Background: an optimization exercise with open tools, aiming at small area and a short achievable clock period. Do not read the settings as production practice. In this exercise RTL edits were held to simulation tests only and were not proved equivalent to the original. The series may have gaps, and a smaller design here may also do less where the tests do not look. Power figures rest on the tool's default switching activity, not on a simulated workload.

**run.sh**
```bash
#!/bin/bash
# synth_recipe.tcl (not shown) runs the flow's synth.tcl, then flattens the netlist and writes it again
# the make line also repeats each setting of config.mk as NAME=value (left out here)
make -C /OpenROAD-flow-scripts/flow DESIGN_CONFIG=/design/flow/config.mk WORK_HOME=/design/flow/orfs CLKGATE_MAP_FILE= SYNTH_SCRIPT=/design/flow/synth_recipe.tcl finish
```
**config.mk**
```make
export PLATFORM = sky130hd
export DESIGN_NAME = smips_core
export DESIGN_NICKNAME = smips_core
export VERILOG_FILES = /design/flow/design.v
export SDC_FILE = /design/flow/constraint.sdc
export NUM_CORES = 4
export LEC_CHECK = 0
export CAP_MARGIN = 20
export CORE_MARGIN = 2
export CORE_UTILIZATION = 40
export SLEW_MARGIN = 20
```
**constraint.sdc**
```tcl
create_clock -name core_clock -period 11.0 [get_ports {clk}]
set_input_delay 2.2000 -clock core_clock [delete_from_list [all_inputs] [get_ports {clk}]]
set_output_delay 2.2000 -clock core_clock [all_outputs]
set_load 0.01 [all_outputs]
```
**design.v**
```verilog
module alu(
    input  [3:0]  ctl,
    input  [31:0] data_1,
    input  [31:0] data_2,
    output reg [31:0] res,
    output zero
);
    always @ * begin
        case(ctl)
            4'b0010: res = data_1 + data_2;
            4'b0110: res = data_1 - data_2;
            4'b0000: res = data_1 & data_2;
            4'b0001:  res = data_1 | data_2;
            4'b1100: res = ~(data_1 | data_2);
            default: res = 32'b0;
        endcase
    end
    assign zero = res == 32'd0;
endmodule
module alu_control(
    input [1:0] alu_op,
    input [5:0] funct,
    output reg [3:0] alu_ctrl
);
    always @ * begin
        case(alu_op)
            2'b00: alu_ctrl = 4'b0010;  
            2'b01: alu_ctrl = 4'b0110;  
            2'b10: begin  
                case(funct)
                    6'b100000: alu_ctrl = 4'b0010;
                    6'b100010: alu_ctrl = 4'b0110;
                    6'b100100: alu_ctrl = 4'b0000;
                    6'b100101: alu_ctrl = 4'b0001;
                    6'b101010: alu_ctrl = 4'b0111;
                    default: alu_ctrl = 4'b0;
                endcase
            end
            default: alu_ctrl = 4'b0;
        endcase
    end
endmodule
module control_unit(
    input [5:0] operation,
    output reg [1:0] alu_op,
    output reg reg_dst,
    output reg branch,
    output reg mem_read,
    output reg mem_write,
    output reg mem_to_reg,
    output reg alu_src,
    output reg reg_write_enable
);
    always @ *
        case(operation)
            6'b000000: reg_dst = 1'b1;
            default:   reg_dst = 1'b0;
        endcase
    always @ *
        case(operation)
            6'b000100:    branch = 1'b1;
            default: branch = 1'b0;
        endcase
    always @ *
        case(operation)
            6'b100011:     mem_read = 1'b1;
            default: mem_read = 1'b0;
        endcase
    always @ *
        case(operation)
            6'b101011:     mem_write = 1'b1;
            default: mem_write = 1'b0;
        endcase
    always @ *
        case(operation)
            6'b100011:     mem_to_reg = 1'b1;
            default: mem_to_reg = 1'b0;
        endcase
    always @ *
        case(operation)
            6'b100011:     alu_src = 1'b1;
            6'b101011:     alu_src = 1'b1;
            default: alu_src = 1'b0;
        endcase
    always @ *
        case(operation)
            6'b000000: reg_write_enable = 1'b1;
            6'b100011:       reg_write_enable = 1'b1;
            default:   reg_write_enable = 1'b0;
        endcase
    always @ *
        case(operation)
            6'b000000: alu_op = 2'b10;
            6'b000100:      alu_op = 2'b01;
            default:   alu_op = 2'b00;
        endcase
endmodule
module sign_extend(
    input [15:0] in,
    output [31:0] out
);
    assign out = { {16{in[15]}}, in[15:0] };
endmodule
module program_sequencer(
    input clk,
    input reset,
    input pc_src,
    input [31:0] branch_target,
    output [31:0] i_addr
);
    reg [31:0] pc;
    wire [31:0] pc_incr;
    assign pc_incr = pc + 4;
    always @(posedge clk) begin
        if(reset == 1'b1)
            pc <= 32'd0;
        else
            case(pc_src)
                1'b0: pc <= pc_incr;
                1'b1: pc <= pc_incr + (branch_target << 2);
                default: pc <= pc_incr;
            endcase
    end
    assign i_addr = pc;
endmodule
module register_file(
    input clk,
    input reset,
    input write_enable,
    input [4:0] reg_1, reg_2, write_reg,
    input [31:0] write_data,
    output reg [31:0] data_1, data_2
);
    reg [31:0] reg_file [31:0];
    integer i;  
    always @(posedge clk) begin
        if(reset == 1'b1) begin
            for(i=0; i<32; i=i+1)
                reg_file[i] <= 32'd0;
            data_1 <= 32'd0;
            data_2 <= 32'd0;
        end else begin
            data_1 <= reg_file[reg_1];
            data_2 <= reg_file[reg_2];
            if(write_enable) begin
                reg_file[write_reg] <= write_data;
            end
        end
    end
endmodule
module smips_core(
    input clk,
    input reset,
    output [31:0] imem_addr,
    input  [31:0] imem_rdata,
    output [31:0] dmem_addr,
    output [31:0] dmem_wdata,
    output        dmem_we,
    input  [31:0] dmem_rdata
);
    wire [3:0] alu_ctrl;
    wire [1:0] alu_op;
    wire alu_src;
    wire reg_dst;
    wire pc_src;
    wire reg_write_enable, ram_write_enable;
    wire write_back_select;
    wire branch;
    wire zero;
    wire ram_read_enable;  
    wire [31:0] i_addr, instruction;
    wire [31:0] data_1, alu_res;
    wire [31:0] ram_data_out;
    wire [31:0] reg_data_2;
    wire [31:0] branch_target;
    wire [5:0]  alu_funct;
    assign instruction  = imem_rdata;
    assign ram_data_out = dmem_rdata;
    assign imem_addr    = i_addr;
    assign dmem_addr    = alu_res;
    assign dmem_wdata   = reg_data_2;
    assign dmem_we      = ram_write_enable;
    assign alu_funct = instruction[5:0];
    assign pc_src = branch & zero;
    reg [31:0] reg_write_data;
    always @ * begin
        case(write_back_select)
            1'b0: reg_write_data = alu_res;
            1'b1: reg_write_data = ram_data_out;
            default: reg_write_data = alu_res;
        endcase
    end
    reg [4:0] reg_write_reg;
    always @ * begin
        case(reg_dst)
            1'b0: reg_write_reg = instruction[20:16];
            1'b1: reg_write_reg = instruction[15:11];
            default: reg_write_reg = instruction[15:11];
        endcase
    end
    reg [31:0] alu_data_2;
    always @ * begin
        case(alu_src)
            1'b0: alu_data_2 = reg_data_2;
            1'b1: alu_data_2 = branch_target;  
            default: alu_data_2 = reg_data_2;
        endcase
    end
    sign_extend jump_extend(
        .in(instruction[15:0]),
        .out(branch_target)
    );
    alu_control alu_controller(
        .alu_op(alu_op),
        .funct(alu_funct),
        .alu_ctrl(alu_ctrl)
    );
    alu alu(
        .ctl(alu_ctrl),
        .data_1(data_1),
        .data_2(alu_data_2),
        .res(alu_res),
        .zero(zero)
    );
    register_file reg_file(
        .clk(clk),
        .reset(reset),
        .reg_1(instruction[25:21]),
        .reg_2(instruction[20:16]),
        .write_reg(reg_write_reg),
        .write_data(reg_write_data),
        .write_enable(reg_write_enable),
        .data_1(data_1),
        .data_2(reg_data_2)
    );
    program_sequencer prog_seq(
        .clk(clk),
        .reset(reset),
        .pc_src(pc_src),
        .branch_target(branch_target),
        .i_addr(i_addr)
    );
    control_unit ctrl_unit(
        .operation(instruction[31:26]),
        .alu_op(alu_op),
        .reg_dst(reg_dst),
        .branch(branch),
        .mem_read(ram_read_enable),
        .mem_write(ram_write_enable),
        .mem_to_reg(write_back_select),
        .alu_src(alu_src),
        .reg_write_enable(reg_write_enable)
    );
endmodule
```
### Where the registers sit, run 1

Other sequential cells in the stronger grey, the rest of the logic in the fainter grey.
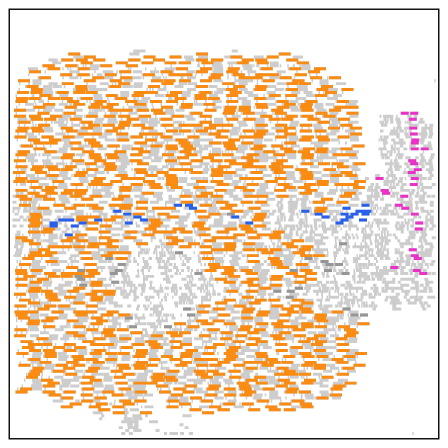
Key: `reg_file.reg_file` = orange [flops 1024, where spread over the die]; `reg_file.data_2` = blue [flops 32, where a horizontal strip, middle]; `prog_seq.pc` = magenta [flops 30]
Another 32 sequential cells are not coloured.

### The worst timing path, run 1

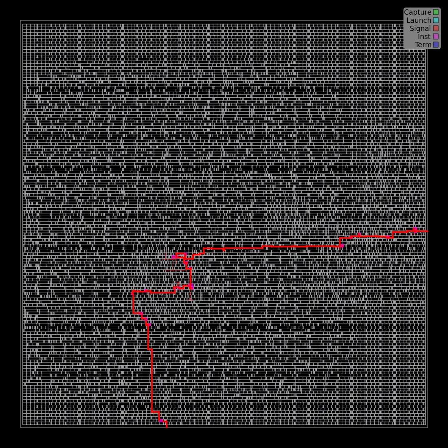
Tmin final: 10460 ps
setup ws final: 541.2 ps

### Nets reached from selected ports, run 1

Bar = 100 um.
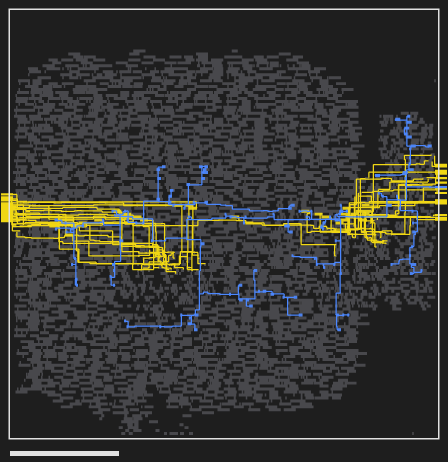
Key: `dmem_wdata` = yellow [direction output, edge 17 left, 15 right, end cells 32, buffers 33, wire 6030 um]; `reset` = blue [direction input, edge right, end cells 130, buffers 3, wire 1940 um]

==> qor.txt, run 1 <==
Num CTS Buffers -> 116
Max power group -> registers
CTS tree -> yes
Core Footprint -> 150000 sq um
setup bufs post-CTS -> 0
CP Cell Sequence -> clkdlybuf4s50_1, or3_1, or4_1, nor4_1, o21ai_0, or3_4, a21o_1, o41ai_2, nand2_1, o211ai_1, o21ai_0, ha_1, a21oi_2, and3_1, nand3_1, a31oi_1, o21ai_0, xnor2_1, o221ai_1, buf_4, clkdlybuf4s50_1
critical path peak fanout -> 7
Ant. Diodes -> 0
number of distinct library cells after synthesis -> 77
fin crit share -> 0.9508
maximum root-to-sink buffer count -> 3
R2R setup slack -> 3900 ps
drt wl/cell -> 32.64 um
row cnt -> 142
tap cell count -> 2016
clk cell area share -> 0.05555
top cells by area, synth -> edfxtp_1, mux4_2, nor2_1
area grow syn2layout -> 13.89%
Gate power share -> 0.220
Slew HR -> 0.2189
nonclk buf count -> 319
FF+latch count, synth -> 1118
Pleak -> 23.69 nW
Clock Buffer Count -> 153
share of cells above drive strength 1 -> 0.2486
hold slack -> 656.5 ps
vias per cell -> 6.368
post-CTS sizing -> 0
first-pass GRT wire length -> 299800 um
net switching fraction of the power -> 0.3081
Clk Latency, worst-skew pair -> 780 ps
Buf/Inv on CP -> 3
# fillers -> 13260
DPL Wire Length -> 127300 um
Max Clock Skew -> 54.80 ps
main flop type after synthesis -> edfxtp_1
number of non-clock inverters -> 36
total number of vias -> 41730
Yosys top cell area share -> 0.5091
WS Path Type -> primary input to primary output
worst hold path class -> flip-flop to flip-flop
Clock transition at path regs -> 60 ps
sequential power -> 0.00489 W
Setup TNS Final -> 0 ps
Critical Path RT -> 8800 ps
P_comb -> 0.00251 W
count of flip-flops and latches -> 1118
Non-clock buffer share -> 0.04360
Die Height -> 392.6 um
top cell category -> registers
fin cells -> 6554
peak supply drop -> 0.0001505 V
P_clk -> 0.00400 W
internal power -> 0.007889 W
status -> finished clean
DR iter-0 viols -> 6121
Post-synth EDFFs -> 1024
Final Setup Violations -> 0
multi-input logic area -> 26670 sq um
Seq/Total Area, Yosys -> 0.5403
[run 1: cell usage in the layout (no fill, tap or decap), types with 12 or more instances in the layout]
| cell | n |
|---|---|
| nor2_1 | 1218 |
| clkinv_2 | 25 |
| ha_1 | 64 |
| dfxtp_1 | 94 |
| clkbuf_16 | 117 |
| mux2i_1 | 91 |
| mux4_2 | 640 |
| buf_4 | 149 |
| clkinv_1 | 18 |
| nor3_1 | 40 |
| edfxtp_1 | 1024 |
| xnor2_1 | 58 |
| o21ai_0 | 65 |
| nor2b_1 | 12 |
| a211oi_1 | 16 |
| a21o_1 | 27 |
| mux2i_4 | 25 |
| nand2_1 | 82 |
| xor2_1 | 38 |
| inv_1 | 34 |
| and3_1 | 19 |
| nor4_1 | 13 |
| nand2b_2 | 30 |
| nand3_1 | 41 |
| a21oi_1 | 99 |
| clkdlybuf4s50_1 | 150 |
| nand2_2 | 33 |
| clkbuf_1 | 29 |
[run 1: routing by layer]
metal,track usage,part of all wire,vias to the layer above
met5,0,0.000079,-
met3,0.05702,0.11,459
met2,0.4213,0.45,2658
li1,-,-,16900
met4,0.1191,0.048,2
met1,0.3831,0.39,21710
[run 1: worst paths after layout]
check                                  endpoint  cells past startpoint
worst max-delay path              dmem_addr[31]                     21
worst min-delay path            prog_seq.pc[31]                      3
worst max register to register  prog_seq.pc[31]                     24
worst min register to register  prog_seq.pc[31]                      3
[run 1: through the flow]
| stage | area (sq um) | util | worst slack [ps] |
|---|---|---|---|
| detailed placement | 64880 | 0.4327 | 174.5 |
| floorplan | 60400 | - | 728.8 |
| CTS | 68700 | 0.4581 | 154.9 |
| global placement | 64750 | 0.4318 | 189.9 |
| finish | 68790 | 0.4587 | 541.2 |
| global route | 68790 | 0.4587 | 130.7 |
[run 1: registers in the layout (all words and copies together), names as in the netlist]
name / flops
prog_seq.pc: 30
reg_file.data_2: 32
reg_file.data_1: 32
reg_file.reg_file: 1024
[run 1: cell families (layout without fill, tap and decap cells)]
| family | after synthesis | after routing | synth area share |
|---|---|---|---|
| other | 1 | 2 | 0.00006209 |
| buffers and inverters | 436 | 576 | 0.02768 |
| muxes | 762 | 762 | 0.2590 |
| adders and majority gates | 66 | 66 | 0.01392 |
| xor gates and xnor gates | 96 | 96 | 0.01392 |
| AOI/OAI and AO/OA | 354 | 354 | 0.03897 |
| and+or+nand+nor | 1564 | 1564 | 0.1062 |
| DFF | 1118 | 1118 | 0.5403 |
### Routed metal, one colour a layer, run 1

Two of the layers only.
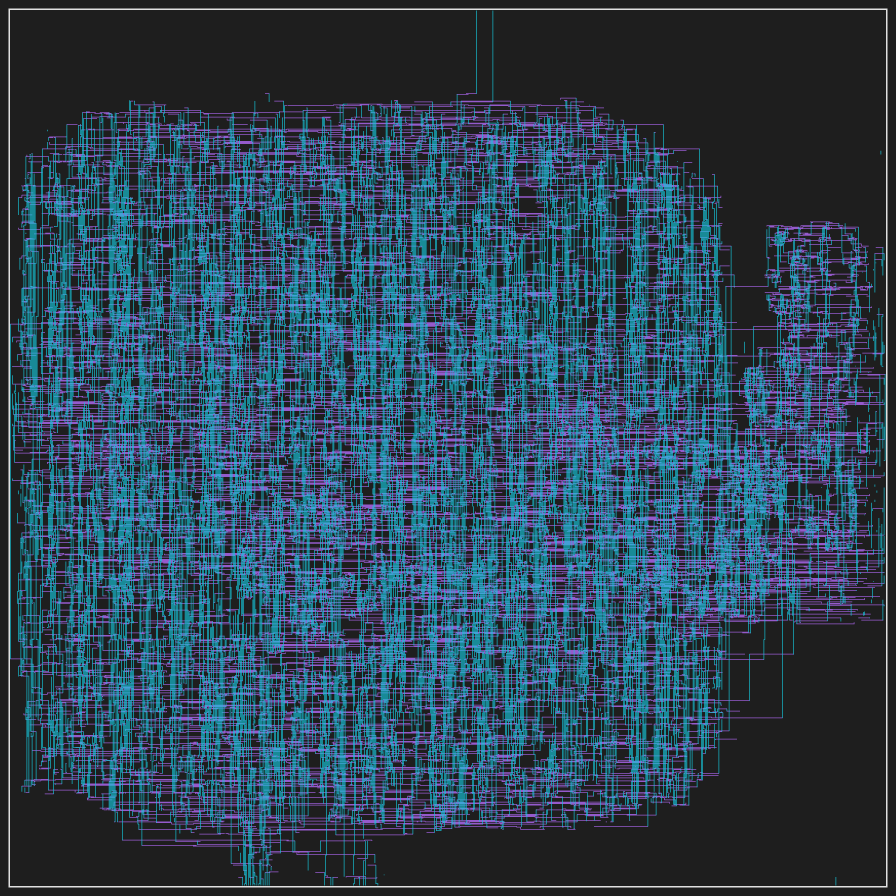

==> run 2: changes to the inputs <==
==> design.v (replaced) <==
module smips_core(
    input clk,
    input reset,
    output [31:0] imem_addr,
    input  [31:0] imem_rdata,
    output [31:0] dmem_addr,
    output [31:0] dmem_wdata,
    output        dmem_we,
    input  [31:0] dmem_rdata
);
    wire [5:0]  op    = imem_rdata[31:26];
    wire [4:0]  rs    = imem_rdata[25:21];
    wire [4:0]  rt    = imem_rdata[20:16];
    wire [4:0]  rd    = imem_rdata[15:11];
    wire [5:0]  funct = imem_rdata[5:0];
    wire [31:0] imm   = {{16{imem_rdata[15]}}, imem_rdata[15:0]};
    reg  [31:0] A, B;
    reg  [29:0] pc;      
    wire is_r   = op == 6'b000000;
    wire is_lw  = op == 6'b100011;
    wire is_sw  = op == 6'b101011;
    wire is_beq = op == 6'b000100;
    wire f_add  = funct == 6'b100000;
    wire f_sub  = funct == 6'b100010;
    wire f_and  = funct == 6'b100100;
    wire f_or   = funct == 6'b100101;
    wire f_slt  = funct == 6'b101010;
    wire sel_addi = is_lw | is_sw;
    wire sel_sub  = is_beq | (is_r & f_sub);
    wire sel_or   = is_r & f_or;
    wire sel_and  = is_r & ~(f_add | f_sub | f_or | f_slt);
    wire sel_add  = (is_r & f_add) | ~(is_r | sel_addi | is_beq);
    wire [31:0] y_add  = A + B;
    wire [31:0] y_sub  = A - B;
    wire [31:0] y_addi = A + imm;
    wire [31:0] y = ({32{sel_add}}  & y_add)
                  | ({32{sel_sub}}  & y_sub)
                  | ({32{sel_and}}  & (A & B))
                  | ({32{sel_or}}   & (A | B))
                  | ({32{sel_addi}} & y_addi);
    assign imem_addr  = {pc, 2'b00};
    assign dmem_addr  = y;
    assign dmem_wdata = B;
    assign dmem_we    = is_sw;
    wire taken = is_beq & (A == B);
    wire [29:0] pc_next = pc + (taken ? imm[29:0] : 30'd0) + 30'd1;
    always @(posedge clk)
        if (reset) pc <= 30'd0;
        else       pc <= pc_next;
    wire        we = is_r | is_lw;
    wire [4:0]  wa = is_r ? rd : rt;
    wire [31:0] wd = reset ? 32'd0 : (is_lw ? dmem_rdata : y);
    reg  [31:0] rf [0:31];
    genvar g;
    generate
        for (g = 0; g < 32; g = g + 1) begin : regs
            wire wen = reset | (we & (wa == g));
            always @(posedge clk)
                if (wen) rf[g] <= wd;
        end
    endgenerate
    always @(posedge clk) begin
        if (reset) begin
            A <= 32'd0;
            B <= 32'd0;
        end else begin
            A <= rf[rs];
            B <= rf[rt];
        end
    end
endmodule
### Routed metal, one colour a layer, run 2

Two of the layers only.
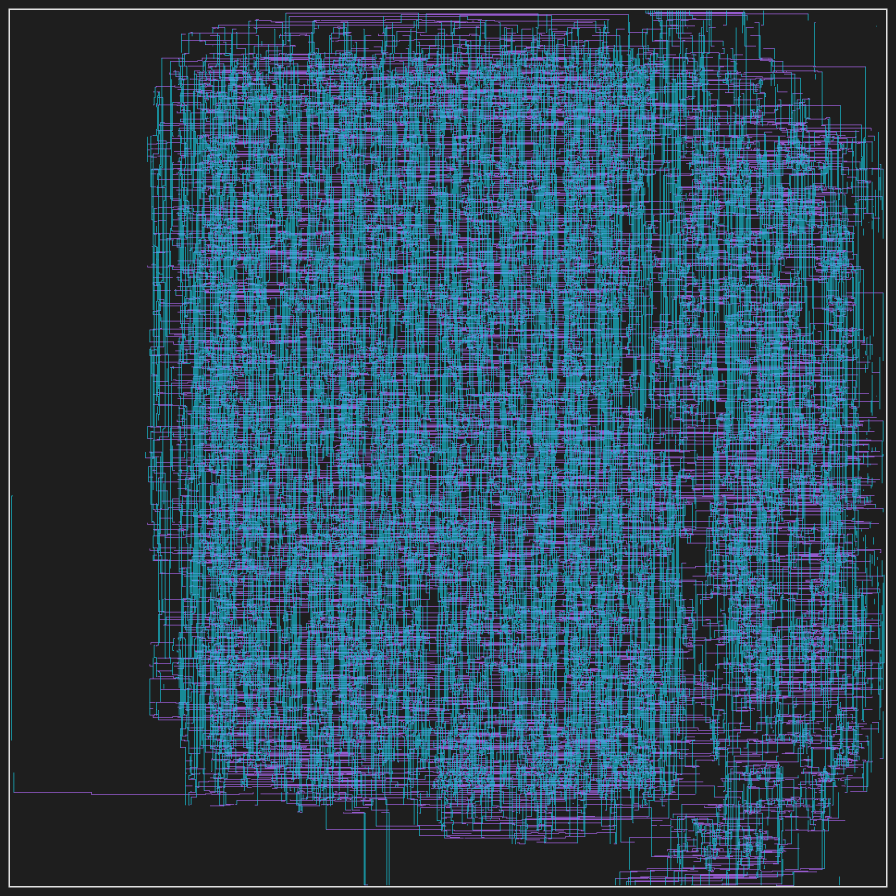
Key: M1 = purple [wire length 87.8 mm]; M2 = cyan [wire length 108 mm]

### Where the registers sit, run 2

Other sequential cells in the stronger grey, the rest of the logic in the fainter grey.
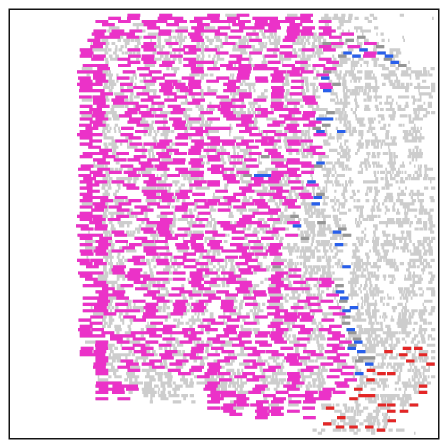
Seq/total area: 0.5281
sequential power: 0.00569 W
post-layout util: 0.4635
Reg area: 32630 sq um

### Nets reached from selected ports, run 2

Bar = 100 um.
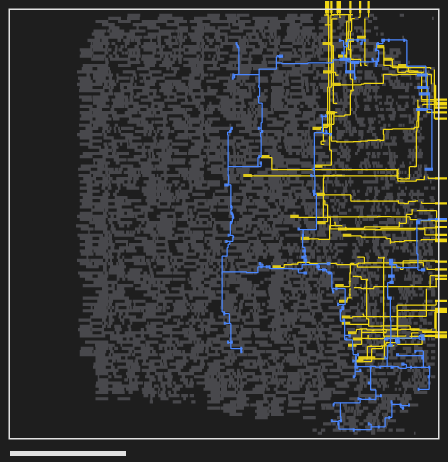
Port Buf Inserts: 160
number of I/O pins: 163

### The worst timing path, run 2

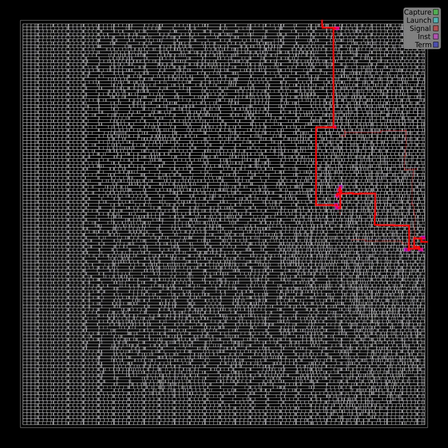
setup ws final: 2216 ps
Tmin final: 8784 ps
fin cells: 6319
Setup TNS Final: 0 ps

==> qor.txt, run 2 <==
RSZ-0062 raised after global routing -> false
worst r2r path cells -> 17 (-29%)
Seq/Total Area, Yosys -> 0.6077 (+0.06746)
Pwr Total -> 0.01129 W
top-count cell post-synth -> edfxtp_1
maximum root-to-sink buffer count -> 3 (unchanged)
biggest regs -> rf (1024), A (32), B (32)
number of distinct library cells after synthesis -> 95 (+23%)
Max Clk Rate -> 113.8 MHz
pin count of the biggest net entering global routing -> 100
WS Path Type -> primary input to primary output
initial antenna violation count -> 18
CTS tree -> yes
Max Clock Skew -> 58.51 ps (+3.707 ps)
root buffer cell -> clkbuf_16
share of cells above drive strength 1 -> 0.1076 (-0.1409)
Die Area -> 137200 sq um
syn_area_per_cell -> 12.41 sq um
Final Hold Viols -> 0
Largest register FFs -> 1024 (unchanged)
FF+latch count, synth -> 1118 (unchanged)
peak supply drop -> 0.0001456 V (-3.3%)
critical path's most frequent cell -> clkdlybuf4s50_1
Final #Nets -> 4677
DR iter-0 viols -> 10530 (+72%)
vias per cell -> 7.570 (+19%)
most frequent cells in the layout -> edfxtp_1, a22oi_1, a221oi_1
internal power -> 0.007890 W (about the same)
total number of vias -> 47830 (+15%)
clk sink count -> 1118
DPL Wire Length -> 143200 um (+13%)
Max stage delay cell, worst path -> clkdlybuf4s50_1
worst hold path class -> flip-flop to flip-flop
net switching fraction of the power -> 0.3013 (-0.006780)
max-cap check violation count -> 0
Cell Pwr Density -> 182.8 nW/um^2
Clock transition at path regs -> 70 ps (about the same)
Post-synth EDFFs -> 1024 (unchanged)
status -> finished clean
GRT Total Usage -> 0.3739
Pleak -> 21.65 nW (-8.6%)
crit path DAT -> 6580 ps
GRT overflow -> 0
multi-input logic area -> 20300 sq um (-24%)
critical path peak fanout -> 11 (+4)
CTS H-tree depth -> 3
clock network power share -> 0.333
Num CTS Buffers -> 109 (-6.0%)
Final Setup Violations -> 0 (unchanged)
Top reg by flops -> rf
final antenna-violating net count -> 0
fin crit share -> 0.7985 (-0.1523)
Buf/Inv on CP -> 2 (-1)
Gate power share -> 0.163 (-0.057)
Yosys top cell area share -> 0.5727 (+0.06357)
vias in the first global route -> 43900
row cnt -> 134 (-5.6%)
Core Footprint -> 133300 sq um (-11%)
crit end category -> primary output
CP Cell Sequence -> clkdlybuf4s50_1, or4_4, a311oi_2, a2111oi_0, a21boi_0, a22o_1, a21oi_1, o311ai_1, a32oi_1, o21ai_0, clkdlybuf4s50_1
hold-fix buffer count after cts -> 0
Critical Path RT -> 8800 ps (about the same)
top cells by area, synth -> edfxtp_1, a22oi_1, a221oi_1
Die Span X -> 370.4 um
Clk Latency, worst-skew pair -> 780 ps (about the same)
Hold Path Cell Cnt -> 2 (-1)
main flop type after synthesis -> edfxtp_1
hold slack -> 546.9 ps (-109.6 ps)
most common cell after layout, fill and taps aside -> edfxtp_1
post-CTS sizing -> 0 (unchanged)
setup bufs post-CTS -> 0 (unchanged)
Die Height -> 370.4 um (-5.7%)
# fillers -> 11850 (-11%)
DR pass1 iterations -> 8
first-pass GRT wire length -> 355100 um (+18%)
GP Congestion -> 0.9737
Post-synth top cells -> edfxtp_1, a22oi_1, a221oi_1, nor2_1, a22o_1
Initial Util -> 0.4028
asr flop ratio synth -> 0
area leader, netlist -> edfxtp_1
area grow syn2layout -> 15.07%
worst stage delay on the critical path -> 790 ps
Crit. path cell count -> 11 (-48%)
Slew HR -> 0.1640 (-0.05486)
drt wl/cell -> 41.99 um (+29%)
P_sw -> 0.003402 W
total number of yosys warnings -> 2
run 2: cell types whose count changed in the layout (fill, tap and decap cells not counted), moves of 84 or more:
cell	before	now
a22oi_1	3	374
nand4_1	10	143
a221oi_1	4	310
nor3_1	40	145
mux4_2	640	0
a21oi_1	99	183
ha_1	64	155
nor2_1	1218	243
a22o_1	0	298
run 2: path summary, 6_finish.rpt:
kind | startpoint | end | slack, ps
setup / recovery | imem_rdata[29] | dmem_addr[30] | 2220
setup reg to reg | B[14] | pc[24] | 4950
hold reg to reg | rf[0][4] | B[4] | 550
hold / removal | rf[0][4] | B[4] | 550
run 2: metrics by stage:
stage	worst slack (ps)	instance area, sq um
after floorplan	4281	53700
after global placement	2281	58240
after detailed placement	2299	58240
after CTS	2299	61760
after global routing	2029	61760
final	2216	61780
run 2: area by class of cell:
cell class              count  area share
multi-input cells        2809      0.3286
flip-flops and latches   1118      0.5281
inverters                 107    0.006501
diodes                      8   0.0003240
well taps                1768     0.03580
clock buffers             128     0.04668
repair buffers            307     0.04380
clock inverters            74     0.01019
run 2: metal layers:
layer / up-vias / part of all wire / global-route usage
li1: 17880 / - / -
met1: 23010 / 0.33 / 0.4553
met2: 5404 / 0.41 / 0.5371
met3: 1522 / 0.17 / 0.1639
met4: 22 / 0.085 / 0.2430
met5: - / 0.00082 / 0.001748
run 2: kinds of logic after synthesis:
| group | count (synthesis) | synth area share |
|---|---|---|
| buf+inv | 400 | 0.02931 |
| xor+xnor | 54 | 0.008808 |
| fa+ha+maj | 159 | 0.03761 |
| mux | 8 | 0.001491 |
| simple gates | 1046 | 0.09493 |
| compound gates | 1540 | 0.2200 |
| other cells | 1 | 0.00006984 |
| flops | 1118 | 0.6077 |
run 2: worst reg2reg max path: stages (launching register included):
cell	delay (ps)
dfxtp_1	580
inv_1	130
ha_1	450
nor3_2	490
and2_1	230
nand4_1	210
nor3_2	910
and2_1	810
ha_1	430
nand4_1	140
nor3_1	70
o211ai_1	80
o211a_1	250
o21ai_1	140
o31ai_1	550
o21ai_0	240
xnor2_1	180
nor2_1	60
run 2: power groups by stage:
stage,Combinational [W],Clock (W),Sequential [W]
global placement,0.00173,0,0.00575
finish,0.00184,0.00376,0.00569
floorplan,0.000915,0,0.00563
detailed placement,0.00174,0,0.00575
global route,0.00189,0.00391,0.00572
CTS,0.00174,0.00375,0.00566
### Cell classes on the final placement, run 2

Bar = 100 um.
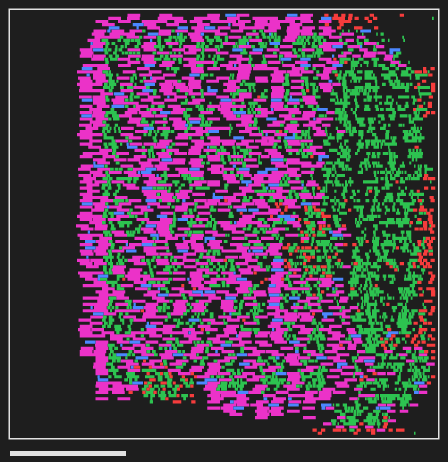

## Run 3: files that changed since run 2, shown whole
==> design.v <==
module add_carry #(parameter N = 16) (
    input  [N-1:0] a,
    input  [N-1:0] b,
    output [N:0]   c
);
    wire [N:0] s = {1'b0, a} + {1'b0, b};
    assign c = s ^ {1'b0, a ^ b};
endmodule
module y_mux(input c, input z0, input z1, output y);
    assign y = c ? z1 : z0;
endmodule
module add_bk #(parameter N = 32) (
    input  [N-1:0] a,
    input  [N-1:0] b,
    input          ci,
    output [N-1:0] s
);
    localparam HALF = N / 2;
    reg [N:0] g, p;
    integer i, l;
    always @* begin
        g = {a & b, ci};
        p = {a ^ b, 1'b0};
        for (l = 1; l <= N; l = l * 2)
            for (i = 2*l-1; i <= N; i = i + 2*l) begin
                g[i] = g[i] | (p[i] & g[i-l]);
                p[i] = p[i] & p[i-l];
            end
        for (l = HALF; l >= 1; l = l / 2)
            for (i = 3*l-1; i <= N; i = i + 2*l) begin
                g[i] = g[i] | (p[i] & g[i-l]);
                p[i] = p[i] & p[i-l];
            end
    end
    assign s = a ^ b ^ g[N-1:0];
endmodule
module rf_aoi222(input s0, d0, s1, d1, s2, d2, output y);
    assign y = ~((s0 & d0) | (s1 & d1) | (s2 & d2));
endmodule
module rf_rdbit(input [31:0] sel, input [31:0] d, output q);
    wire [9:0] n;
    genvar g;
    generate
        for (g = 0; g < 10; g = g + 1) begin : t
            rf_aoi222 u(.s0(sel[3*g]), .d0(d[3*g]), .s1(sel[3*g+1]), .d1(d[3*g+1]),
                        .s2(sel[3*g+2]), .d2(d[3*g+2]), .y(n[g]));
        end
    endgenerate
    assign q = ~&n | (sel[30] & d[30]) | (sel[31] & d[31]);
endmodule
module smips_core(
    input clk,
    input reset,
    output [31:0] imem_addr,
    input  [31:0] imem_rdata,
    output [31:0] dmem_addr,
    output [31:0] dmem_wdata,
    output        dmem_we,
    input  [31:0] dmem_rdata
);
    wire [5:0]  op    = imem_rdata[31:26];
    wire [4:0]  rs    = imem_rdata[25:21];
    wire [4:0]  rt    = imem_rdata[20:16];
    wire [4:0]  rd    = imem_rdata[15:11];
    wire [5:0]  funct = imem_rdata[5:0];
    wire [15:0] imm   = imem_rdata[15:0];
    reg  [31:0] A, B;
    reg  [29:0] pc;      
    wire is_r   = op == 6'b000000;
    wire is_lw  = op == 6'b100011;
    wire is_sw  = op == 6'b101011;
    wire is_beq = op == 6'b000100;
    wire f_add  = funct == 6'b100000;
    wire f_sub  = funct == 6'b100010;
    wire f_or   = funct == 6'b100101;
    wire f_slt  = funct == 6'b101010;
    wire sel_addi = is_lw | is_sw;
    wire sel_sub  = is_beq | (is_r & f_sub);
    wire sel_or   = is_r & f_or;
    wire sel_and  = is_r & ~(f_add | f_sub | f_or | f_slt);
    wire sel_add  = (is_r & f_add) | ~(is_r | sel_addi | is_beq);
    wire [31:0] y_add, y_sub;
    add_bk #(32) u_add(.a(A), .b(B),  .ci(1'b0), .s(y_add));
    add_bk #(32) u_sub(.a(A), .b(~B), .ci(1'b1), .s(y_sub));
    wire [31:0] y_rr = ({32{sel_add}} & y_add)
                     | ({32{sel_sub}} & y_sub)
                     | ({32{sel_and}} & (A & B))
                     | ({32{sel_or}}  & (A | B));
    wire [16:0] c_lo;
    add_carry #(16) u_addi(.a(A[15:0]), .b(imm), .c(c_lo));
    wire [15:0] p_lo  = A[15:0] ^ imm;
    wire [15:0] a_hi  = A[31:16];
    wire [15:0] a_inc = a_hi + 16'd1;
    wire [15:0] a_dec = a_hi - 16'd1;
    wire [31:0] z0 = sel_addi ? {imm[15] ? a_dec : a_hi, p_lo}  : y_rr;
    wire [31:0] z1 = sel_addi ? {imm[15] ? a_hi : a_inc, ~p_lo} : y_rr;
    wire [31:0] cy = {{16{c_lo[16]}}, c_lo[15:0]};
    wire [31:0] y;
    assign y[0] = z0[0];
    genvar k;
    generate
        for (k = 1; k < 32; k = k + 1) begin : ym
            y_mux u(.c(cy[k]), .z0(z0[k]), .z1(z1[k]), .y(y[k]));
        end
    endgenerate
    assign imem_addr  = {pc, 2'b00};
    assign dmem_addr  = y;
    assign dmem_wdata = B;
    assign dmem_we    = is_sw;
    wire        taken  = is_beq & (y_sub == 32'd0);
    wire [29:0] pc_inc = pc + 30'd1;
    wire [29:0] pc_br  = pc_inc + {{14{imm[15]}}, imm};
    always @(posedge clk)
        if (reset)      pc <= 30'd0;
        else if (taken) pc <= pc_br;
        else            pc <= pc_inc;
    wire        we = is_r | is_lw;
    wire [4:0]  wa = is_r ? rd : rt;
    wire [31:0] wd = reset ? 32'd0 : (is_lw ? dmem_rdata : y);
    reg  [31:0] rf [0:31];
    genvar g, b;
    generate
        for (g = 0; g < 32; g = g + 1) begin : regs
            wire wen = reset | (we & (wa == g));
            always @(posedge clk)
                if (wen) rf[g] <= wd;
        end
    endgenerate
    wire [31:0] sel_a, sel_b, a_d, b_d;
    generate
        for (g = 0; g < 32; g = g + 1) begin : dec
            assign sel_a[g] = ~reset & (rs == g);
            assign sel_b[g] = ~reset & (rt == g);
        end
        for (b = 0; b < 32; b = b + 1) begin : rdp
            wire [31:0] col;
            for (g = 0; g < 32; g = g + 1) begin : c
                assign col[g] = rf[g][b];
            end
            rf_rdbit ua(.sel(sel_a), .d(col), .q(a_d[b]));
            rf_rdbit ub(.sel(sel_b), .d(col), .q(b_d[b]));
        end
    endgenerate
    always @(posedge clk) begin
        A <= a_d;
        B <= b_d;
    end
endmodule
==> config.mk <==
export PLATFORM = sky130hd
export DESIGN_NAME = smips_core
export DESIGN_NICKNAME = smips_core
export VERILOG_FILES = /design/flow/design.v
export SDC_FILE = /design/flow/constraint.sdc
export NUM_CORES = 4
export LEC_CHECK = 0
export CAP_MARGIN = 20
export CORE_MARGIN = 2
export CORE_UTILIZATION = 40
export SLEW_MARGIN = 20
export SYNTH_HIERARCHICAL = 1
export SYNTH_MINIMUM_KEEP_SIZE = 0
### Cell classes on the final placement, run 3

Bar = 100 um.
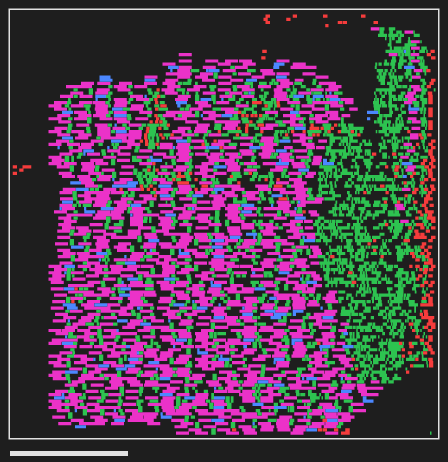
Key: remaining logic cells = green [cells 2438, share of their area 33%]; registers = magenta [cells 1118, share of their area 56%]; remaining buffers and delay cells = red [cells 297, share of their area 4.6%]; clock drivers and dummy loads = blue [cells 210, share of their area 6.2%]

### Routed metal, one colour a layer, run 3

Two of the layers only.
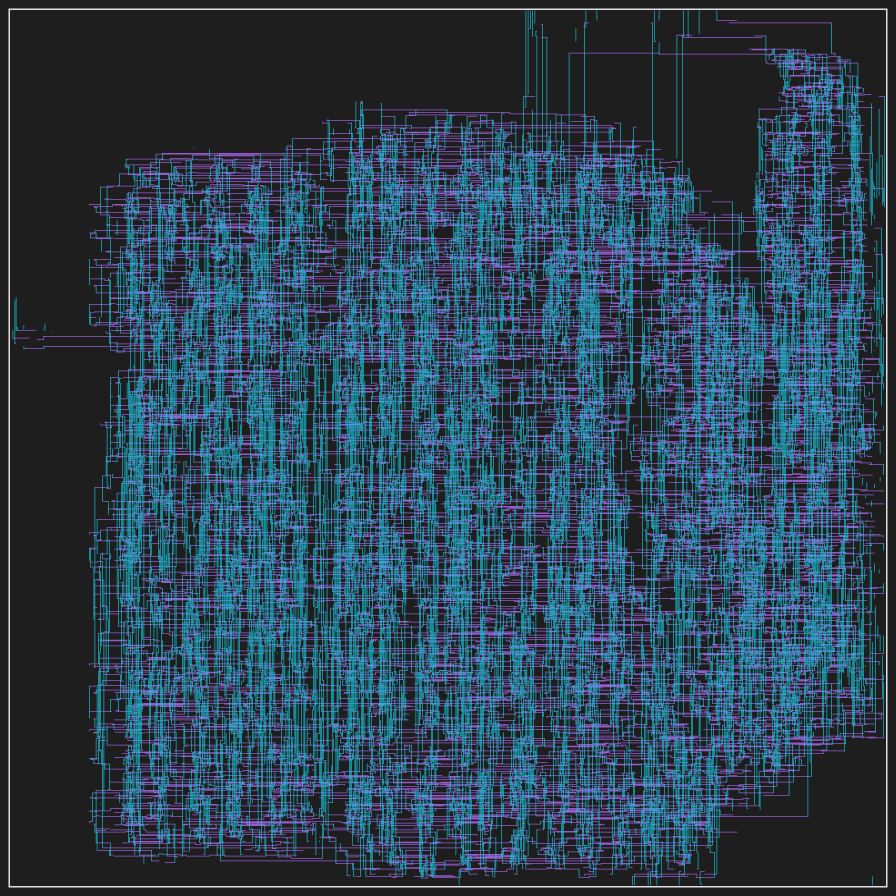
total number of vias: 40480
GRT Total Usage: 0.2848
Total Wirelength: 194800 um
drt wl/cell: 34.02 um

### Nets reached from selected ports, run 3

Bar = 100 um.
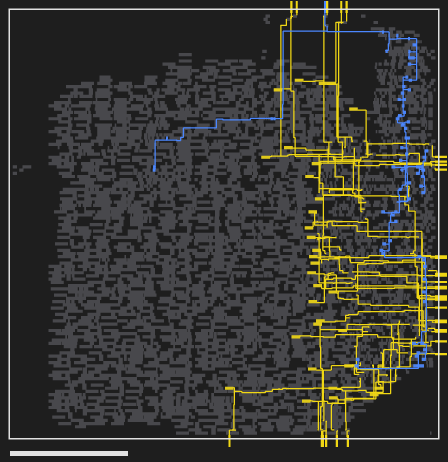

### The worst timing path, run 3

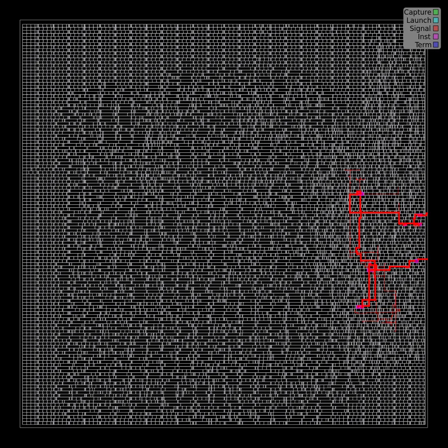
Tmin final: 8258 ps
post-layout util: 0.4744
fin cells: 5726

==> qor.txt, run 3 <==
Slew HR -> 0.1338 (-0.03028)
Clk Latency, worst-skew pair -> 740 ps (-40 ps)
area grow syn2layout -> 17.60%
top layer used by detailed routing -> met5
Final Setup Violations -> 0 (unchanged)
post-CTS sizing -> 0 (unchanged)
initial antenna violation count -> 9 (-9)
status -> finished clean
pin count of the biggest net entering global routing -> 49 (-51%)
RSZ-0062 raised after global routing -> false
net switching fraction of the power -> 0.2920 (-0.009250)
P_sw -> 0.003529 W (+3.7%)
clk sink count -> 1118 (unchanged)
CP Cell Sequence -> clkdlybuf4s50_1, or4_1, or3_1, nor2b_2, buf_4, a221o_1, a211oi_1, nor2_1, mux2_4, clkdlybuf4s50_1
root buffer cell -> clkbuf_16
Largest register FFs -> 1024 (unchanged)
Final Hold Viols -> 0 (unchanged)
Max Clock Skew -> 54.55 ps (-3.966 ps)
Post-Syn Instances -> 3634
Port Buf Inserts -> 160 (unchanged)
number of I/O pins -> 163 (unchanged)
final antenna-violating net count -> 0 (unchanged)
setup bufs post-CTS -> 0 (unchanged)
crit end category -> primary output
Gate power share -> 0.181 (+0.018)
Max stage delay cell, worst path -> or3_1
GRT overflow -> 0 (unchanged)
DR WL met2 -> 85200 um (-21%)
syn_area_per_cell -> 14.17 sq um (+14%)
M1 WL -> 72190 um (-18%)
Clock transition at path regs -> 80 ps (about the same)
CTS H-tree depth -> 3 (unchanged)
internal power -> 0.008555 W (+8.4%)
DRC Markers -> 0
# fillers -> 11100 (-6.3%)
crit path DAT -> 6060 ps (-520 ps)
biggest regs -> rf (1024), A (32), B (32)
fin crit share -> 0.7507 (-0.04781)
total number of yosys warnings -> 9 (+7)
CTS tree -> yes
most frequent cells in the layout -> edfxtp_1, a222oi_1, nand2_1
DR pass1 iterations -> 14 (+6)
DR iter-0 viols -> 9317 (-12%)
Top reg by flops -> rf
setup ws final -> 2742 ps (+526.0 ps)
most common cell after layout, fill and taps aside -> edfxtp_1
worst hold path class -> flip-flop to flip-flop
first-pass GRT wire length -> 272000 um (-23%)
critical path peak fanout -> 22 (+11)
maximum root-to-sink buffer count -> 3 (unchanged)
Core Footprint -> 127700 sq um (-4.2%)
max-cap check violation count -> 0 (unchanged)
DPL Wire Length -> 120700 um (-16%)
worst stage delay on the critical path -> 860 ps (+70 ps)
vias in the first global route -> 38620 (-12%)
critical path's most frequent cell -> clkdlybuf4s50_1
Setup TNS Final -> 0 ps (unchanged)
Final Max Tran Viols -> 0
slew at the pin closest to its max-slew limit -> 1299 ps
Initial Util -> 0.4034 (+0.0005498)
row cnt -> 131 (-2.2%)
Critical Path RT -> 8800 ps (about the same)
Pleak -> 21.08 nW (-2.7%)
synthesized cell area -> 51510 sq um
Die Height -> 362.8 um (-2.0%)
share of cells above drive strength 1 -> 0.1376 (+0.02994)
clock network power share -> 0.314 (-0.019)
Cell Pwr Density -> 199.5 nW/um^2 (+9.2%)
hold-fix buffer count after cts -> 0 (unchanged)
CP Launch Type -> primary input
pre-CTS WS -> 2861 ps (+561.8 ps)
WS Path Type -> primary input to primary output
Seq pwr share -> 0.505
Die Area -> 131600 sq um (-4.0%)
Num CTS Buffers -> 111 (+1.8%)
peak supply drop -> 0.0001545 V (+6.1%)
Die Span X -> 362.8 um (-2.0%)
GP Congestion -> 0.9523 (-2.2%)
vias per cell -> 7.070 (-6.6%)
WL met3 -> 29380 um (-37%)
Final #Nets -> 4179 (-11%)
Max Clk Rate -> 121.1 MHz (+6.4%)
run 3: changes by cell type in the layout (fill, tap and decap cells not counted), sizes merged, moves of 41 or more:
cell    change
nor3      -128
a22oi     -372
ha         -41
nor2      -126
a222oi    +643
nand3      -77
nand2      +90
or4        +65
a22o      -230
a221oi    -299
run 3: through the flow:
step                      std cells  hold WS [ps]  instance area [sq um]    util  total power, W
after floorplan                3636         563.4                  51510       -        0.007236
after global placement         5511         575.6                  56840  0.4451        0.008224
after detailed placement       5514         581.4                  56900  0.4456        0.008285
after CTS                      5724         587.7                  60530  0.4741         0.01203
after global routing           5725         612.6                  60570  0.4743         0.01247
final                          5726         583.5                  60570  0.4744         0.01208
run 3: cell type report:
type                       instances  area (sq um)  area share
clock inverter                    73         725.7     0.01198
timing repair buffer             297          2680     0.04425
sequential                      1118         32630      0.5388
tap                             1662          2079     0.03433
clock buffer                     137          2907     0.04799
inverter                         128         480.5    0.007933
multi-input combinational       2310         19060      0.3147
antenna                            1         2.502  0.00004132
run 3: layer usage:
| metal | track usage | vias to the layer above |
|---|---|---|
| met3 | 0.08829 | 489 |
| met4 | 0.1168 | 8 |
| met5 | 0 | - |
| li1 | - | 16670 |
| met2 | 0.4380 | 3355 |
| met1 | 0.3733 | 19960 |
run 3: power groups by stage:
stage          sequential, W  clock [W]  combinational, W
2_1_floorplan        0.00604          0           0.00120
3_3_place_gp         0.00612          0           0.00210
3_5_place_dp         0.00616          0           0.00212
4_1_cts              0.00608    0.00383           0.00213
5_1_grt              0.00617    0.00399           0.00231
6_report             0.00610    0.00380           0.00218
run 3: final timing paths:
kind | start | endpoint | slack (ps) | depth (start not counted)
hold / removal | rf[31][26] | A[26] | 580 | 2
setup reg to reg | A[0] | pc[29] | 5270 | 18
setup / recovery | imem_rdata[29] | dmem_addr[14] | 2740 | 10
hold reg to reg | rf[31][26] | A[26] | 580 | 2
run 3: worst max-delay path: cells and delay by family:
family,cells,cell delay (ps)
AND/OR/NAND/NOR,4,1340
AO/OA/AOI/OAI,2,830
buffers and inverters,3,1340
multiplexers,1,310
### Where the registers sit, run 3

Other sequential cells in the stronger grey, the rest of the logic in the fainter grey.
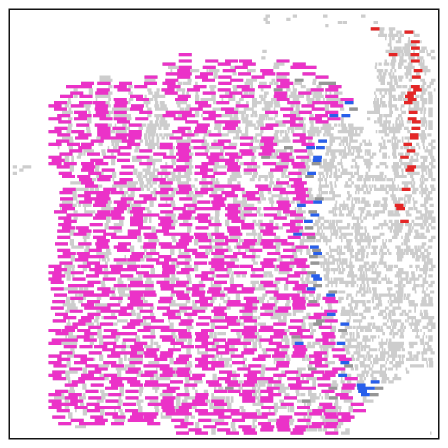

==> run 4: changes to the inputs <==
--- a/config.mk
+++ b/config.mk
@@ -8,4 +8,8 @@
 export CAP_MARGIN = 20
+export CELL_PAD_IN_SITES_DETAIL_PLACEMENT = 1
 export CORE_MARGIN = 2
 export CORE_UTILIZATION = 40
+export CTS_BUF_LIST = sky130_fd_sc_hd__clkbuf_4 sky130_fd_sc_hd__clkbuf_8
+export PLACE_DENSITY = 0.5
+export SETUP_SLACK_MARGIN = 4.5
 export SLEW_MARGIN = 20
### Where the registers sit, run 4

Other sequential cells in the stronger grey, the rest of the logic in the fainter grey.
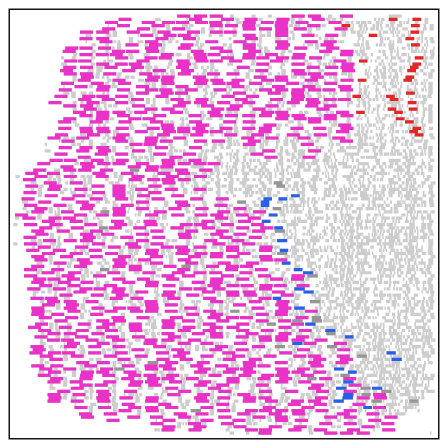
Key: `pc` = red [flops 30, where upper right]; `A` = blue [flops 32]; `rf` = magenta [flops 1024]
Another 32 sequential cells are not coloured.
post-layout util: 0.4952
Reg area: 32760 sq um
sequential power: 0.00614 W

### Cell classes on the final placement, run 4

Bar = 100 um.
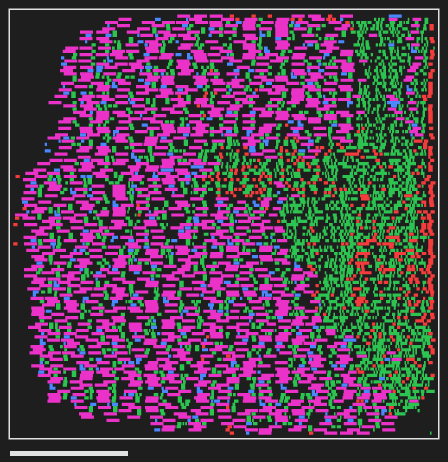
row cnt: 131
Seq/total area: 0.5182
fin area: 63230 sq um
Core Footprint: 127700 sq um

==> qor.txt, run 4 <==
clk sink count -> 1118 (unchanged)
multi-input logic area -> 20290 sq um (+6.4%)
worst hold path class -> flip-flop to flip-flop
Final Max Tran Viols -> 0 (unchanged)
peak supply drop -> 0.0001424 V (-7.8%)
Pwr Total -> 0.01266 W (+4.7%)
GP Congestion -> 0.9846 (+3.4%)
most common cell after layout, fill and taps aside -> edfxtp_1
hold slack -> 601.3 ps (+17.77 ps)
GRT Total Usage -> 0.3549 (+0.07007)
GRT overflow -> 0 (unchanged)
Final Setup Violations -> 0 (unchanged)
most frequent cells in the layout -> edfxtp_1, a222oi_1, nand2_1
Pleak -> 22.27 nW (+5.6%)
initial antenna violation count -> 13 (+4)
Top reg by flops -> rf
status -> finished clean
CTS tree -> yes
crit end category -> primary output
Die Span X -> 362.8 um (unchanged)
crit path DAT -> 4630 ps (-1430 ps)
# fillers -> 12630 (+14%)
vias in the first global route -> 42360 (+9.7%)
total number of yosys warnings -> 9 (unchanged)
fin crit share -> 0.6210 (-0.1297)
Slew HR -> 0.3290 (+0.1952)
met2 usage -> 0.5445 (+0.1066)
Critical Path Source -> imem_rdata[26]
DPL Wire Length -> 140000 um (+16%)
synthesized cell area -> 51510 sq um (unchanged)
vias per cell -> 7.107 (+0.53%)
Final Hold Viols -> 0 (unchanged)
worst reg2reg path endpoint -> pc[29]
Die Height -> 362.8 um (unchanged)
Setup TNS Final -> 0 ps (unchanged)
max-cap check violation count -> 0 (unchanged)
grt met3 use -> 0.09094 (+0.002657)
Port Buf Inserts -> 160 (unchanged)
worst r2r path cells -> 18 (unchanged)
Total Wirelength -> 239600 um (+23%)
root buffer cell -> clkbuf_8
CP Launch Type -> primary input
Clock transition at path regs -> 60 ps (-20 ps)
Final #Nets -> 4357 (+4.3%)
Initial Util -> 0.4034 (unchanged)
Max Clock Skew -> 58.95 ps (+4.406 ps)
Cell Pwr Density -> 200.2 nW/um^2 (+0.33%)
first-pass GRT wire length -> 326500 um (+20%)
GRT met1 Usage -> 0.4412 (+0.06786)
CTS H-tree depth -> 4 (+1)
share of cells above drive strength 1 -> 0.2436 (+0.1060)
number of I/O pins -> 163 (unchanged)
start of the worst register-to-register path -> B[11]
Max Clk Rate -> 146.4 MHz (+21%)
critical path peak fanout -> 7 (-68%)
final antenna-violating net count -> 0 (unchanged)
WS Path Type -> primary input to primary output
Post-Syn Instances -> 3634 (unchanged)
pin count of the biggest net entering global routing -> 48 (-2.0%)
Clk Latency, worst-skew pair -> 930 ps (+190 ps)
total number of vias -> 42430 (+4.8%)
drt wl/cell -> 40.13 um (+18%)
slew at the pin closest to its max-slew limit -> 1007 ps (-292.8 ps)
Num CTS Buffers -> 185 (+67%)
Critical Path RT -> 8800 ps (about the same)
maximum root-to-sink buffer count -> 3 (unchanged)
biggest regs -> rf (1024), A (32), B (32)
Largest register FFs -> 1024 (unchanged)
area grow syn2layout -> 22.76%
R2R setup slack -> 5590 ps (+320 ps)
syn_area_per_cell -> 14.17 sq um (unchanged)
RSZ-0062 raised after global routing -> true
CP endpoint -> dmem_addr[22]
Die Area -> 131600 sq um (unchanged)
DR iter-0 viols -> 8477 (-9.0%)
DRC Markers -> 0 (unchanged)
DR pass1 iterations -> 10 (-4)
most used routing layer -> met2
### The worst timing path, run 4

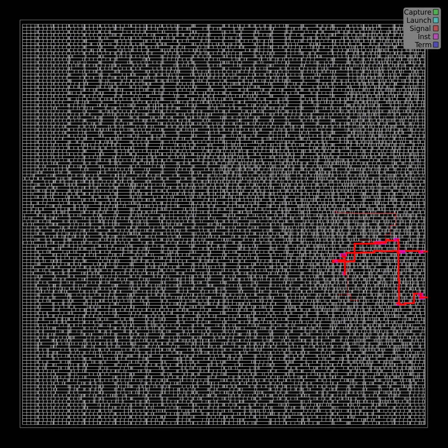
fin cells: 5970
Tmin final: 6831 ps
setup ws final: 4169 ps

### Nets reached from selected ports, run 4

Bar = 100 um.
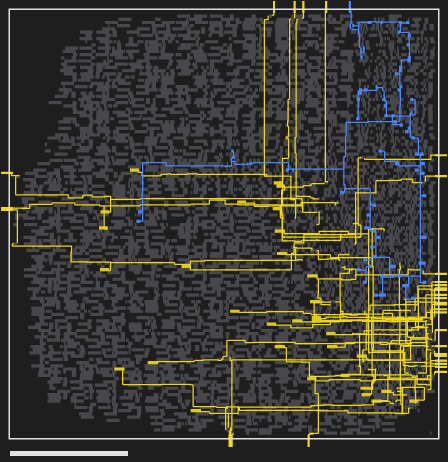

[run 4: cell type report]
class | count | area share
clock inverter | 91 | 0.009894
inverter | 128 | 0.007876
multi-input combinational | 2311 | 0.3209
clock buffer | 255 | 0.04937
antenna | 5 | 0.0001979
timing repair buffer | 400 | 0.06075
sequential | 1118 | 0.5182
tap | 1662 | 0.03289
[run 4: what timing repair did]
action,in CTS,in global routing
hold endpoints to repair,0,0
endpoints found under the setup margin,32,32
pin swaps,86,45
hold buffers,0,0
gates cloned,11,0
setup buffers,56,27
resized for setup,519,71
[run 4: critical path: stages]
cell      delay (ps)
buf_6             90
or4_4            550
or2_4            270
a21oi_4          150
nor2_4            90
buf_16           170
a222oi_1         480
o21ai_1          170
mux2_4           330
buf_6            130
[run 4: stage by stage]
stage                     instance area (sq um)  cells  worst slack (ps)
final                                     63230   5970              4169
after global routing                      63220   5966              4161
after global placement                    57010   5525              3046
after detailed placement                  57030   5525              3022
after CTS                                 62690   5938              4283
after floorplan                           51520   3636              4274
[run 4: worst min-delay path by stage]
stage | startpoint | to | slack, ps | cells past startpoint
3_5_place_dp | rf[31][20] | B[20] | 590 | 2
4_1_cts | rf[31][20] | A[20] | 590 | 2
3_3_place_gp | rf[31][8] | B[8] | 580 | 2
2_1_floorplan | rf[4][0] | A[0] | 560 | 3
6_report | rf[31][5] | B[5] | 600 | 2
5_1_grt | rf[31][30] | B[30] | 620 | 2
[run 4: metal layers]
| layer | vias up | wire length (um) |
|---|---|---|
| met5 | - | 18 |
| met4 | 2 | 17640 |
| met3 | 607 | 28100 |
| met2 | 3118 | 106400 |
| met1 | 21640 | 87390 |
| li1 | 17060 | - |
[run 4: report_power, final]
| part | leakage [nW] | internal, W | switching (W) |
|---|---|---|---|
| logic | 9.00 | 0.000990 | 0.00180 |
| clock network | 1.96 | 0.00197 | 0.00175 |
| registers | 11.3 | 0.00567 | 0.000474 |
| total | 22.3 | 0.00863 | 0.00403 |
### Routed metal, one colour a layer, run 4

Two of the layers only.
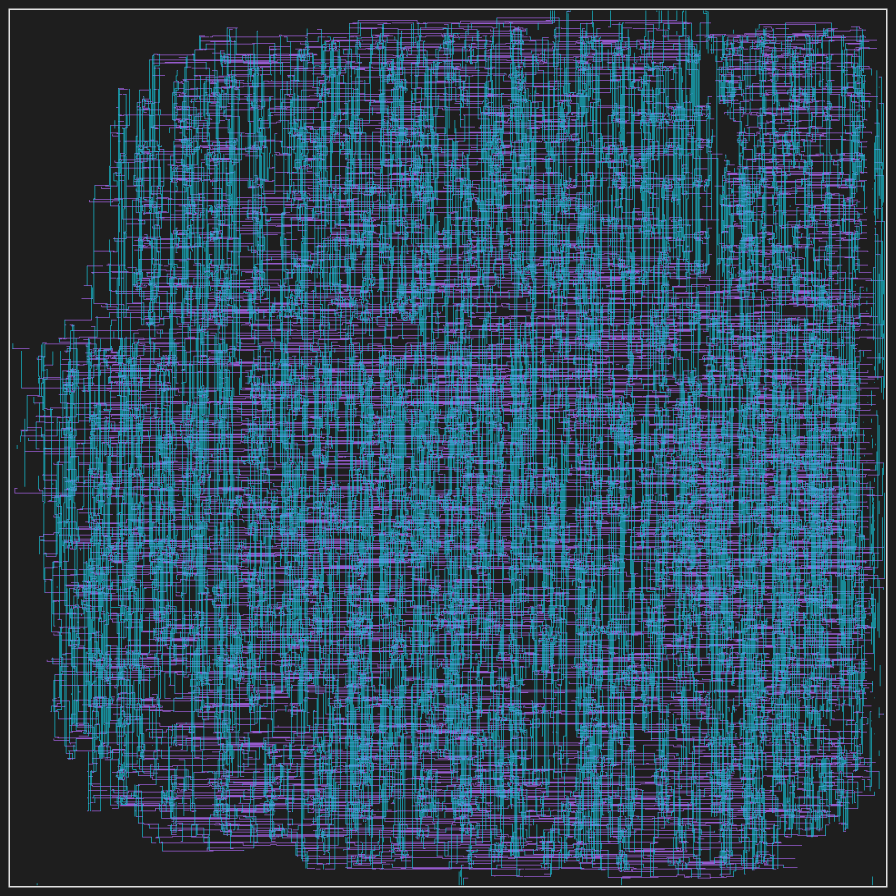

==> run 5: a larger rewrite; changed files in full <==
removed: run.sh
==> design.v <==
module add_carry #(parameter N = 16) (
    input  [N-1:0] a,
    input  [N-1:0] b,
    output [N:0]   c
);
    wire [N:0] s = {1'b0, a} + {1'b0, b};
    assign c = s ^ {1'b0, a ^ b};
endmodule
module y_mux(input c, input z0, input z1, output y);
    assign y = c ? z1 : z0;
endmodule
module z_bit(
    input  s_add, s_sub, s_and, s_or, s_addi,
    input  sum, diff, a, b, x0, x1,
    output z0, z1
);
    wire n1 = ~((s_add & sum) | (s_sub & diff));
    wire n2 = ~((s_and & a & b) | (s_or & (a | b)));
    assign z0 = ~(n1 & n2 & ~(s_addi & x0));
    assign z1 = ~(n1 & n2 & ~(s_addi & x1));
endmodule
module add_bk #(parameter N = 32) (
    input  [N-1:0] a,
    input  [N-1:0] b,
    input          ci,
    output [N-1:0] s
);
    localparam HALF = N / 2;
    reg [N:0] g, p;
    integer i, l;
    always @* begin
        g = {a & b, ci};
        p = {a ^ b, 1'b0};
        for (l = 1; l <= N; l = l * 2)
            for (i = 2*l-1; i <= N; i = i + 2*l) begin
                g[i] = g[i] | (p[i] & g[i-l]);
                p[i] = p[i] & p[i-l];
            end
        for (l = HALF; l >= 1; l = l / 2)
            for (i = 3*l-1; i <= N; i = i + 2*l) begin
                g[i] = g[i] | (p[i] & g[i-l]);
                p[i] = p[i] & p[i-l];
            end
    end
    assign s = a ^ b ^ g[N-1:0];
endmodule
module ctrl_dec(
    input  [5:0] op,
    input  [5:0] funct,
    output s_add, s_sub, s_and, s_or, s_addi
);
    wire is_r   = op == 6'b000000;
    wire is_lw  = op == 6'b100011;
    wire is_sw  = op == 6'b101011;
    wire is_beq = op == 6'b000100;
    wire f_add  = funct == 6'b100000;
    wire f_sub  = funct == 6'b100010;
    wire f_or   = funct == 6'b100101;
    wire f_slt  = funct == 6'b101010;
    assign s_addi = is_lw | is_sw;
    assign s_sub  = is_beq | (is_r & f_sub);
    assign s_or   = is_r & f_or;
    assign s_and  = is_r & ~(f_add | f_sub | f_or | f_slt);
    assign s_add  = (is_r & f_add) | ~(is_r | s_addi | is_beq);
endmodule
module rf_aoi222(input s0, d0, s1, d1, s2, d2, output y);
    assign y = ~((s0 & d0) | (s1 & d1) | (s2 & d2));
endmodule
module rf_tail(input n8, n9, s0, d0, s1, d1, output y);
    assign y = ~(n8 & n9 & ~((s0 & d0) | (s1 & d1)));
endmodule
module rf_rdbit(input [31:0] sel, input [31:0] d, output q);
    wire [9:0] n;
    wire tl;
    genvar g;
    generate
        for (g = 0; g < 10; g = g + 1) begin : t
            rf_aoi222 u(.s0(sel[3*g]), .d0(d[3*g]), .s1(sel[3*g+1]), .d1(d[3*g+1]),
                        .s2(sel[3*g+2]), .d2(d[3*g+2]), .y(n[g]));
        end
    endgenerate
    rf_tail u10(.n8(n[8]), .n9(n[9]), .s0(sel[30]), .d0(d[30]), .s1(sel[31]), .d1(d[31]), .y(tl));
    assign q = ~&n[3:0] | ~&n[7:4] | tl;
endmodule
module rf_dec(input [4:0] a, input dis, output [31:0] y);
    genvar g;
    generate
        for (g = 0; g < 32; g = g + 1) begin : d
            assign y[g] = ~dis & (a == g);
        end
    endgenerate
endmodule
module smips_core(
    input clk,
    input reset,
    output [31:0] imem_addr,
    input  [31:0] imem_rdata,
    output [31:0] dmem_addr,
    output [31:0] dmem_wdata,
    output        dmem_we,
    input  [31:0] dmem_rdata
);
    wire [5:0]  op    = imem_rdata[31:26];
    wire [4:0]  rs    = imem_rdata[25:21];
    wire [4:0]  rt    = imem_rdata[20:16];
    wire [4:0]  rd    = imem_rdata[15:11];
    wire [5:0]  funct = imem_rdata[5:0];
    wire [15:0] imm   = imem_rdata[15:0];
    reg  [31:0] A, B;
    reg  [29:0] pc;      
    wire is_r   = op == 6'b000000;
    wire is_lw  = op == 6'b100011;
    wire is_sw  = op == 6'b101011;
    wire is_beq = op == 6'b000100;
    wire sel_add, sel_sub, sel_and, sel_or, sel_addi;
    ctrl_dec u_dec(.op(op), .funct(funct), .s_add(sel_add), .s_sub(sel_sub),
                   .s_and(sel_and), .s_or(sel_or), .s_addi(sel_addi));
    wire [31:0] y_add, y_sub;
    add_bk #(32) u_add(.a(A), .b(B),  .ci(1'b0), .s(y_add));
    add_bk #(32) u_sub(.a(A), .b(~B), .ci(1'b1), .s(y_sub));
    wire [16:0] c_lo;
    add_carry #(16) u_addi(.a(A[15:0]), .b(imm), .c(c_lo));
    wire [15:0] p_lo  = A[15:0] ^ imm;
    wire [15:0] a_hi  = A[31:16];
    wire [15:0] a_inc = a_hi + 16'd1;
    wire [15:0] a_dec = a_hi - 16'd1;
    wire [31:0] x0 = {imm[15] ? a_dec : a_hi, p_lo};
    wire [31:0] x1 = {imm[15] ? a_hi : a_inc, ~p_lo};
    wire [31:0] cy = {{16{c_lo[16]}}, c_lo[15:0]};
    wire [31:0] z0, z1, y;
    genvar k;
    generate
        for (k = 0; k < 32; k = k + 1) begin : ym
            z_bit uz(.s_add(sel_add), .s_sub(sel_sub), .s_and(sel_and), .s_or(sel_or),
                     .s_addi(sel_addi), .sum(y_add[k]), .diff(y_sub[k]), .a(A[k]), .b(B[k]),
                     .x0(x0[k]), .x1(x1[k]), .z0(z0[k]), .z1(z1[k]));
            if (k == 0) begin : b0
                assign y[k] = z0[k];
            end else begin : bk
                y_mux u(.c(cy[k]), .z0(z0[k]), .z1(z1[k]), .y(y[k]));
            end
        end
    endgenerate
    assign imem_addr  = {pc, 2'b00};
    assign dmem_addr  = y;
    assign dmem_wdata = B;
    assign dmem_we    = is_sw;
    wire        taken   = is_beq & (A == B);
    wire [29:0] pc_off  = taken ? {{14{imm[15]}}, imm} : 30'd0;
    wire [30:0] pc_sum  = {pc, 1'b1} + {pc_off, 1'b1};
    always @(posedge clk)
        if (reset) pc <= 30'd0;
        else       pc <= pc_sum[30:1];
    wire        we = is_r | is_lw;
    wire [4:0]  wa = is_r ? rd : rt;
    wire [31:0] wd = reset ? 32'd0 : (is_lw ? dmem_rdata : y);
    reg  [31:0] rf [0:31];
    genvar g, b;
    generate
        for (g = 0; g < 32; g = g + 1) begin : regs
            wire wen = reset | (we & (wa == g));
            always @(posedge clk)
                if (wen) rf[g] <= wd;
        end
    endgenerate
    wire [31:0] sel_a, sel_b, a_d, b_d;
    rf_dec u_deca(.a(rs), .dis(reset), .y(sel_a));
    rf_dec u_decb(.a(rt), .dis(reset), .y(sel_b));
    generate
        for (b = 0; b < 32; b = b + 1) begin : rdp
            wire [31:0] col;
            for (g = 0; g < 32; g = g + 1) begin : c
                assign col[g] = rf[g][b];
            end
            rf_rdbit ua(.sel(sel_a), .d(col), .q(a_d[b]));
            rf_rdbit ub(.sel(sel_b), .d(col), .q(b_d[b]));
        end
    endgenerate
    always @(posedge clk) begin
        A <= a_d;
        B <= b_d;
    end
endmodule
==> flow/run.sh <==
#!/bin/bash
# Standard ORFS layout (standard.sh) with three changes:
#  - input/output ports buffered with buf_2 instead of the resizer's default pick
#  - clock tree: larger sink clusters, clkbuf_8/16 only, no dummy loads
# Each tool's output stays in orfs/logs; make's own output goes to standard.log.
set -euo pipefail
export BUFFER_PORTS_ARGS="-buffer_cell sky130_fd_sc_hd__buf_2"
export CTS_ARGS="-sink_clustering_enable -repair_clock_nets -dont_use_dummy_load -sink_clustering_size 20 -sink_clustering_max_diameter 80 -buf_list {sky130_fd_sc_hd__clkbuf_8 sky130_fd_sc_hd__clkbuf_16}"
bash standard.sh > standard.log 2>&1
==> standard.sh <==
#!/bin/bash
# synth_recipe.tcl (not shown) runs the flow's synth.tcl, then flattens the netlist and writes it again
# the make line also repeats each setting of config.mk as NAME=value (left out here)
make -C /OpenROAD-flow-scripts/flow DESIGN_CONFIG=/design/flow/config.mk WORK_HOME=/design/flow/orfs CLKGATE_MAP_FILE= SYNTH_SCRIPT=/design/flow/synth_recipe.tcl "${@:-finish}"
==> config.mk <==
export PLATFORM = sky130hd
export DESIGN_NAME = smips_core
export DESIGN_NICKNAME = smips_core
export VERILOG_FILES = /design/flow/design.v
export SDC_FILE = /design/flow/constraint.sdc
export NUM_CORES = 4
export LEC_CHECK = 0
export CAP_MARGIN = 20
export CELL_PAD_IN_SITES_DETAIL_PLACEMENT = 1
export CORE_MARGIN = 2
export CORE_UTILIZATION = 40
export PLACE_DENSITY = 0.5
export SETUP_SLACK_MARGIN = 4.5
export SLEW_MARGIN = 20
export SYNTH_HIERARCHICAL = 1
export SYNTH_MINIMUM_KEEP_SIZE = 0
### Routed metal, one colour a layer, run 5

Two of the layers only.
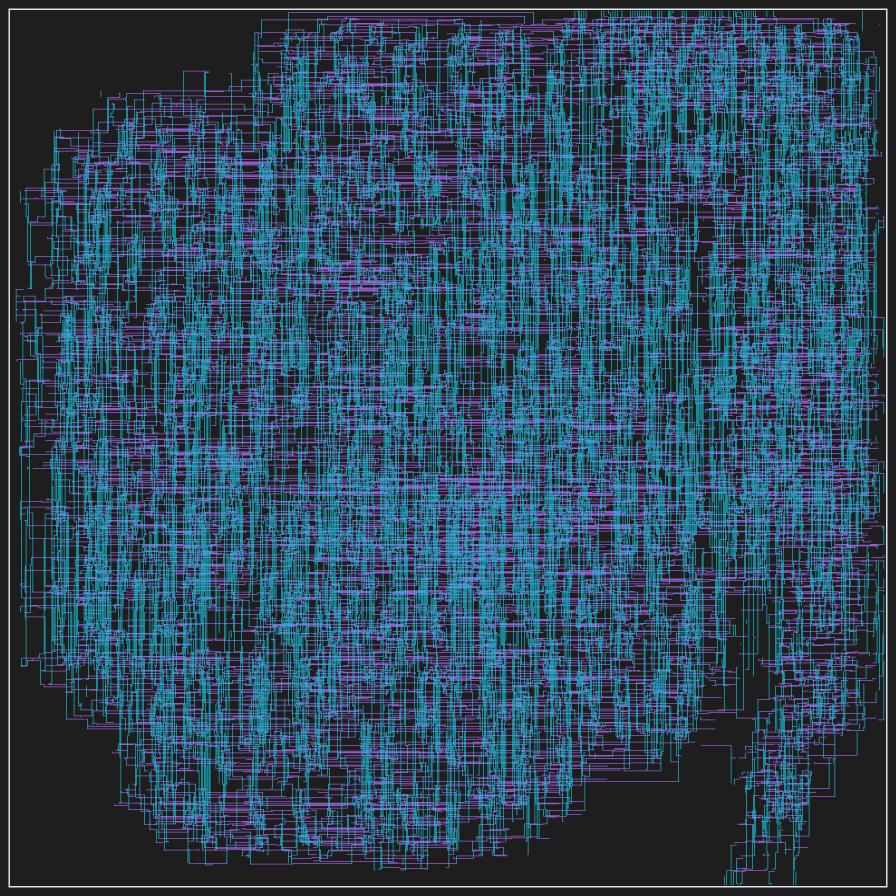
Key: M2 = cyan [wire length 99.8 mm]; M1 = purple [wire length 86.2 mm]
drt wl/cell: 40.40 um
GRT Total Usage: 0.3334
total number of vias: 40780

### Cell classes on the final placement, run 5

Bar = 100 um.
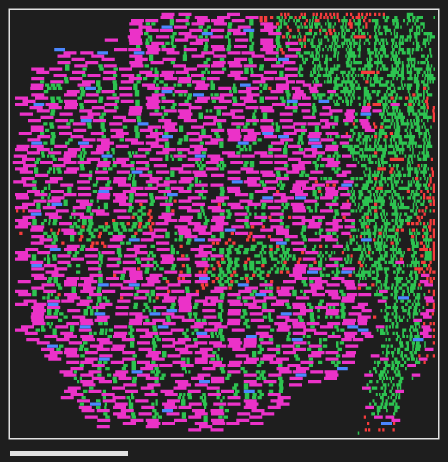
Core Footprint: 127200 sq um
Seq/total area: 0.5614
fin area: 58340 sq um
post-layout util: 0.4587

==> qor.txt, run 5 <==
RSZ-0062 raised after global routing -> true
Pleak -> 19.97 nW (-10%)
clk sink count -> 1118 (unchanged)
Die Height -> 361.3 um (-0.43%)
area grow syn2layout -> 14.26%
crit end category -> primary output
number of I/O pins -> 163 (unchanged)
row cnt -> 131 (unchanged)
Die Span X -> 361.3 um (-0.43%)
biggest regs -> rf (1024), A (32), B (32)
Initial Util -> 0.4014 (-0.001943)
Final Hold Viols -> 0 (unchanged)
Largest register FFs -> 1024 (unchanged)
slew at the pin closest to its max-slew limit -> 1079 ps (+72.36 ps)
syn_area_per_cell -> 14.51 sq um (+2.4%)
status -> finished clean
Final Setup Violations -> 0 (unchanged)
maximum root-to-sink buffer count -> 3 (unchanged)
GRT overflow -> 0 (unchanged)
DR pass1 iterations -> 14 (+4)
vias per cell -> 7.353 (+3.5%)
Final Max Tran Viols -> 0 (unchanged)
synthesized cell area -> 51060 sq um (-0.86%)
WS Path Type -> primary input to primary output
Cell Pwr Density -> 188.9 nW/um^2 (-5.6%)
DR iter-0 viols -> 8296 (-2.1%)
Total Wirelength -> 224100 um (-6.5%)
pin count of the biggest net entering global routing -> 79 (+65%)
critical path peak fanout -> 8 (+1)
initial antenna violation count -> 16 (+3)
Final #Nets -> 4086 (-6.2%)
Max Clk Rate -> 154.3 MHz (+5.4%)
most frequent cells in the layout -> edfxtp_1, a222oi_1, nand2_1
hold-fix buffer count after cts -> 0 (unchanged)
CTS tree -> yes
Post-Syn Instances -> 3518 (-3.2%)
vias in the first global route -> 40220 (-5.0%)
GP Congestion -> 0.8927 (-9.3%)
CTS H-tree depth -> 3 (-1)
root buffer cell -> clkbuf_16
### Where the registers sit, run 5

Other sequential cells in the stronger grey, the rest of the logic in the fainter grey.
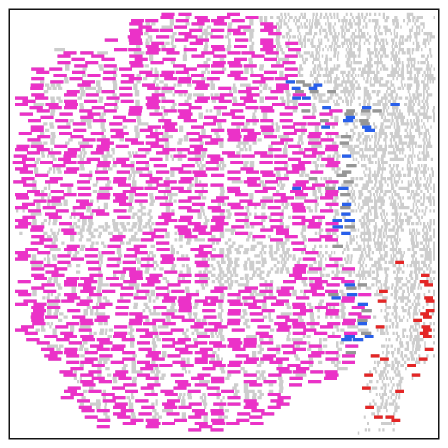
Reg area: 32750 sq um
sequential power: 0.00616 W

### The worst timing path, run 5

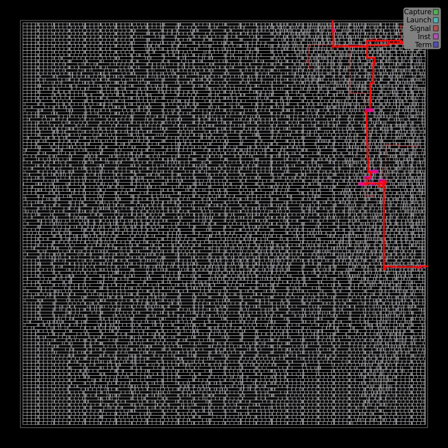
fin cells: 5546
Tmin final: 6483 ps
setup ws final: 4517 ps

-- run 5: stage by stage --
step	utilization	total power (W)	hold slack (ps)	area, sq um	instances
after CTS	0.4549	0.01091	487.3	57860	5522
after detailed placement	0.4363	0.008308	502.1	55500	5432
after global routing	0.4586	0.01140	495.2	58330	5543
after floorplan	-	0.007231	470.5	51100	3520
after global placement	0.4363	0.008240	494.8	55500	5432
final	0.4587	0.01102	484.5	58340	5546
-- run 5: critical path, stage by stage --
cell and delay, ps:
buf_2 170, ha_1 340, a21oi_1 270, o21ai_2 140, a41oi_2 270, o21ai_4 90, buf_12 150, buf_12 150
mux2_4 330, buf_2 150
-- run 5: repair_timing --
item | CTS | global route
setup endpoints to repair | 32 | 32
setup buffers | 13 | 19
gates resized for setup | 79 | 92
gates cloned | 3 | 0
pin swaps | 20 | 52
-- run 5: path summary, 6_finish.rpt --
path                         to           from  slack, ps  depth (start not counted)
setup / recovery  dmem_addr[18]  imem_rdata[9]       4520                         10
hold / removal             A[2]      rf[10][2]        480                          2
setup reg to reg         pc[27]           A[3]       5790                         14
hold reg to reg            A[2]      rf[10][2]        480                          2
-- run 5: layout make-up --
cell class,instances,area [sq um]
clock buffer,74,1852
antenna,5,12.51
tap,1662,2079
inverter,170,638.1
timing repair buffer,330,2241
multi-input combinational,2187,18770
sequential,1118,32750
fill,12610,68850
-- run 5: metal layers --
| metal | wire length (um) | GRT usage |
|---|---|---|
| met1 | 86170 | 0.4442 |
| met4 | 10310 | 0.1386 |
| met2 | 99750 | 0.5154 |
| met5 | 110 | 0 |
| met3 | 27720 | 0.08971 |
-- run 5: where the power goes --
| group | total, W | internal [W] | switching [W] |
|---|---|---|---|
| Clock | 0.00259 | 0.00119 | 0.00140 |
| Combinational | 0.00227 | 0.000778 | 0.00149 |
| Sequential | 0.00616 | 0.00567 | 0.000498 |
| Total | 0.0110 | 0.00764 | 0.00338 |
### Nets reached from selected ports, run 5

Bar = 100 um.
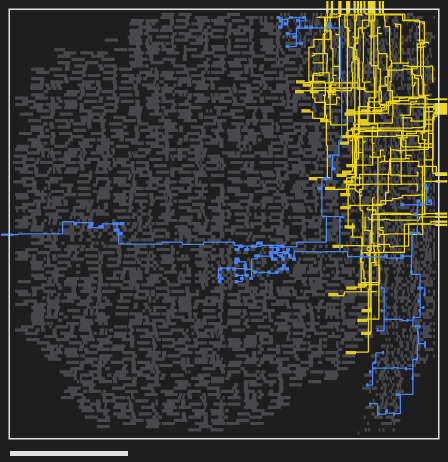

==> run 6: changes to the inputs <==
==> flow/run.sh (replaced) <==
#!/bin/bash
# Standard ORFS layout (standard.sh) with three changes:
#  - input/output ports buffered with buf_2 instead of the resizer's default pick
#  - clock tree: sink clusters of up to 25 within 100 um, clkbuf_8/16 only, no dummy loads
# Each tool's output stays in orfs/logs; make's own output goes to standard.log.
set -euo pipefail
export BUFFER_PORTS_ARGS="-buffer_cell sky130_fd_sc_hd__buf_2"
export CTS_ARGS="-sink_clustering_enable -repair_clock_nets -dont_use_dummy_load -sink_clustering_size 25 -sink_clustering_max_diameter 100 -buf_list {sky130_fd_sc_hd__clkbuf_8 sky130_fd_sc_hd__clkbuf_16}"
bash standard.sh > standard.log 2>&1
### Nets reached from selected ports, run 6

Bar = 100 um.
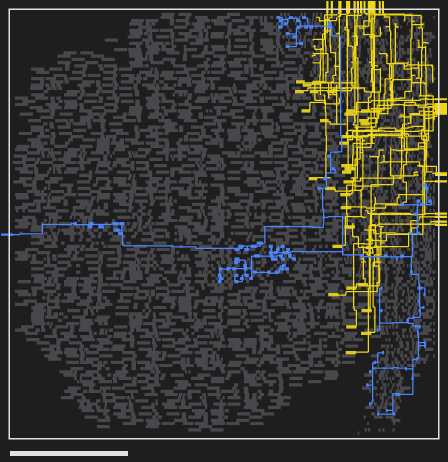
Key: `dmem_wdata` = yellow [direction output, edge 17 top, 15 right, end cells 32, buffers 38, wire 5820 um]; `reset` = blue [direction input, edge left, end cells 111, buffers 2, wire 1540 um]

### Routed metal, one colour a layer, run 6

Two of the layers only.
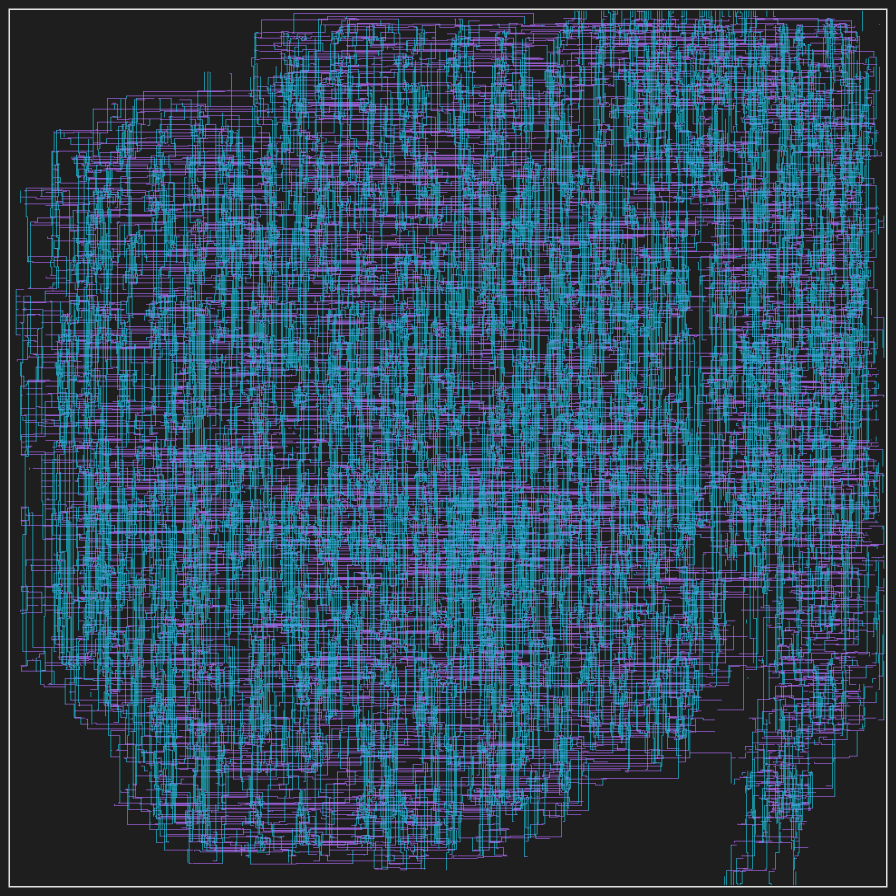
GRT Total Usage: 0.3321
total number of vias: 40730

==> qor.txt, run 6 <==
DRC Markers -> 0
Max Clock Skew -> 65.52 ps
most common cell after layout, fill and taps aside -> edfxtp_1
Slew HR -> 0.2504
WS Path Type -> primary input to primary output
worst hold path class -> flip-flop to flip-flop
internal power -> 0.007316 W (-4.2%)
CP Cell Sequence -> buf_2, ha_1, nand4_1, a21oi_1, a2111oi_2, o41ai_1, mux2_4, buf_6
Final Hold Viols -> 0 (unchanged)
Clk Latency, worst-skew pair -> 710 ps
RSZ-0062 raised after global routing -> true
row cnt -> 131 (unchanged)
crit end category -> primary output
net switching fraction of the power -> 0.3119 (+0.004882)
max-cap check violation count -> 0
CP Launch Type -> primary input
vias in the first global route -> 40070 (-0.38%)
Port Buf Inserts -> 160
Gate power share -> 0.216 (+0.010)
Seq pwr share -> 0.580 (+0.021)
area grow syn2layout -> 13.43%
worst stage delay on the critical path -> 560 ps (+220 ps)
number of I/O pins -> 163 (unchanged)
DR iter-0 viols -> 8101 (-2.4%)
Max stage delay cell, worst path -> o41ai_1
GP Congestion -> 0.8927 (unchanged)
slew at the pin closest to its max-slew limit -> 1113 ps (+33.77 ps)
Largest register FFs -> 1024 (unchanged)
Setup TNS Final -> 0 ps
Cell Pwr Density -> 183.6 nW/um^2 (-2.8%)
most frequent cells in the layout -> edfxtp_1, a222oi_1, nand2_1
total number of yosys warnings -> 9
Crit path max-delay family -> compound AO/OA/AOI/OAI gates
biggest regs -> rf (1024), A (32), B (32)
clock network power share -> 0.205 (-0.030)
Critical Path RT -> 8800 ps
initial antenna violation count -> 18 (+2)
pin count of the biggest net entering global routing -> 79 (unchanged)
final antenna-violating net count -> 0
Die Span X -> 361.3 um (unchanged)
fin crit share -> 0.5945
CTS tree -> yes
Post-Syn Instances -> 3518 (unchanged)
Final Max Tran Viols -> 0 (unchanged)
Num CTS Buffers -> 53
P_sw -> 0.003316 W (-2.0%)
crit path DAT -> 4340 ps
Critical Path Source -> imem_rdata[2]
Initial Util -> 0.4014 (unchanged)
Final #Nets -> 4074 (-0.29%)
Top reg by flops -> rf
Buf/Inv on CP -> 2 (-2)
synthesized cell area -> 51060 sq um (unchanged)
DPL Wire Length -> 137100 um
hold path start -> rf[8][10]
drt wl/cell -> 40.44 um (about the same)
root buffer cell -> clkbuf_16
Max Clk Rate -> 152.9 MHz (-0.87%)
vias per cell -> 7.361 (about the same)
status -> finished clean
start of the worst register-to-register path -> A[23]
Core Footprint -> 127200 sq um (unchanged)
Clock transition at path regs -> 90 ps
share of cells above drive strength 1 -> 0.1839
maximum root-to-sink buffer count -> 3 (unchanged)
clk sink count -> 1118 (unchanged)
first-pass GRT wire length -> 308500 um
DR pass1 iterations -> 11 (-3)
Final Setup Violations -> 0 (unchanged)
# fillers -> 12640 (+0.17%)
peak supply drop -> 0.0001229 V
Pleak -> 19.75 nW (-1.1%)
syn_area_per_cell -> 14.51 sq um (unchanged)
critical path peak fanout -> 5 (-3)
Die Height -> 361.3 um (unchanged)
Total Wirelength -> 223800 um (-0.12%)
GRT overflow -> 0 (unchanged)
CTS H-tree depth -> 2 (-1)
### The worst timing path, run 6

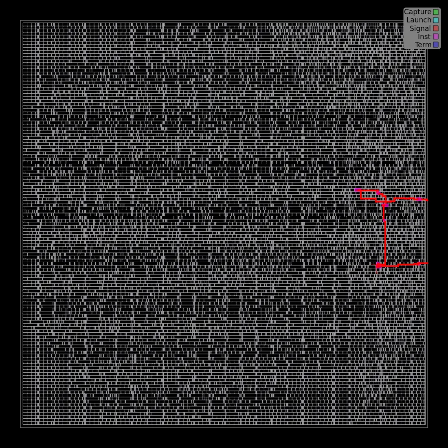
setup ws final: 4460 ps
Tmin final: 6540 ps
fin cells: 5534
post-layout util: 0.4554

### Cell classes on the final placement, run 6

Bar = 100 um.
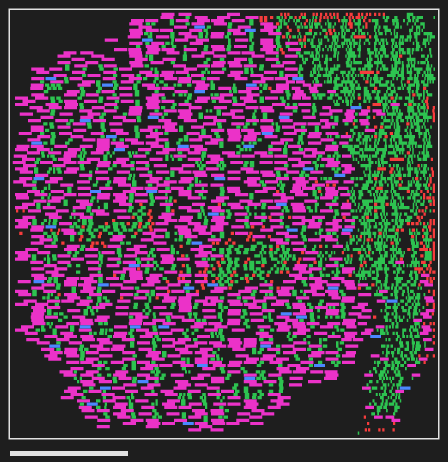
fin area: 57920 sq um
Seq/total area: 0.5655

run 6: path summary, 6_finish.rpt:
kind                            slack (ps)            end  cells past startpoint
worst max-delay path                  4460  dmem_addr[13]                      8
worst min-delay path                   520          B[10]                      2
worst min register to register         520          B[10]                      2
worst max register to register        5740         pc[27]                     14
run 6: final cells by class:
cell class | instances | area [sq um] | share of cell area
flip-flops and latches | 1118 | 32760 | 0.5655
multi-input cells | 2187 | 18800 | 0.3247
repair buffers | 339 | 2302 | 0.03975
well taps | 1662 | 2079 | 0.03590
clock buffers | 53 | 1326 | 0.02290
inverters | 170 | 638.1 | 0.01102
diodes | 5 | 12.51 | 0.0002160
run 6: worst min-delay path: stages, from the launching register on:
cell	delay, ps
edfxtp_1	350
a222oi_1	90
nand4_1	90
run 6: metal layers:
| metal | global-route usage | vias up | wire length (um) |
|---|---|---|---|
| met5 | 0 | - | 101 |
| met4 | 0.1365 | 16 | 10380 |
| met3 | 0.08407 | 546 | 27420 |
| met2 | 0.5139 | 2876 | 99370 |
| met1 | 0.4462 | 21120 | 86540 |
| li1 | - | 16170 | - |
run 6: power by group through the flow:
stage               registers (W)  logic, W  clock network (W)
floorplan                 0.00605   0.00118                  0
global placement          0.00618   0.00206                  0
detailed placement        0.00622   0.00208                  0
CTS                       0.00613   0.00216            0.00221
global route              0.00623   0.00243            0.00233
finish                    0.00616   0.00229            0.00218
run 6: repair_timing:
action / CTS / global route
pin swaps: 21 / 53
setup buffers: 14 / 27
setup endpoints to repair: 32 / 32
cloned: 3 / 0
resized for setup: 94 / 84
hold buffers: 0 / 0
run 6: per-stage QoR:
stage	cell area (sq um)	cells	hold WS (ps)	total power (W)
after floorplan	51100	3520	470.5	0.007231
after global placement	55500	5432	494.8	0.008240
after detailed placement	55500	5432	502.1	0.008308
after CTS	57380	5502	512.6	0.01050
after global routing	57910	5529	549.7	0.01100
final	57920	5534	520.3	0.01063
### Where the registers sit, run 6

Other sequential cells in the stronger grey, the rest of the logic in the fainter grey.
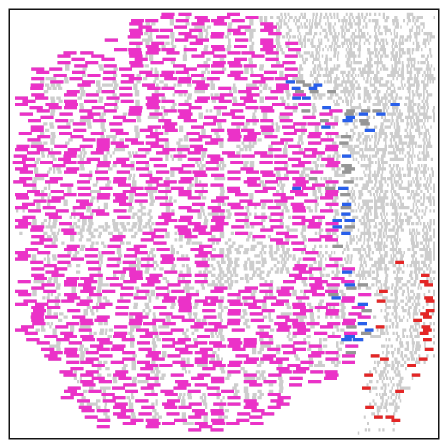

==> run 7: changes to the inputs <==
==> flow/run.sh (replaced) <==
#!/bin/bash
# Standard ORFS layout (standard.sh) with three changes:
#  - input/output ports buffered with buf_1 instead of the resizer's default pick
#  - clock tree: sink clusters of up to 25 within 100 um, clkbuf_8/16 only, no dummy loads
# Each tool's output stays in orfs/logs; make's own output goes to standard.log.
set -euo pipefail
export BUFFER_PORTS_ARGS="-buffer_cell sky130_fd_sc_hd__buf_1"
export CTS_ARGS="-sink_clustering_enable -repair_clock_nets -dont_use_dummy_load -sink_clustering_size 25 -sink_clustering_max_diameter 100 -buf_list {sky130_fd_sc_hd__clkbuf_8 sky130_fd_sc_hd__clkbuf_16}"
bash standard.sh > standard.log 2>&1
### Where the registers sit, run 7

Other sequential cells in the stronger grey, the rest of the logic in the fainter grey.
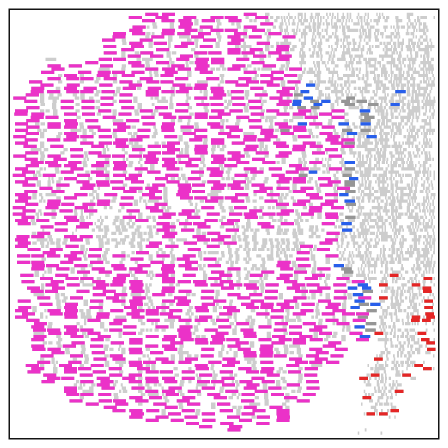
Key: `pc` = red [flops 30, where lower right]; `A` = blue [flops 32]; `rf` = magenta [flops 1024]
Another 32 sequential cells are not coloured.
post-layout util: 0.4589
Reg area: 32790 sq um
Seq/total area: 0.5618

### Cell classes on the final placement, run 7

Bar = 100 um.
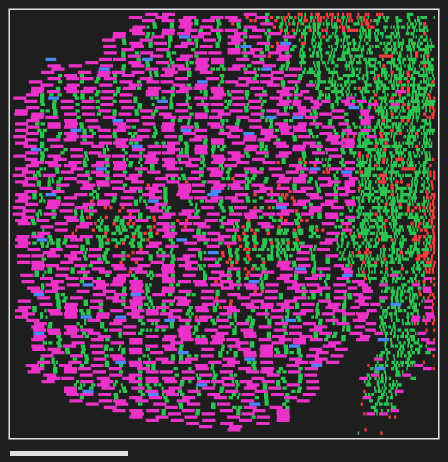
Key: registers = magenta [cells 1118, share of their area 58%]; remaining logic cells = green [cells 2357, share of their area 35%]; clock-net drivers = blue [cells 53, share of their area 2.4%]; remaining buffers and delay cells = red [cells 374, share of their area 4.4%]
fin area: 58360 sq um

### Routed metal, one colour a layer, run 7

Two of the layers only.
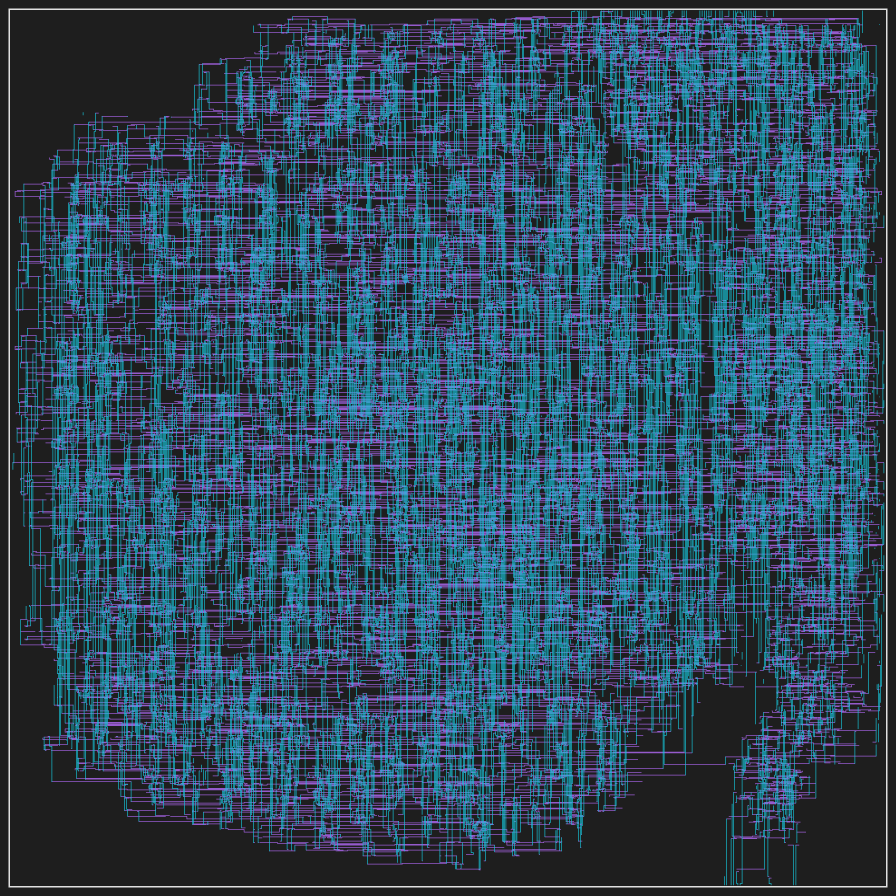
Key: M1 = purple [wire length 86.5 mm]; M2 = cyan [wire length 100 mm]
total number of vias: 40770
drt wl/cell: 40.46 um
GRT Total Usage: 0.3303

### Nets reached from selected ports, run 7

Bar = 100 um.
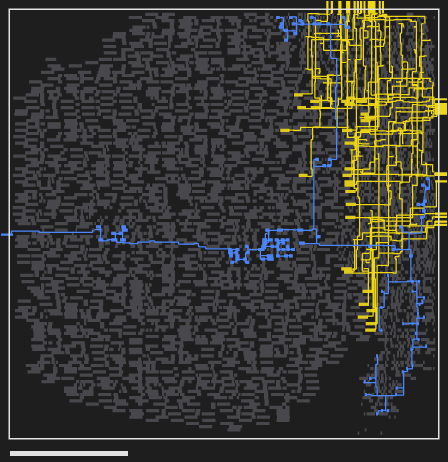
Key: `dmem_wdata` = yellow [direction output, edge 17 top, 15 right, end cells 32, buffers 49, wire 5690 um]; `reset` = blue [direction input, edge left, end cells 111, buffers 2, wire 1430 um]

==> qor.txt, run 7 <==
Largest register FFs -> 1024 (unchanged)
Max Clk Rate -> 153.1 MHz (+0.13%)
crit path DAT -> 4330 ps (about the same)
row cnt -> 131 (unchanged)
CTS H-tree depth -> 2 (unchanged)
Total Wirelength -> 225400 um (+0.70%)
total number of yosys warnings -> 9 (unchanged)
slew at the pin closest to its max-slew limit -> 1101 ps (-11.24 ps)
synthesized cell area -> 51060 sq um (unchanged)
Clk Latency, worst-skew pair -> 710 ps (about the same)
pin count of the biggest net entering global routing -> 70 (-11%)
fin crit share -> 0.5938 (-0.0007627)
pre-CTS WS -> 3937 ps
Core Footprint -> 127200 sq um (unchanged)
max-cap check violation count -> 0 (unchanged)
Cell Pwr Density -> 183.9 nW/um^2 (+0.18%)
Post-Syn Instances -> 3518 (unchanged)
Critical Path RT -> 8800 ps (about the same)
Tmin final -> 6531 ps (-8.390 ps)
most frequent cells in the layout -> edfxtp_1, a222oi_1, buf_4
vias in the first global route -> 39620 (-1.1%)
DR pass1 iterations -> 12 (+1)
Die Area -> 130500 sq um
Clock transition at path regs -> 100 ps (about the same)
CTS tree -> yes
WS Path Type -> primary input to primary output
status -> finished clean
most common cell after layout, fill and taps aside -> edfxtp_1
number of I/O pins -> 163 (unchanged)
first-pass GRT wire length -> 306300 um (-0.73%)
vias per cell -> 7.319 (-0.56%)
crit end category -> primary output
critical path peak fanout -> 8 (+3)
Final Setup Violations -> 0 (unchanged)
Port Buf Inserts -> 160 (unchanged)
area grow syn2layout -> 14.30%
GP Congestion -> 0.8846 (-0.91%)
Final Max Tran Viols -> 0 (unchanged)
Slew HR -> 0.2657 (+0.01533)
maximum root-to-sink buffer count -> 3 (unchanged)
worst hold path class -> flip-flop to flip-flop
Pleak -> 19.50 nW (-1.3%)
peak supply drop -> 0.0001317 V (+7.2%)
hold-fix buffer count after cts -> 0 (unchanged)
Die Span X -> 361.3 um (unchanged)
Final Hold Viols -> 0 (unchanged)
Initial Util -> 0.4014 (unchanged)
biggest regs -> rf (1024), A (32), B (32)
RSZ-0062 raised after global routing -> true
DR iter-0 viols -> 8584 (+6.0%)
clk sink count -> 1118 (unchanged)
setup ws final -> 4469 ps (+8.390 ps)
R2R setup slack -> 5560 ps (-180 ps)
Setup TNS Final -> 0 ps (unchanged)
Max Clock Skew -> 72.24 ps (+6.715 ps)
Top reg by flops -> rf
root buffer cell -> clkbuf_16
DPL Wire Length -> 137700 um (+0.43%)
CP Launch Type -> primary input
share of cells above drive strength 1 -> 0.1656 (-0.01831)
GRT overflow -> 0 (unchanged)
Final #Nets -> 4109 (+0.86%)
Die Height -> 361.3 um (unchanged)
initial antenna violation count -> 26 (+8)
final antenna-violating net count -> 0 (unchanged)
syn_area_per_cell -> 14.51 sq um (unchanged)
Num CTS Buffers -> 53 (unchanged)
DRC Markers -> 0 (unchanged)
==> run 7: final timing paths <==
kind	from	to	cells past startpoint
worst max-delay path	imem_rdata[8]	dmem_addr[21]	9
worst min-delay path	rf[7][5]	A[5]	2
worst max register to register	A[23]	pc[27]	14
worst min register to register	rf[7][5]	A[5]	2
==> run 7: what timing repair did <==
item / in CTS / in global routing
resized for setup: 109 / 166
buffers inserted: 14 / 63
setup endpoints to repair: 32 / 31
cloned: 2 / 1
pin swaps: 20 / 69
==> run 7: cell type report <==
cell class / instances / area, sq um
diodes: 6 / 15.01
well taps: 1662 / 2079
repair buffers: 374 / 2462
flip-flops and latches: 1118 / 32790
fillers: 12650 / 68830
clock buffers: 53 / 1326
inverters: 170 / 640.6
multi-input cells: 2187 / 19050
==> run 7: power by group <==
| part | total, W | internal (W) | switching, W |
|---|---|---|---|
| Combinational | 0.00238 | 0.000827 | 0.00156 |
| Clock | 0.00219 | 0.000861 | 0.00133 |
| Sequential | 0.00616 | 0.00567 | 0.000493 |
==> run 7: worst max-delay path, stage by stage <==
cell	delay, ps
clkbuf_2	180
ha_4	330
o211ai_1	190
or3_4	450
o21ai_4	180
buf_12	140
buf_12	160
mux2_4	360
buf_6	130
==> run 7: stage by stage <==
step / cell area, sq um / cells / total power [W] / hold slack [ps]
after floorplan: 51100 / 3520 / 0.007231 / 470.5
after global placement: 55300 / 5431 / 0.008216 / 501.0
after detailed placement: 55300 / 5431 / 0.008283 / 497.6
after CTS: 57140 / 5500 / 0.01048 / 518.0
after global routing: 58350 / 5564 / 0.01107 / 547.1
final: 58360 / 5570 / 0.01073 / 514.8
==> run 7: layer usage <==
metal,global-route usage,wire length [um],vias up
met5,0.002590,195,-
met4,0.1172,9279,22
met3,0.08299,29020,501
met2,0.5142,100300,2953
met1,0.4483,86550,21040
li1,-,-,16250
### The worst timing path, run 7

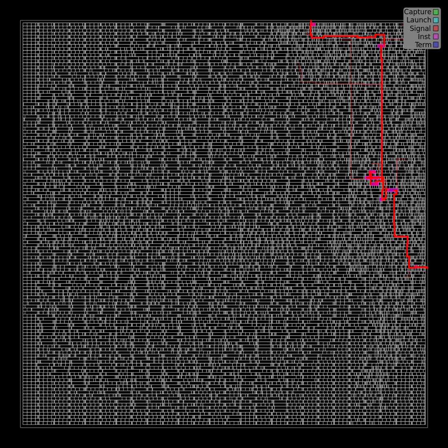

==> run 8: changes to the inputs <==
--- a/design.v
+++ b/design.v
@@ -8,4 +8,4 @@
 endmodule
-module y_mux(input c, input z0, input z1, output y);
-    assign y = c ? z1 : z0;
+module y_mux(input nc, input nz0, input nz1, output y);
+    assign y = ~(nc ? nz0 : nz1);
 endmodule
@@ -14,3 +14,3 @@
     input  sum, diff, a, b, x0, x1,
-    output z0, z1
+    output nz0, nz1
 );
@@ -18,4 +18,4 @@
     wire n2 = ~((s_and & a & b) | (s_or & (a | b)));
-    assign z0 = ~(n1 & n2 & ~(s_addi & x0));
-    assign z1 = ~(n1 & n2 & ~(s_addi & x1));
+    assign nz0 = n1 & n2 & ~(s_addi & x0);
+    assign nz1 = n1 & n2 & ~(s_addi & x1);
 endmodule
@@ -65,2 +65,85 @@
 endmodule
+module cg_nand2(input a, b, output y);
+    assign y = ~(a & b);
+endmodule
+module cg_nor2(input a, b, output y);
+    assign y = ~(a | b);
+endmodule
+module cg_inv(input a, output y);
+    assign y = ~a;
+endmodule
+module cg_a21oi(input a1, a2, b1, output y);
+    assign y = ~((a1 & a2) | b1);
+endmodule
+module cg_o21ai(input a1, a2, b1, output y);
+    assign y = ~((a1 | a2) & b1);
+endmodule
+module carry16(
+    input  [15:0] a,
+    input  [15:0] b,
+    output [15:0] nc,
+    output        nc16
+);
+    wire [15:0] g0, p0;       
+    wire [15:0] g1, p1;       
+    wire [15:0] g2, p2;       
+    wire [15:0] g3, p3;       
+    wire [15:0] g4;           
+    genvar i;
+    generate
+        for (i = 0; i < 16; i = i + 1) begin : l0
+            cg_nand2 ug(.a(a[i]), .b(b[i]), .y(g0[i]));
+            if (i >= 1) begin : p
+                cg_nor2 up(.a(a[i]), .b(b[i]), .y(p0[i]));
+            end else begin : np
+                assign p0[i] = 1'b1;
+            end
+        end
+        for (i = 0; i < 16; i = i + 1) begin : l1
+            if (i >= 1) begin : n
+                cg_o21ai ug(.a1(p0[i]), .a2(g0[i-1]), .b1(g0[i]), .y(g1[i]));
+            end else begin : t
+                cg_inv ug(.a(g0[i]), .y(g1[i]));
+            end
+            if (i >= 2) begin : p
+                cg_nor2 up(.a(p0[i]), .b(p0[i-1]), .y(p1[i]));
+            end else begin : np
+                assign p1[i] = 1'b0;
+            end
+        end
+        for (i = 0; i < 16; i = i + 1) begin : l2
+            if (i >= 2) begin : n
+                cg_a21oi ug(.a1(p1[i]), .a2(g1[i-2]), .b1(g1[i]), .y(g2[i]));
+            end else begin : t
+                cg_inv ug(.a(g1[i]), .y(g2[i]));
+            end
+            if (i >= 4) begin : p
+                cg_nand2 up(.a(p1[i]), .b(p1[i-2]), .y(p2[i]));
+            end else begin : np
+                assign p2[i] = 1'b1;
+            end
+        end
+        for (i = 0; i < 16; i = i + 1) begin : l3
+            if (i >= 4) begin : n
+                cg_o21ai ug(.a1(p2[i]), .a2(g2[i-4]), .b1(g2[i]), .y(g3[i]));
+            end else begin : t
+                cg_inv ug(.a(g2[i]), .y(g3[i]));
+            end
+            if (i >= 8) begin : p
+                cg_nor2 up(.a(p2[i]), .b(p2[i-4]), .y(p3[i]));
+            end else begin : np
+                assign p3[i] = 1'b0;
+            end
+        end
+        for (i = 0; i < 16; i = i + 1) begin : l4
+            if (i >= 8) begin : n
+                cg_a21oi ug(.a1(p3[i]), .a2(g3[i-8]), .b1(g3[i]), .y(g4[i]));
+            end else begin : t
+                cg_inv ug(.a(g3[i]), .y(g4[i]));
+            end
+        end
+    endgenerate
+    cg_a21oi ug16(.a1(p3[15]), .a2(g3[7]), .b1(g3[15]), .y(nc16));
+    assign nc = g4;
+endmodule
 module rf_aoi222(input s0, d0, s1, d1, s2, d2, output y);
@@ -114,5 +197,7 @@
     wire is_beq = op == 6'b000100;
-    wire sel_add, sel_sub, sel_and, sel_or, sel_addi;
-    ctrl_dec u_dec(.op(op), .funct(funct), .s_add(sel_add), .s_sub(sel_sub),
-                   .s_and(sel_and), .s_or(sel_or), .s_addi(sel_addi));
+    wire [1:0] sel_add, sel_sub, sel_and, sel_or, sel_addi;
+    ctrl_dec u_dec0(.op(op), .funct(funct), .s_add(sel_add[0]), .s_sub(sel_sub[0]),
+                    .s_and(sel_and[0]), .s_or(sel_or[0]), .s_addi(sel_addi[0]));
+    ctrl_dec u_dec1(.op(op), .funct(funct), .s_add(sel_add[1]), .s_sub(sel_sub[1]),
+                    .s_and(sel_and[1]), .s_or(sel_or[1]), .s_addi(sel_addi[1]));
     wire [31:0] y_add, y_sub;
@@ -120,4 +205,5 @@
     add_bk #(32) u_sub(.a(A), .b(~B), .ci(1'b1), .s(y_sub));
-    wire [16:0] c_lo;
-    add_carry #(16) u_addi(.a(A[15:0]), .b(imm), .c(c_lo));
+    wire [15:0] nc_lo;
+    wire        nc16b;
+    carry16 u_addi(.a(A[15:0]), .b(imm), .nc(nc_lo), .nc16(nc16b));
     wire [15:0] p_lo  = A[15:0] ^ imm;
@@ -128,4 +214,4 @@
     wire [31:0] x1 = {imm[15] ? a_hi : a_inc, ~p_lo};
-    wire [31:0] cy = {{16{c_lo[16]}}, c_lo[15:0]};
-    wire [31:0] z0, z1, y;
+    wire [31:0] ncy = {{8{nc16b}}, {8{nc_lo[15]}}, nc_lo[14:0], 1'b1};
+    wire [31:0] nz0, nz1, y;
     genvar k;
@@ -133,9 +219,9 @@
         for (k = 0; k < 32; k = k + 1) begin : ym
-            z_bit uz(.s_add(sel_add), .s_sub(sel_sub), .s_and(sel_and), .s_or(sel_or),
-                     .s_addi(sel_addi), .sum(y_add[k]), .diff(y_sub[k]), .a(A[k]), .b(B[k]),
-                     .x0(x0[k]), .x1(x1[k]), .z0(z0[k]), .z1(z1[k]));
+            z_bit uz(.s_add(sel_add[k/16]), .s_sub(sel_sub[k/16]), .s_and(sel_and[k/16]),
+                     .s_or(sel_or[k/16]), .s_addi(sel_addi[k/16]), .sum(y_add[k]), .diff(y_sub[k]), .a(A[k]), .b(B[k]),
+                     .x0(x0[k]), .x1(x1[k]), .nz0(nz0[k]), .nz1(nz1[k]));
             if (k == 0) begin : b0
-                assign y[k] = z0[k];
+                assign y[k] = ~nz0[k];
             end else begin : bk
-                y_mux u(.c(cy[k]), .z0(z0[k]), .z1(z1[k]), .y(y[k]));
+                y_mux u(.nc(ncy[k]), .nz0(nz0[k]), .nz1(nz1[k]), .y(y[k]));
             end
@@ -147,8 +233,9 @@
     assign dmem_we    = is_sw;
-    wire        taken   = is_beq & (A == B);
-    wire [29:0] pc_off  = taken ? {{14{imm[15]}}, imm} : 30'd0;
-    wire [30:0] pc_sum  = {pc, 1'b1} + {pc_off, 1'b1};
+    wire        taken  = is_beq & (y_sub == 32'd0);   
+    wire [29:0] pc_inc = pc + 30'd1;
+    wire [30:0] pc_br  = {pc, 1'b1} + {{14{imm[15]}}, imm, 1'b1};
     always @(posedge clk)
-        if (reset) pc <= 30'd0;
-        else       pc <= pc_sum[30:1];
+        if (reset)      pc <= 30'd0;
+        else if (taken) pc <= pc_br[30:1];
+        else            pc <= pc_inc;
     wire        we = is_r | is_lw;
--- a/config.mk
+++ b/config.mk
@@ -12,3 +12,3 @@
 export PLACE_DENSITY = 0.5
-export SETUP_SLACK_MARGIN = 4.5
+export SETUP_SLACK_MARGIN = 4.8
 export SLEW_MARGIN = 20
### The worst timing path, run 8

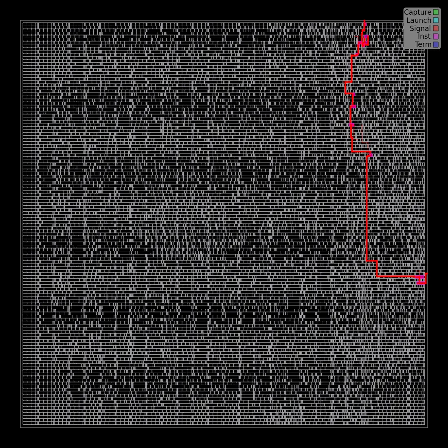
fin cells: 5864
setup ws final: 4604 ps
Tmin final: 6396 ps
post-layout util: 0.4692

### Routed metal, one colour a layer, run 8

Two of the layers only.
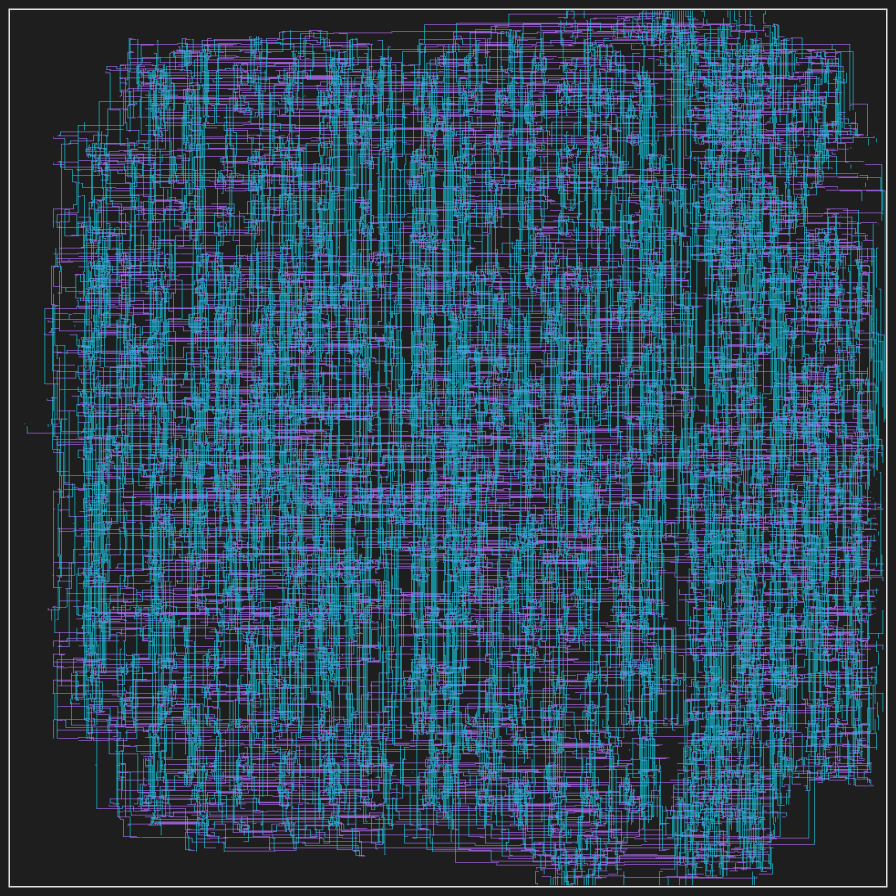
Key: M2 = cyan [wire length 101 mm]; M1 = purple [wire length 83.5 mm]
total number of vias: 41480
drt wl/cell: 37.28 um
GRT Total Usage: 0.3180
Total Wirelength: 218600 um

### Cell classes on the final placement, run 8

Bar = 100 um.
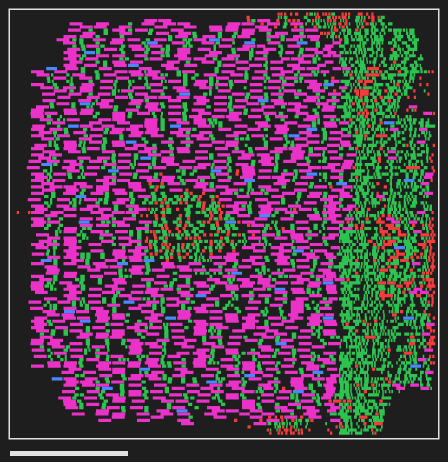
Key: remaining logic cells = green [cells 2529, share of their area 36%]; remaining buffers and delay cells = red [cells 415, share of their area 5.5%]; registers = magenta [cells 1118, share of their area 56%]; clock-net drivers = blue [cells 54, share of their area 2.3%]
Seq/total area: 0.5417
row cnt: 132
Core Footprint: 129000 sq um

### Where the registers sit, run 8

Other sequential cells in the stronger grey, the rest of the logic in the fainter grey.
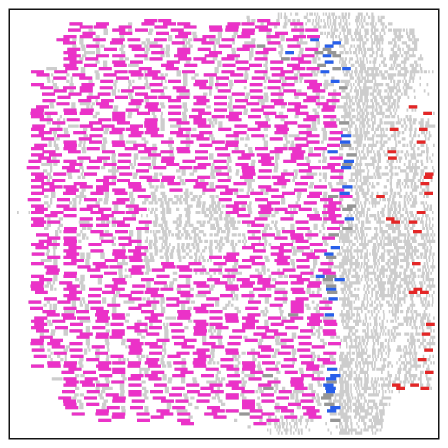
Key: `rf` = magenta [flops 1024]; `A` = blue [flops 32, where a vertical strip on the right]; `pc` = red [flops 30]
Another 32 sequential cells are not coloured.

==> qor.txt, run 8 <==
total number of yosys warnings -> 9 (unchanged)
worst stage delay on the critical path -> 230 ps (-220 ps)
RSZ-0062 raised after global routing -> true
Final #Nets -> 4309 (+4.9%)
number of I/O pins -> 163 (unchanged)
WS Path Type -> primary input to primary output
biggest regs -> rf (1024), A (32), B (32)
CP Launch Type -> primary input
most common cell after layout, fill and taps aside -> edfxtp_1
synthesized cell area -> 51830 sq um (+1.5%)
Initial Util -> 0.4018 (about the same)
vias per cell -> 7.074 (-3.4%)
DR iter-0 viols -> 8052 (-6.2%)
Num CTS Buffers -> 54 (+1.9%)
multi-input logic area -> 20300 sq um (+6.6%)
initial antenna violation count -> 12 (-54%)
vias in the first global route -> 41650 (+5.1%)
maximum root-to-sink buffer count -> 3 (unchanged)
crit end category -> primary output
Clock transition at path regs -> 100 ps (about the same)
root buffer cell -> clkbuf_16
fin crit share -> 0.5814 (-0.01235)
hold-fix buffer count after cts -> 0 (unchanged)
Final Setup Violations -> 0 (unchanged)
Die Height -> 364.0 um (+0.74%)
Die Span X -> 364.0 um (+0.74%)
status -> finished clean
# fillers -> 12840 (+1.5%)
Pleak -> 20.30 nW (+4.1%)
final antenna-violating net count -> 0 (unchanged)
Max Clk Rate -> 156.4 MHz (+2.1%)
CTS tree -> yes
area grow syn2layout -> 16.77%
net switching fraction of the power -> 0.3142 (-0.0006339)
first-pass GRT wire length -> 301700 um (-1.5%)
P_sw -> 0.003418 W (+1.2%)
DRC Markers -> 0 (unchanged)
M1 WL -> 83530 um (-3.5%)
Max Clock Skew -> 81.11 ps (+8.871 ps)
Clk Latency, worst-skew pair -> 720 ps (about the same)
crit path DAT -> 4200 ps (-130 ps)
CP Cell Sequence -> buf_12, buf_12, clkinvlp_4, and3_4, and3_4, nand4_1, nor2_2, nand3_1, xnor2_1, nand2_1, o211a_1, mux2i_1, buf_2
Final Max Tran Viols -> 0 (unchanged)
Top reg by flops -> rf
clk sink count -> 1118 (unchanged)
Reg area -> 32780 sq um (about the same)
Setup TNS Final -> 0 ps (unchanged)
max-cap check violation count -> 0 (unchanged)
most frequent cells in the layout -> edfxtp_1, a222oi_1, buf_4
Gate power share -> 0.232 (+0.010)
Critical Path RT -> 8800 ps (about the same)
GRT overflow -> 0 (unchanged)
internal power -> 0.007461 W (+1.5%)
WL met3 -> 23710 um (-18%)
syn_area_per_cell -> 14.04 sq um (-3.3%)
Post-Syn Instances -> 3691 (+4.9%)
slew at the pin closest to its max-slew limit -> 946.0 ps (-155.5 ps)
Largest register FFs -> 1024 (unchanged)
Die Area -> 132500 sq um (+1.5%)
clock network power share -> 0.203 (about the same)
pin count of the biggest net entering global routing -> 49 (-30%)
DR pass1 iterations -> 13 (+1)
peak supply drop -> 0.0001170 V (-11%)
Port Buf Inserts -> 160 (unchanged)
worst hold path class -> flip-flop to flip-flop
Cells after DPL -> 5693 (+4.8%)
top layer used by detailed routing -> met5
CTS H-tree depth -> 2 (unchanged)
critical path peak fanout -> 4 (-4)
share of cells above drive strength 1 -> 0.1897 (+0.02419)
DR WL met2 -> 101200 um (+0.86%)
Slew HR -> 0.3694 (+0.1037)
Buf/Inv on CP -> 4 (unchanged)
GP Congestion -> 0.8806 (-0.45%)
Max stage delay cell, worst path -> nand4_1
Seq pwr share -> 0.566 (-0.008)
DPL Wire Length -> 127400 um (-7.5%)
Cell Pwr Density -> 179.8 nW/um^2 (-2.3%)
Crit path max-delay family -> simple AND/OR/NAND/NOR gates
Final Hold Viols -> 0 (unchanged)
[run 8: power by group through the flow]
stage	sequential [W]	combinational [W]	clock, W
4_1_cts	0.00613	0.00230	0.00224
3_5_place_dp	0.00621	0.00206	0
5_1_grt	0.00623	0.00267	0.00236
3_3_place_gp	0.00617	0.00204	0
6_report	0.00615	0.00252	0.00220
2_1_floorplan	0.00607	0.00117	0
[run 8: path summary, 6_finish.rpt]
kind	from	endpoint	slack (ps)	cells past startpoint
max	imem_rdata[15]	dmem_addr[29]	4600	13
max reg2reg	B[11]	pc[24]	5800	18
min	rf[10][14]	B[14]	520	2
min reg2reg	rf[10][14]	B[14]	520	2
[run 8: timing repair]
item	in CTS	in global routing
resized for setup	287	182
pin swaps	67	89
gates cloned	7	1
endpoints found under the hold margin	0	0
setup endpoints to repair	32	31
setup buffers	56	47
[run 8: final cells by class]
| type | instances | area share |
|---|---|---|
| flip-flops and latches | 1118 | 0.5417 |
| clock buffers | 54 | 0.02233 |
| multi-input cells | 2341 | 0.3355 |
| diodes | 6 | 0.0002481 |
| repair buffers | 415 | 0.05255 |
| well taps | 1742 | 0.03601 |
| inverters | 188 | 0.01172 |
[run 8: per-stage QoR]
step / total power (W) / util / area [sq um] / worst slack, ps / hold WS (ps)
floorplan: 0.007237 / - / 51890 / 4828 / 470.5
global placement: 0.008207 / 0.4358 / 56220 / 3810 / 488.8
detailed placement: 0.008276 / 0.4358 / 56220 / 3745 / 499.1
CTS: 0.01066 / 0.4600 / 59340 / 4616 / 518.5
global route: 0.01126 / 0.4691 / 60510 / 4540 / 551.5
finish: 0.01088 / 0.4692 / 60520 / 4604 / 518.2
[run 8: worst register-to-register path: cells and delay by family, from the launching register on]
kind                     cells  cell delay (ps)
AND/OR/NAND/NOR              8             2650
flip-flops                   1              440
AO/OA/AOI/OAI                5              700
buffers and inverters        3              460
adder cells (fa/ha/maj)      2              840
[run 8: routing by layer]
metal,track usage,vias to the layer above
met3,0.06619,538
met2,0.5142,2652
li1,-,16940
met4,0.1435,18
met1,0.4117,21340
met5,0,-
### Nets reached from selected ports, run 8

Bar = 100 um.
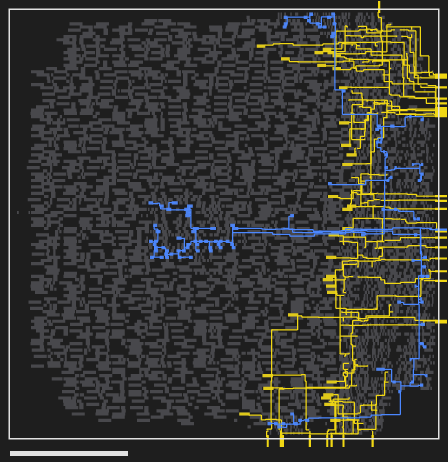

==> run 9: changes to the inputs <==
--- a/design.v
+++ b/design.v
@@ -147,2 +147,10 @@
     assign nc = g4;
+endmodule
+module br_taken(
+    input  [5:0]  op,
+    input  [31:0] a,
+    input  [31:0] b,
+    output        taken
+);
+    assign taken = (op == 6'b000100) & (a == b);
 endmodule
@@ -233,9 +241,9 @@
     assign dmem_we    = is_sw;
-    wire        taken  = is_beq & (y_sub == 32'd0);   
-    wire [29:0] pc_inc = pc + 30'd1;
-    wire [30:0] pc_br  = {pc, 1'b1} + {{14{imm[15]}}, imm, 1'b1};
+    wire        taken;
+    br_taken u_br(.op(op), .a(A), .b(B), .taken(taken));
+    wire [29:0] pc_off  = taken ? {{14{imm[15]}}, imm} : 30'd0;
+    wire [30:0] pc_sum  = {pc, 1'b1} + {pc_off, 1'b1};
     always @(posedge clk)
-        if (reset)      pc <= 30'd0;
-        else if (taken) pc <= pc_br[30:1];
-        else            pc <= pc_inc;
+        if (reset) pc <= 30'd0;
+        else       pc <= pc_sum[30:1];
     wire        we = is_r | is_lw;
--- a/config.mk
+++ b/config.mk
@@ -12,3 +12,3 @@
 export PLACE_DENSITY = 0.5
-export SETUP_SLACK_MARGIN = 4.8
+export SETUP_SLACK_MARGIN = 4.7
 export SLEW_MARGIN = 20
### Nets reached from selected ports, run 9

Bar = 100 um.
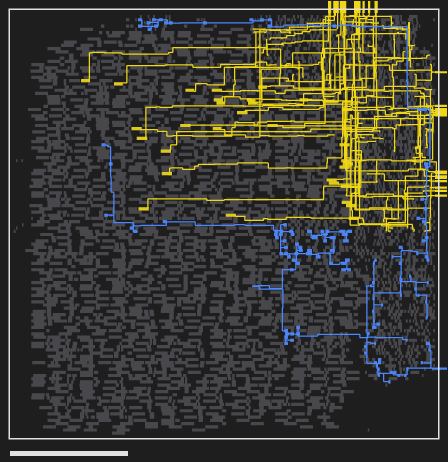
Key: `dmem_wdata` = yellow [direction output, edge 17 top, 15 right, end cells 32, buffers 36, wire 8200 um]; `reset` = blue [direction input, edge right, end cells 122, buffers 3, wire 1740 um]

### The worst timing path, run 9

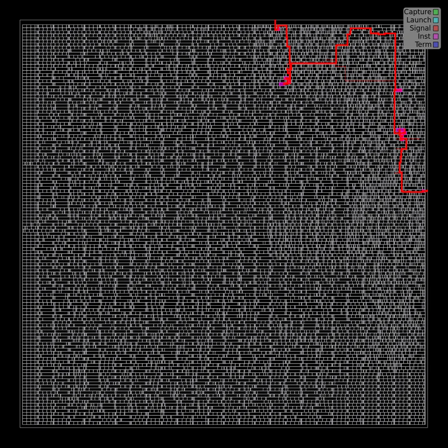
post-layout util: 0.4578
setup ws final: 4657 ps

==> qor.txt, run 9 <==
most used routing layer -> met2
maximum root-to-sink buffer count -> 3 (unchanged)
Max Clk Rate -> 157.7 MHz (+0.84%)
first-pass GRT wire length -> 294300 um (-2.5%)
hold slack -> 526.2 ps (+7.998 ps)
Final Hold Viols -> 0 (unchanged)
Core Footprint -> 127800 sq um (-0.88%)
# fillers -> 12840 (unchanged)
CTS H-tree depth -> 2 (unchanged)
GRT overflow -> 0 (unchanged)
CP Cell Sequence -> buf_2, and2_4, a22o_1, a211oi_4, buf_6, buf_8, a21oi_1, o211a_1, mux2i_2, buf_2
GRT met1 Usage -> 0.4177 (+0.005992)
fin crit share -> 0.5766 (-0.004814)
critical path peak fanout -> 8 (+4)
Die Area -> 131900 sq um (-0.40%)
area grow syn2layout -> 13.39%
syn_area_per_cell -> 14.13 sq um (+0.61%)
Largest register FFs -> 1024 (unchanged)
Tmin final -> 6343 ps (-52.95 ps)
vias in the first global route -> 39340 (-5.6%)
GP Congestion -> 0.9153 (+3.9%)
Port Buf Inserts -> 160 (unchanged)
hold path start -> rf[10][15]
total number of vias -> 40290 (-2.9%)
root buffer cell -> clkbuf_16
Final Setup Violations -> 0 (unchanged)
biggest regs -> rf (1024), A (32), B (32)
Die Span X -> 363.2 um (-0.20%)
Final Max Tran Viols -> 0 (unchanged)
status -> finished clean
worst hold path class -> flip-flop to flip-flop
Post-Syn Instances -> 3654 (-1.0%)
pin count of the biggest net entering global routing -> 49 (unchanged)
fin area -> 58530 sq um (-3.3%)
synthesized cell area -> 51620 sq um (-0.40%)
R2R setup slack -> 6290 ps (+490 ps)
initial antenna violation count -> 8 (-4)
### Cell classes on the final placement, run 9

Bar = 100 um.
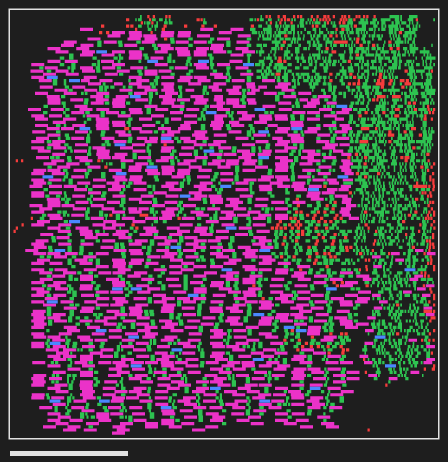
Key: remaining logic cells = green [cells 2483, share of their area 35%]; clock-net drivers = blue [cells 53, share of their area 2.3%]; remaining buffers and delay cells = red [cells 362, share of their area 4.2%]; registers = magenta [cells 1118, share of their area 58%]

### Routed metal, one colour a layer, run 9

Two of the layers only.
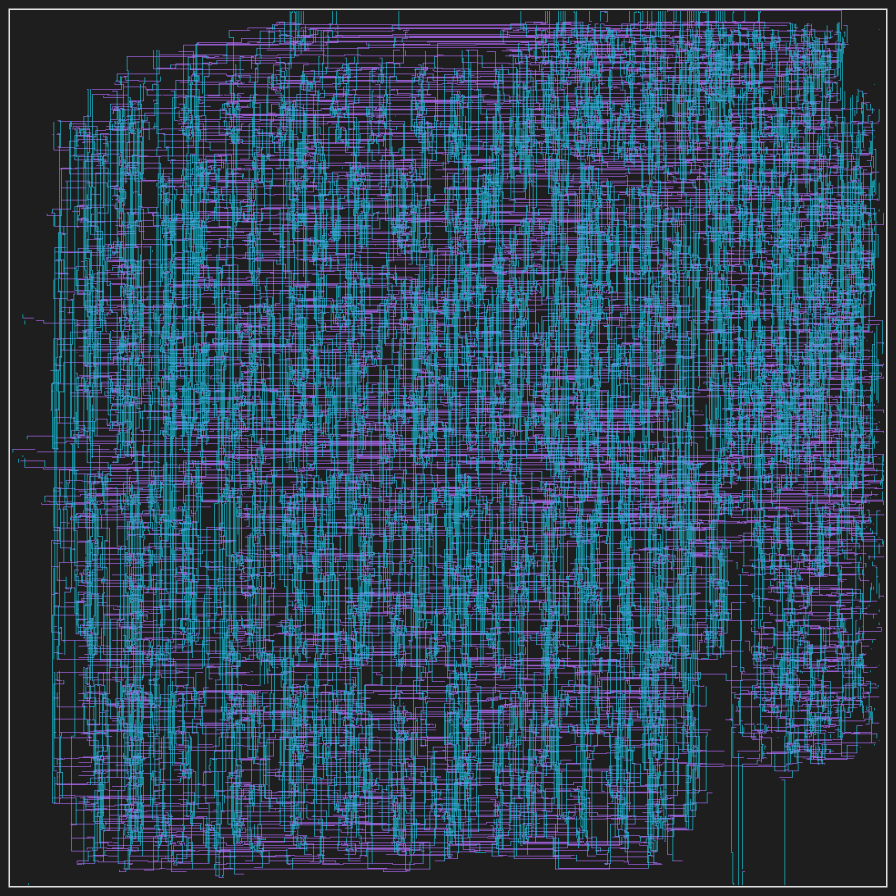
Key: M1 = purple [wire length 84.0 mm]; M2 = cyan [wire length 94.7 mm]
drt wl/cell: 37.49 um
Total Wirelength: 213000 um
GRT Total Usage: 0.3109

run 9: final cells by class:
cell class	instances	area, sq um	area share
Sequential cell	1118	32780	0.5601
Multi-Input combinational cell	2307	19310	0.3299
Timing Repair Buffer	362	2364	0.04038
Tap cell	1662	2079	0.03553
Clock buffer	53	1326	0.02266
Inverter	176	660.6	0.01129
Antenna cell	3	7.507	0.0001283
run 9: report_power, final:
| part | switching (W) | total, W | internal, W |
|---|---|---|---|
| Sequential | 0.000531 | 0.00621 | 0.00568 |
| Clock | 0.00130 | 0.00216 | 0.000860 |
| Combinational | 0.00158 | 0.00235 | 0.000769 |
run 9: layer usage:
metal,vias up,part of all wire
met5,-,0.00054
met1,20820,0.39
li1,16610,-
met3,424,0.10
met2,2426,0.44
met4,4,0.057
run 9: worst min-delay path, delay by kind of cell (launching register included):
kind / cells / cell delay [ps]
flip-flops: 1 / 360
AND/OR/NAND/NOR: 1 / 70
AO/OA/AOI/OAI: 1 / 70
run 9: what timing repair did:
action / CTS / global route
resized for setup: 159 / 115
cloned: 3 / 0
endpoints found under the setup margin: 32 / 32
pin swaps: 48 / 58
buffers inserted: 36 / 29
run 9: worst max-delay path by stage:
stage / to / slack [ps] / start / cells past startpoint
5_1_grt: dmem_addr[30] / 4500 / B[4] / 13
2_1_floorplan: dmem_addr[16] / 4760 / imem_rdata[31] / 6
3_5_place_dp: dmem_addr[15] / 3980 / imem_rdata[0] / 8
3_3_place_gp: dmem_addr[15] / 3690 / imem_rdata[1] / 8
6_report: dmem_addr[30] / 4660 / imem_rdata[2] / 10
4_1_cts: dmem_addr[14] / 4650 / A[0] / 14
run 9: stage by stage:
stage	total power, W	setup WS [ps]
after CTS	0.01057	4650
final	0.01072	4657
after floorplan	0.007221	4762
after detailed placement	0.008351	3983
after global placement	0.008268	3695
after global routing	0.01110	4502

## re-timing with driven ports
In the flow no input, the clock included, has a driving cell. The finished layouts below were timed again as built, in two steps.
Step 1 assumes that a clkbuf_16 drives the clock port and a buf_2 every other input.
Step 2 adds t to the input delays and takes it off the output delays; t is the mean of the earliest and latest rising clock arrival at the registers after step 1. Input paths then give back, and output paths get back, about the clock's delay inside the block.
a / b / c = ideal / step 1 / step 2; a / b = the first two.
run | t, ns | setup slack, ns | worst setup path after step 2 | clock arrival spread, ns
run 1 | 0.830 | 0.541 / 0.512 / 0.512 | input to output | 0.055 / 0.056
run 2 | 0.831 | 2.216 / 2.180 / 2.180 | input to output | 0.059 / 0.058
run 3 | 0.790 | 2.742 / 2.714 / 2.714 | input to output | 0.057 / 0.057
run 4 | 0.977 | 4.169 / 4.135 / 4.135 | input to output | 0.059 / 0.059
run 5 | 0.730 | 4.517 / 4.494 / 4.216 | input to register | 0.103 / 0.103
run 6 | 0.770 | 4.460 / 4.395 / 4.176 | input to register | 0.066 / 0.065
run 7 | 0.764 | 4.469 / 4.440 / 4.088 | input to register | 0.074 / 0.073
run 8 | 0.760 | 4.604 / 4.552 / 4.552 | input to output | 0.091 / 0.092
run 9 | 0.736 | 4.657 / 4.601 / 4.418 | input to register | 0.058 / 0.057
After both steps setup and hold are still met in every run listed. The setup slack of run 7, which loses most, moves by -0.029 ns with the drivers and by -0.381 ns with both steps.
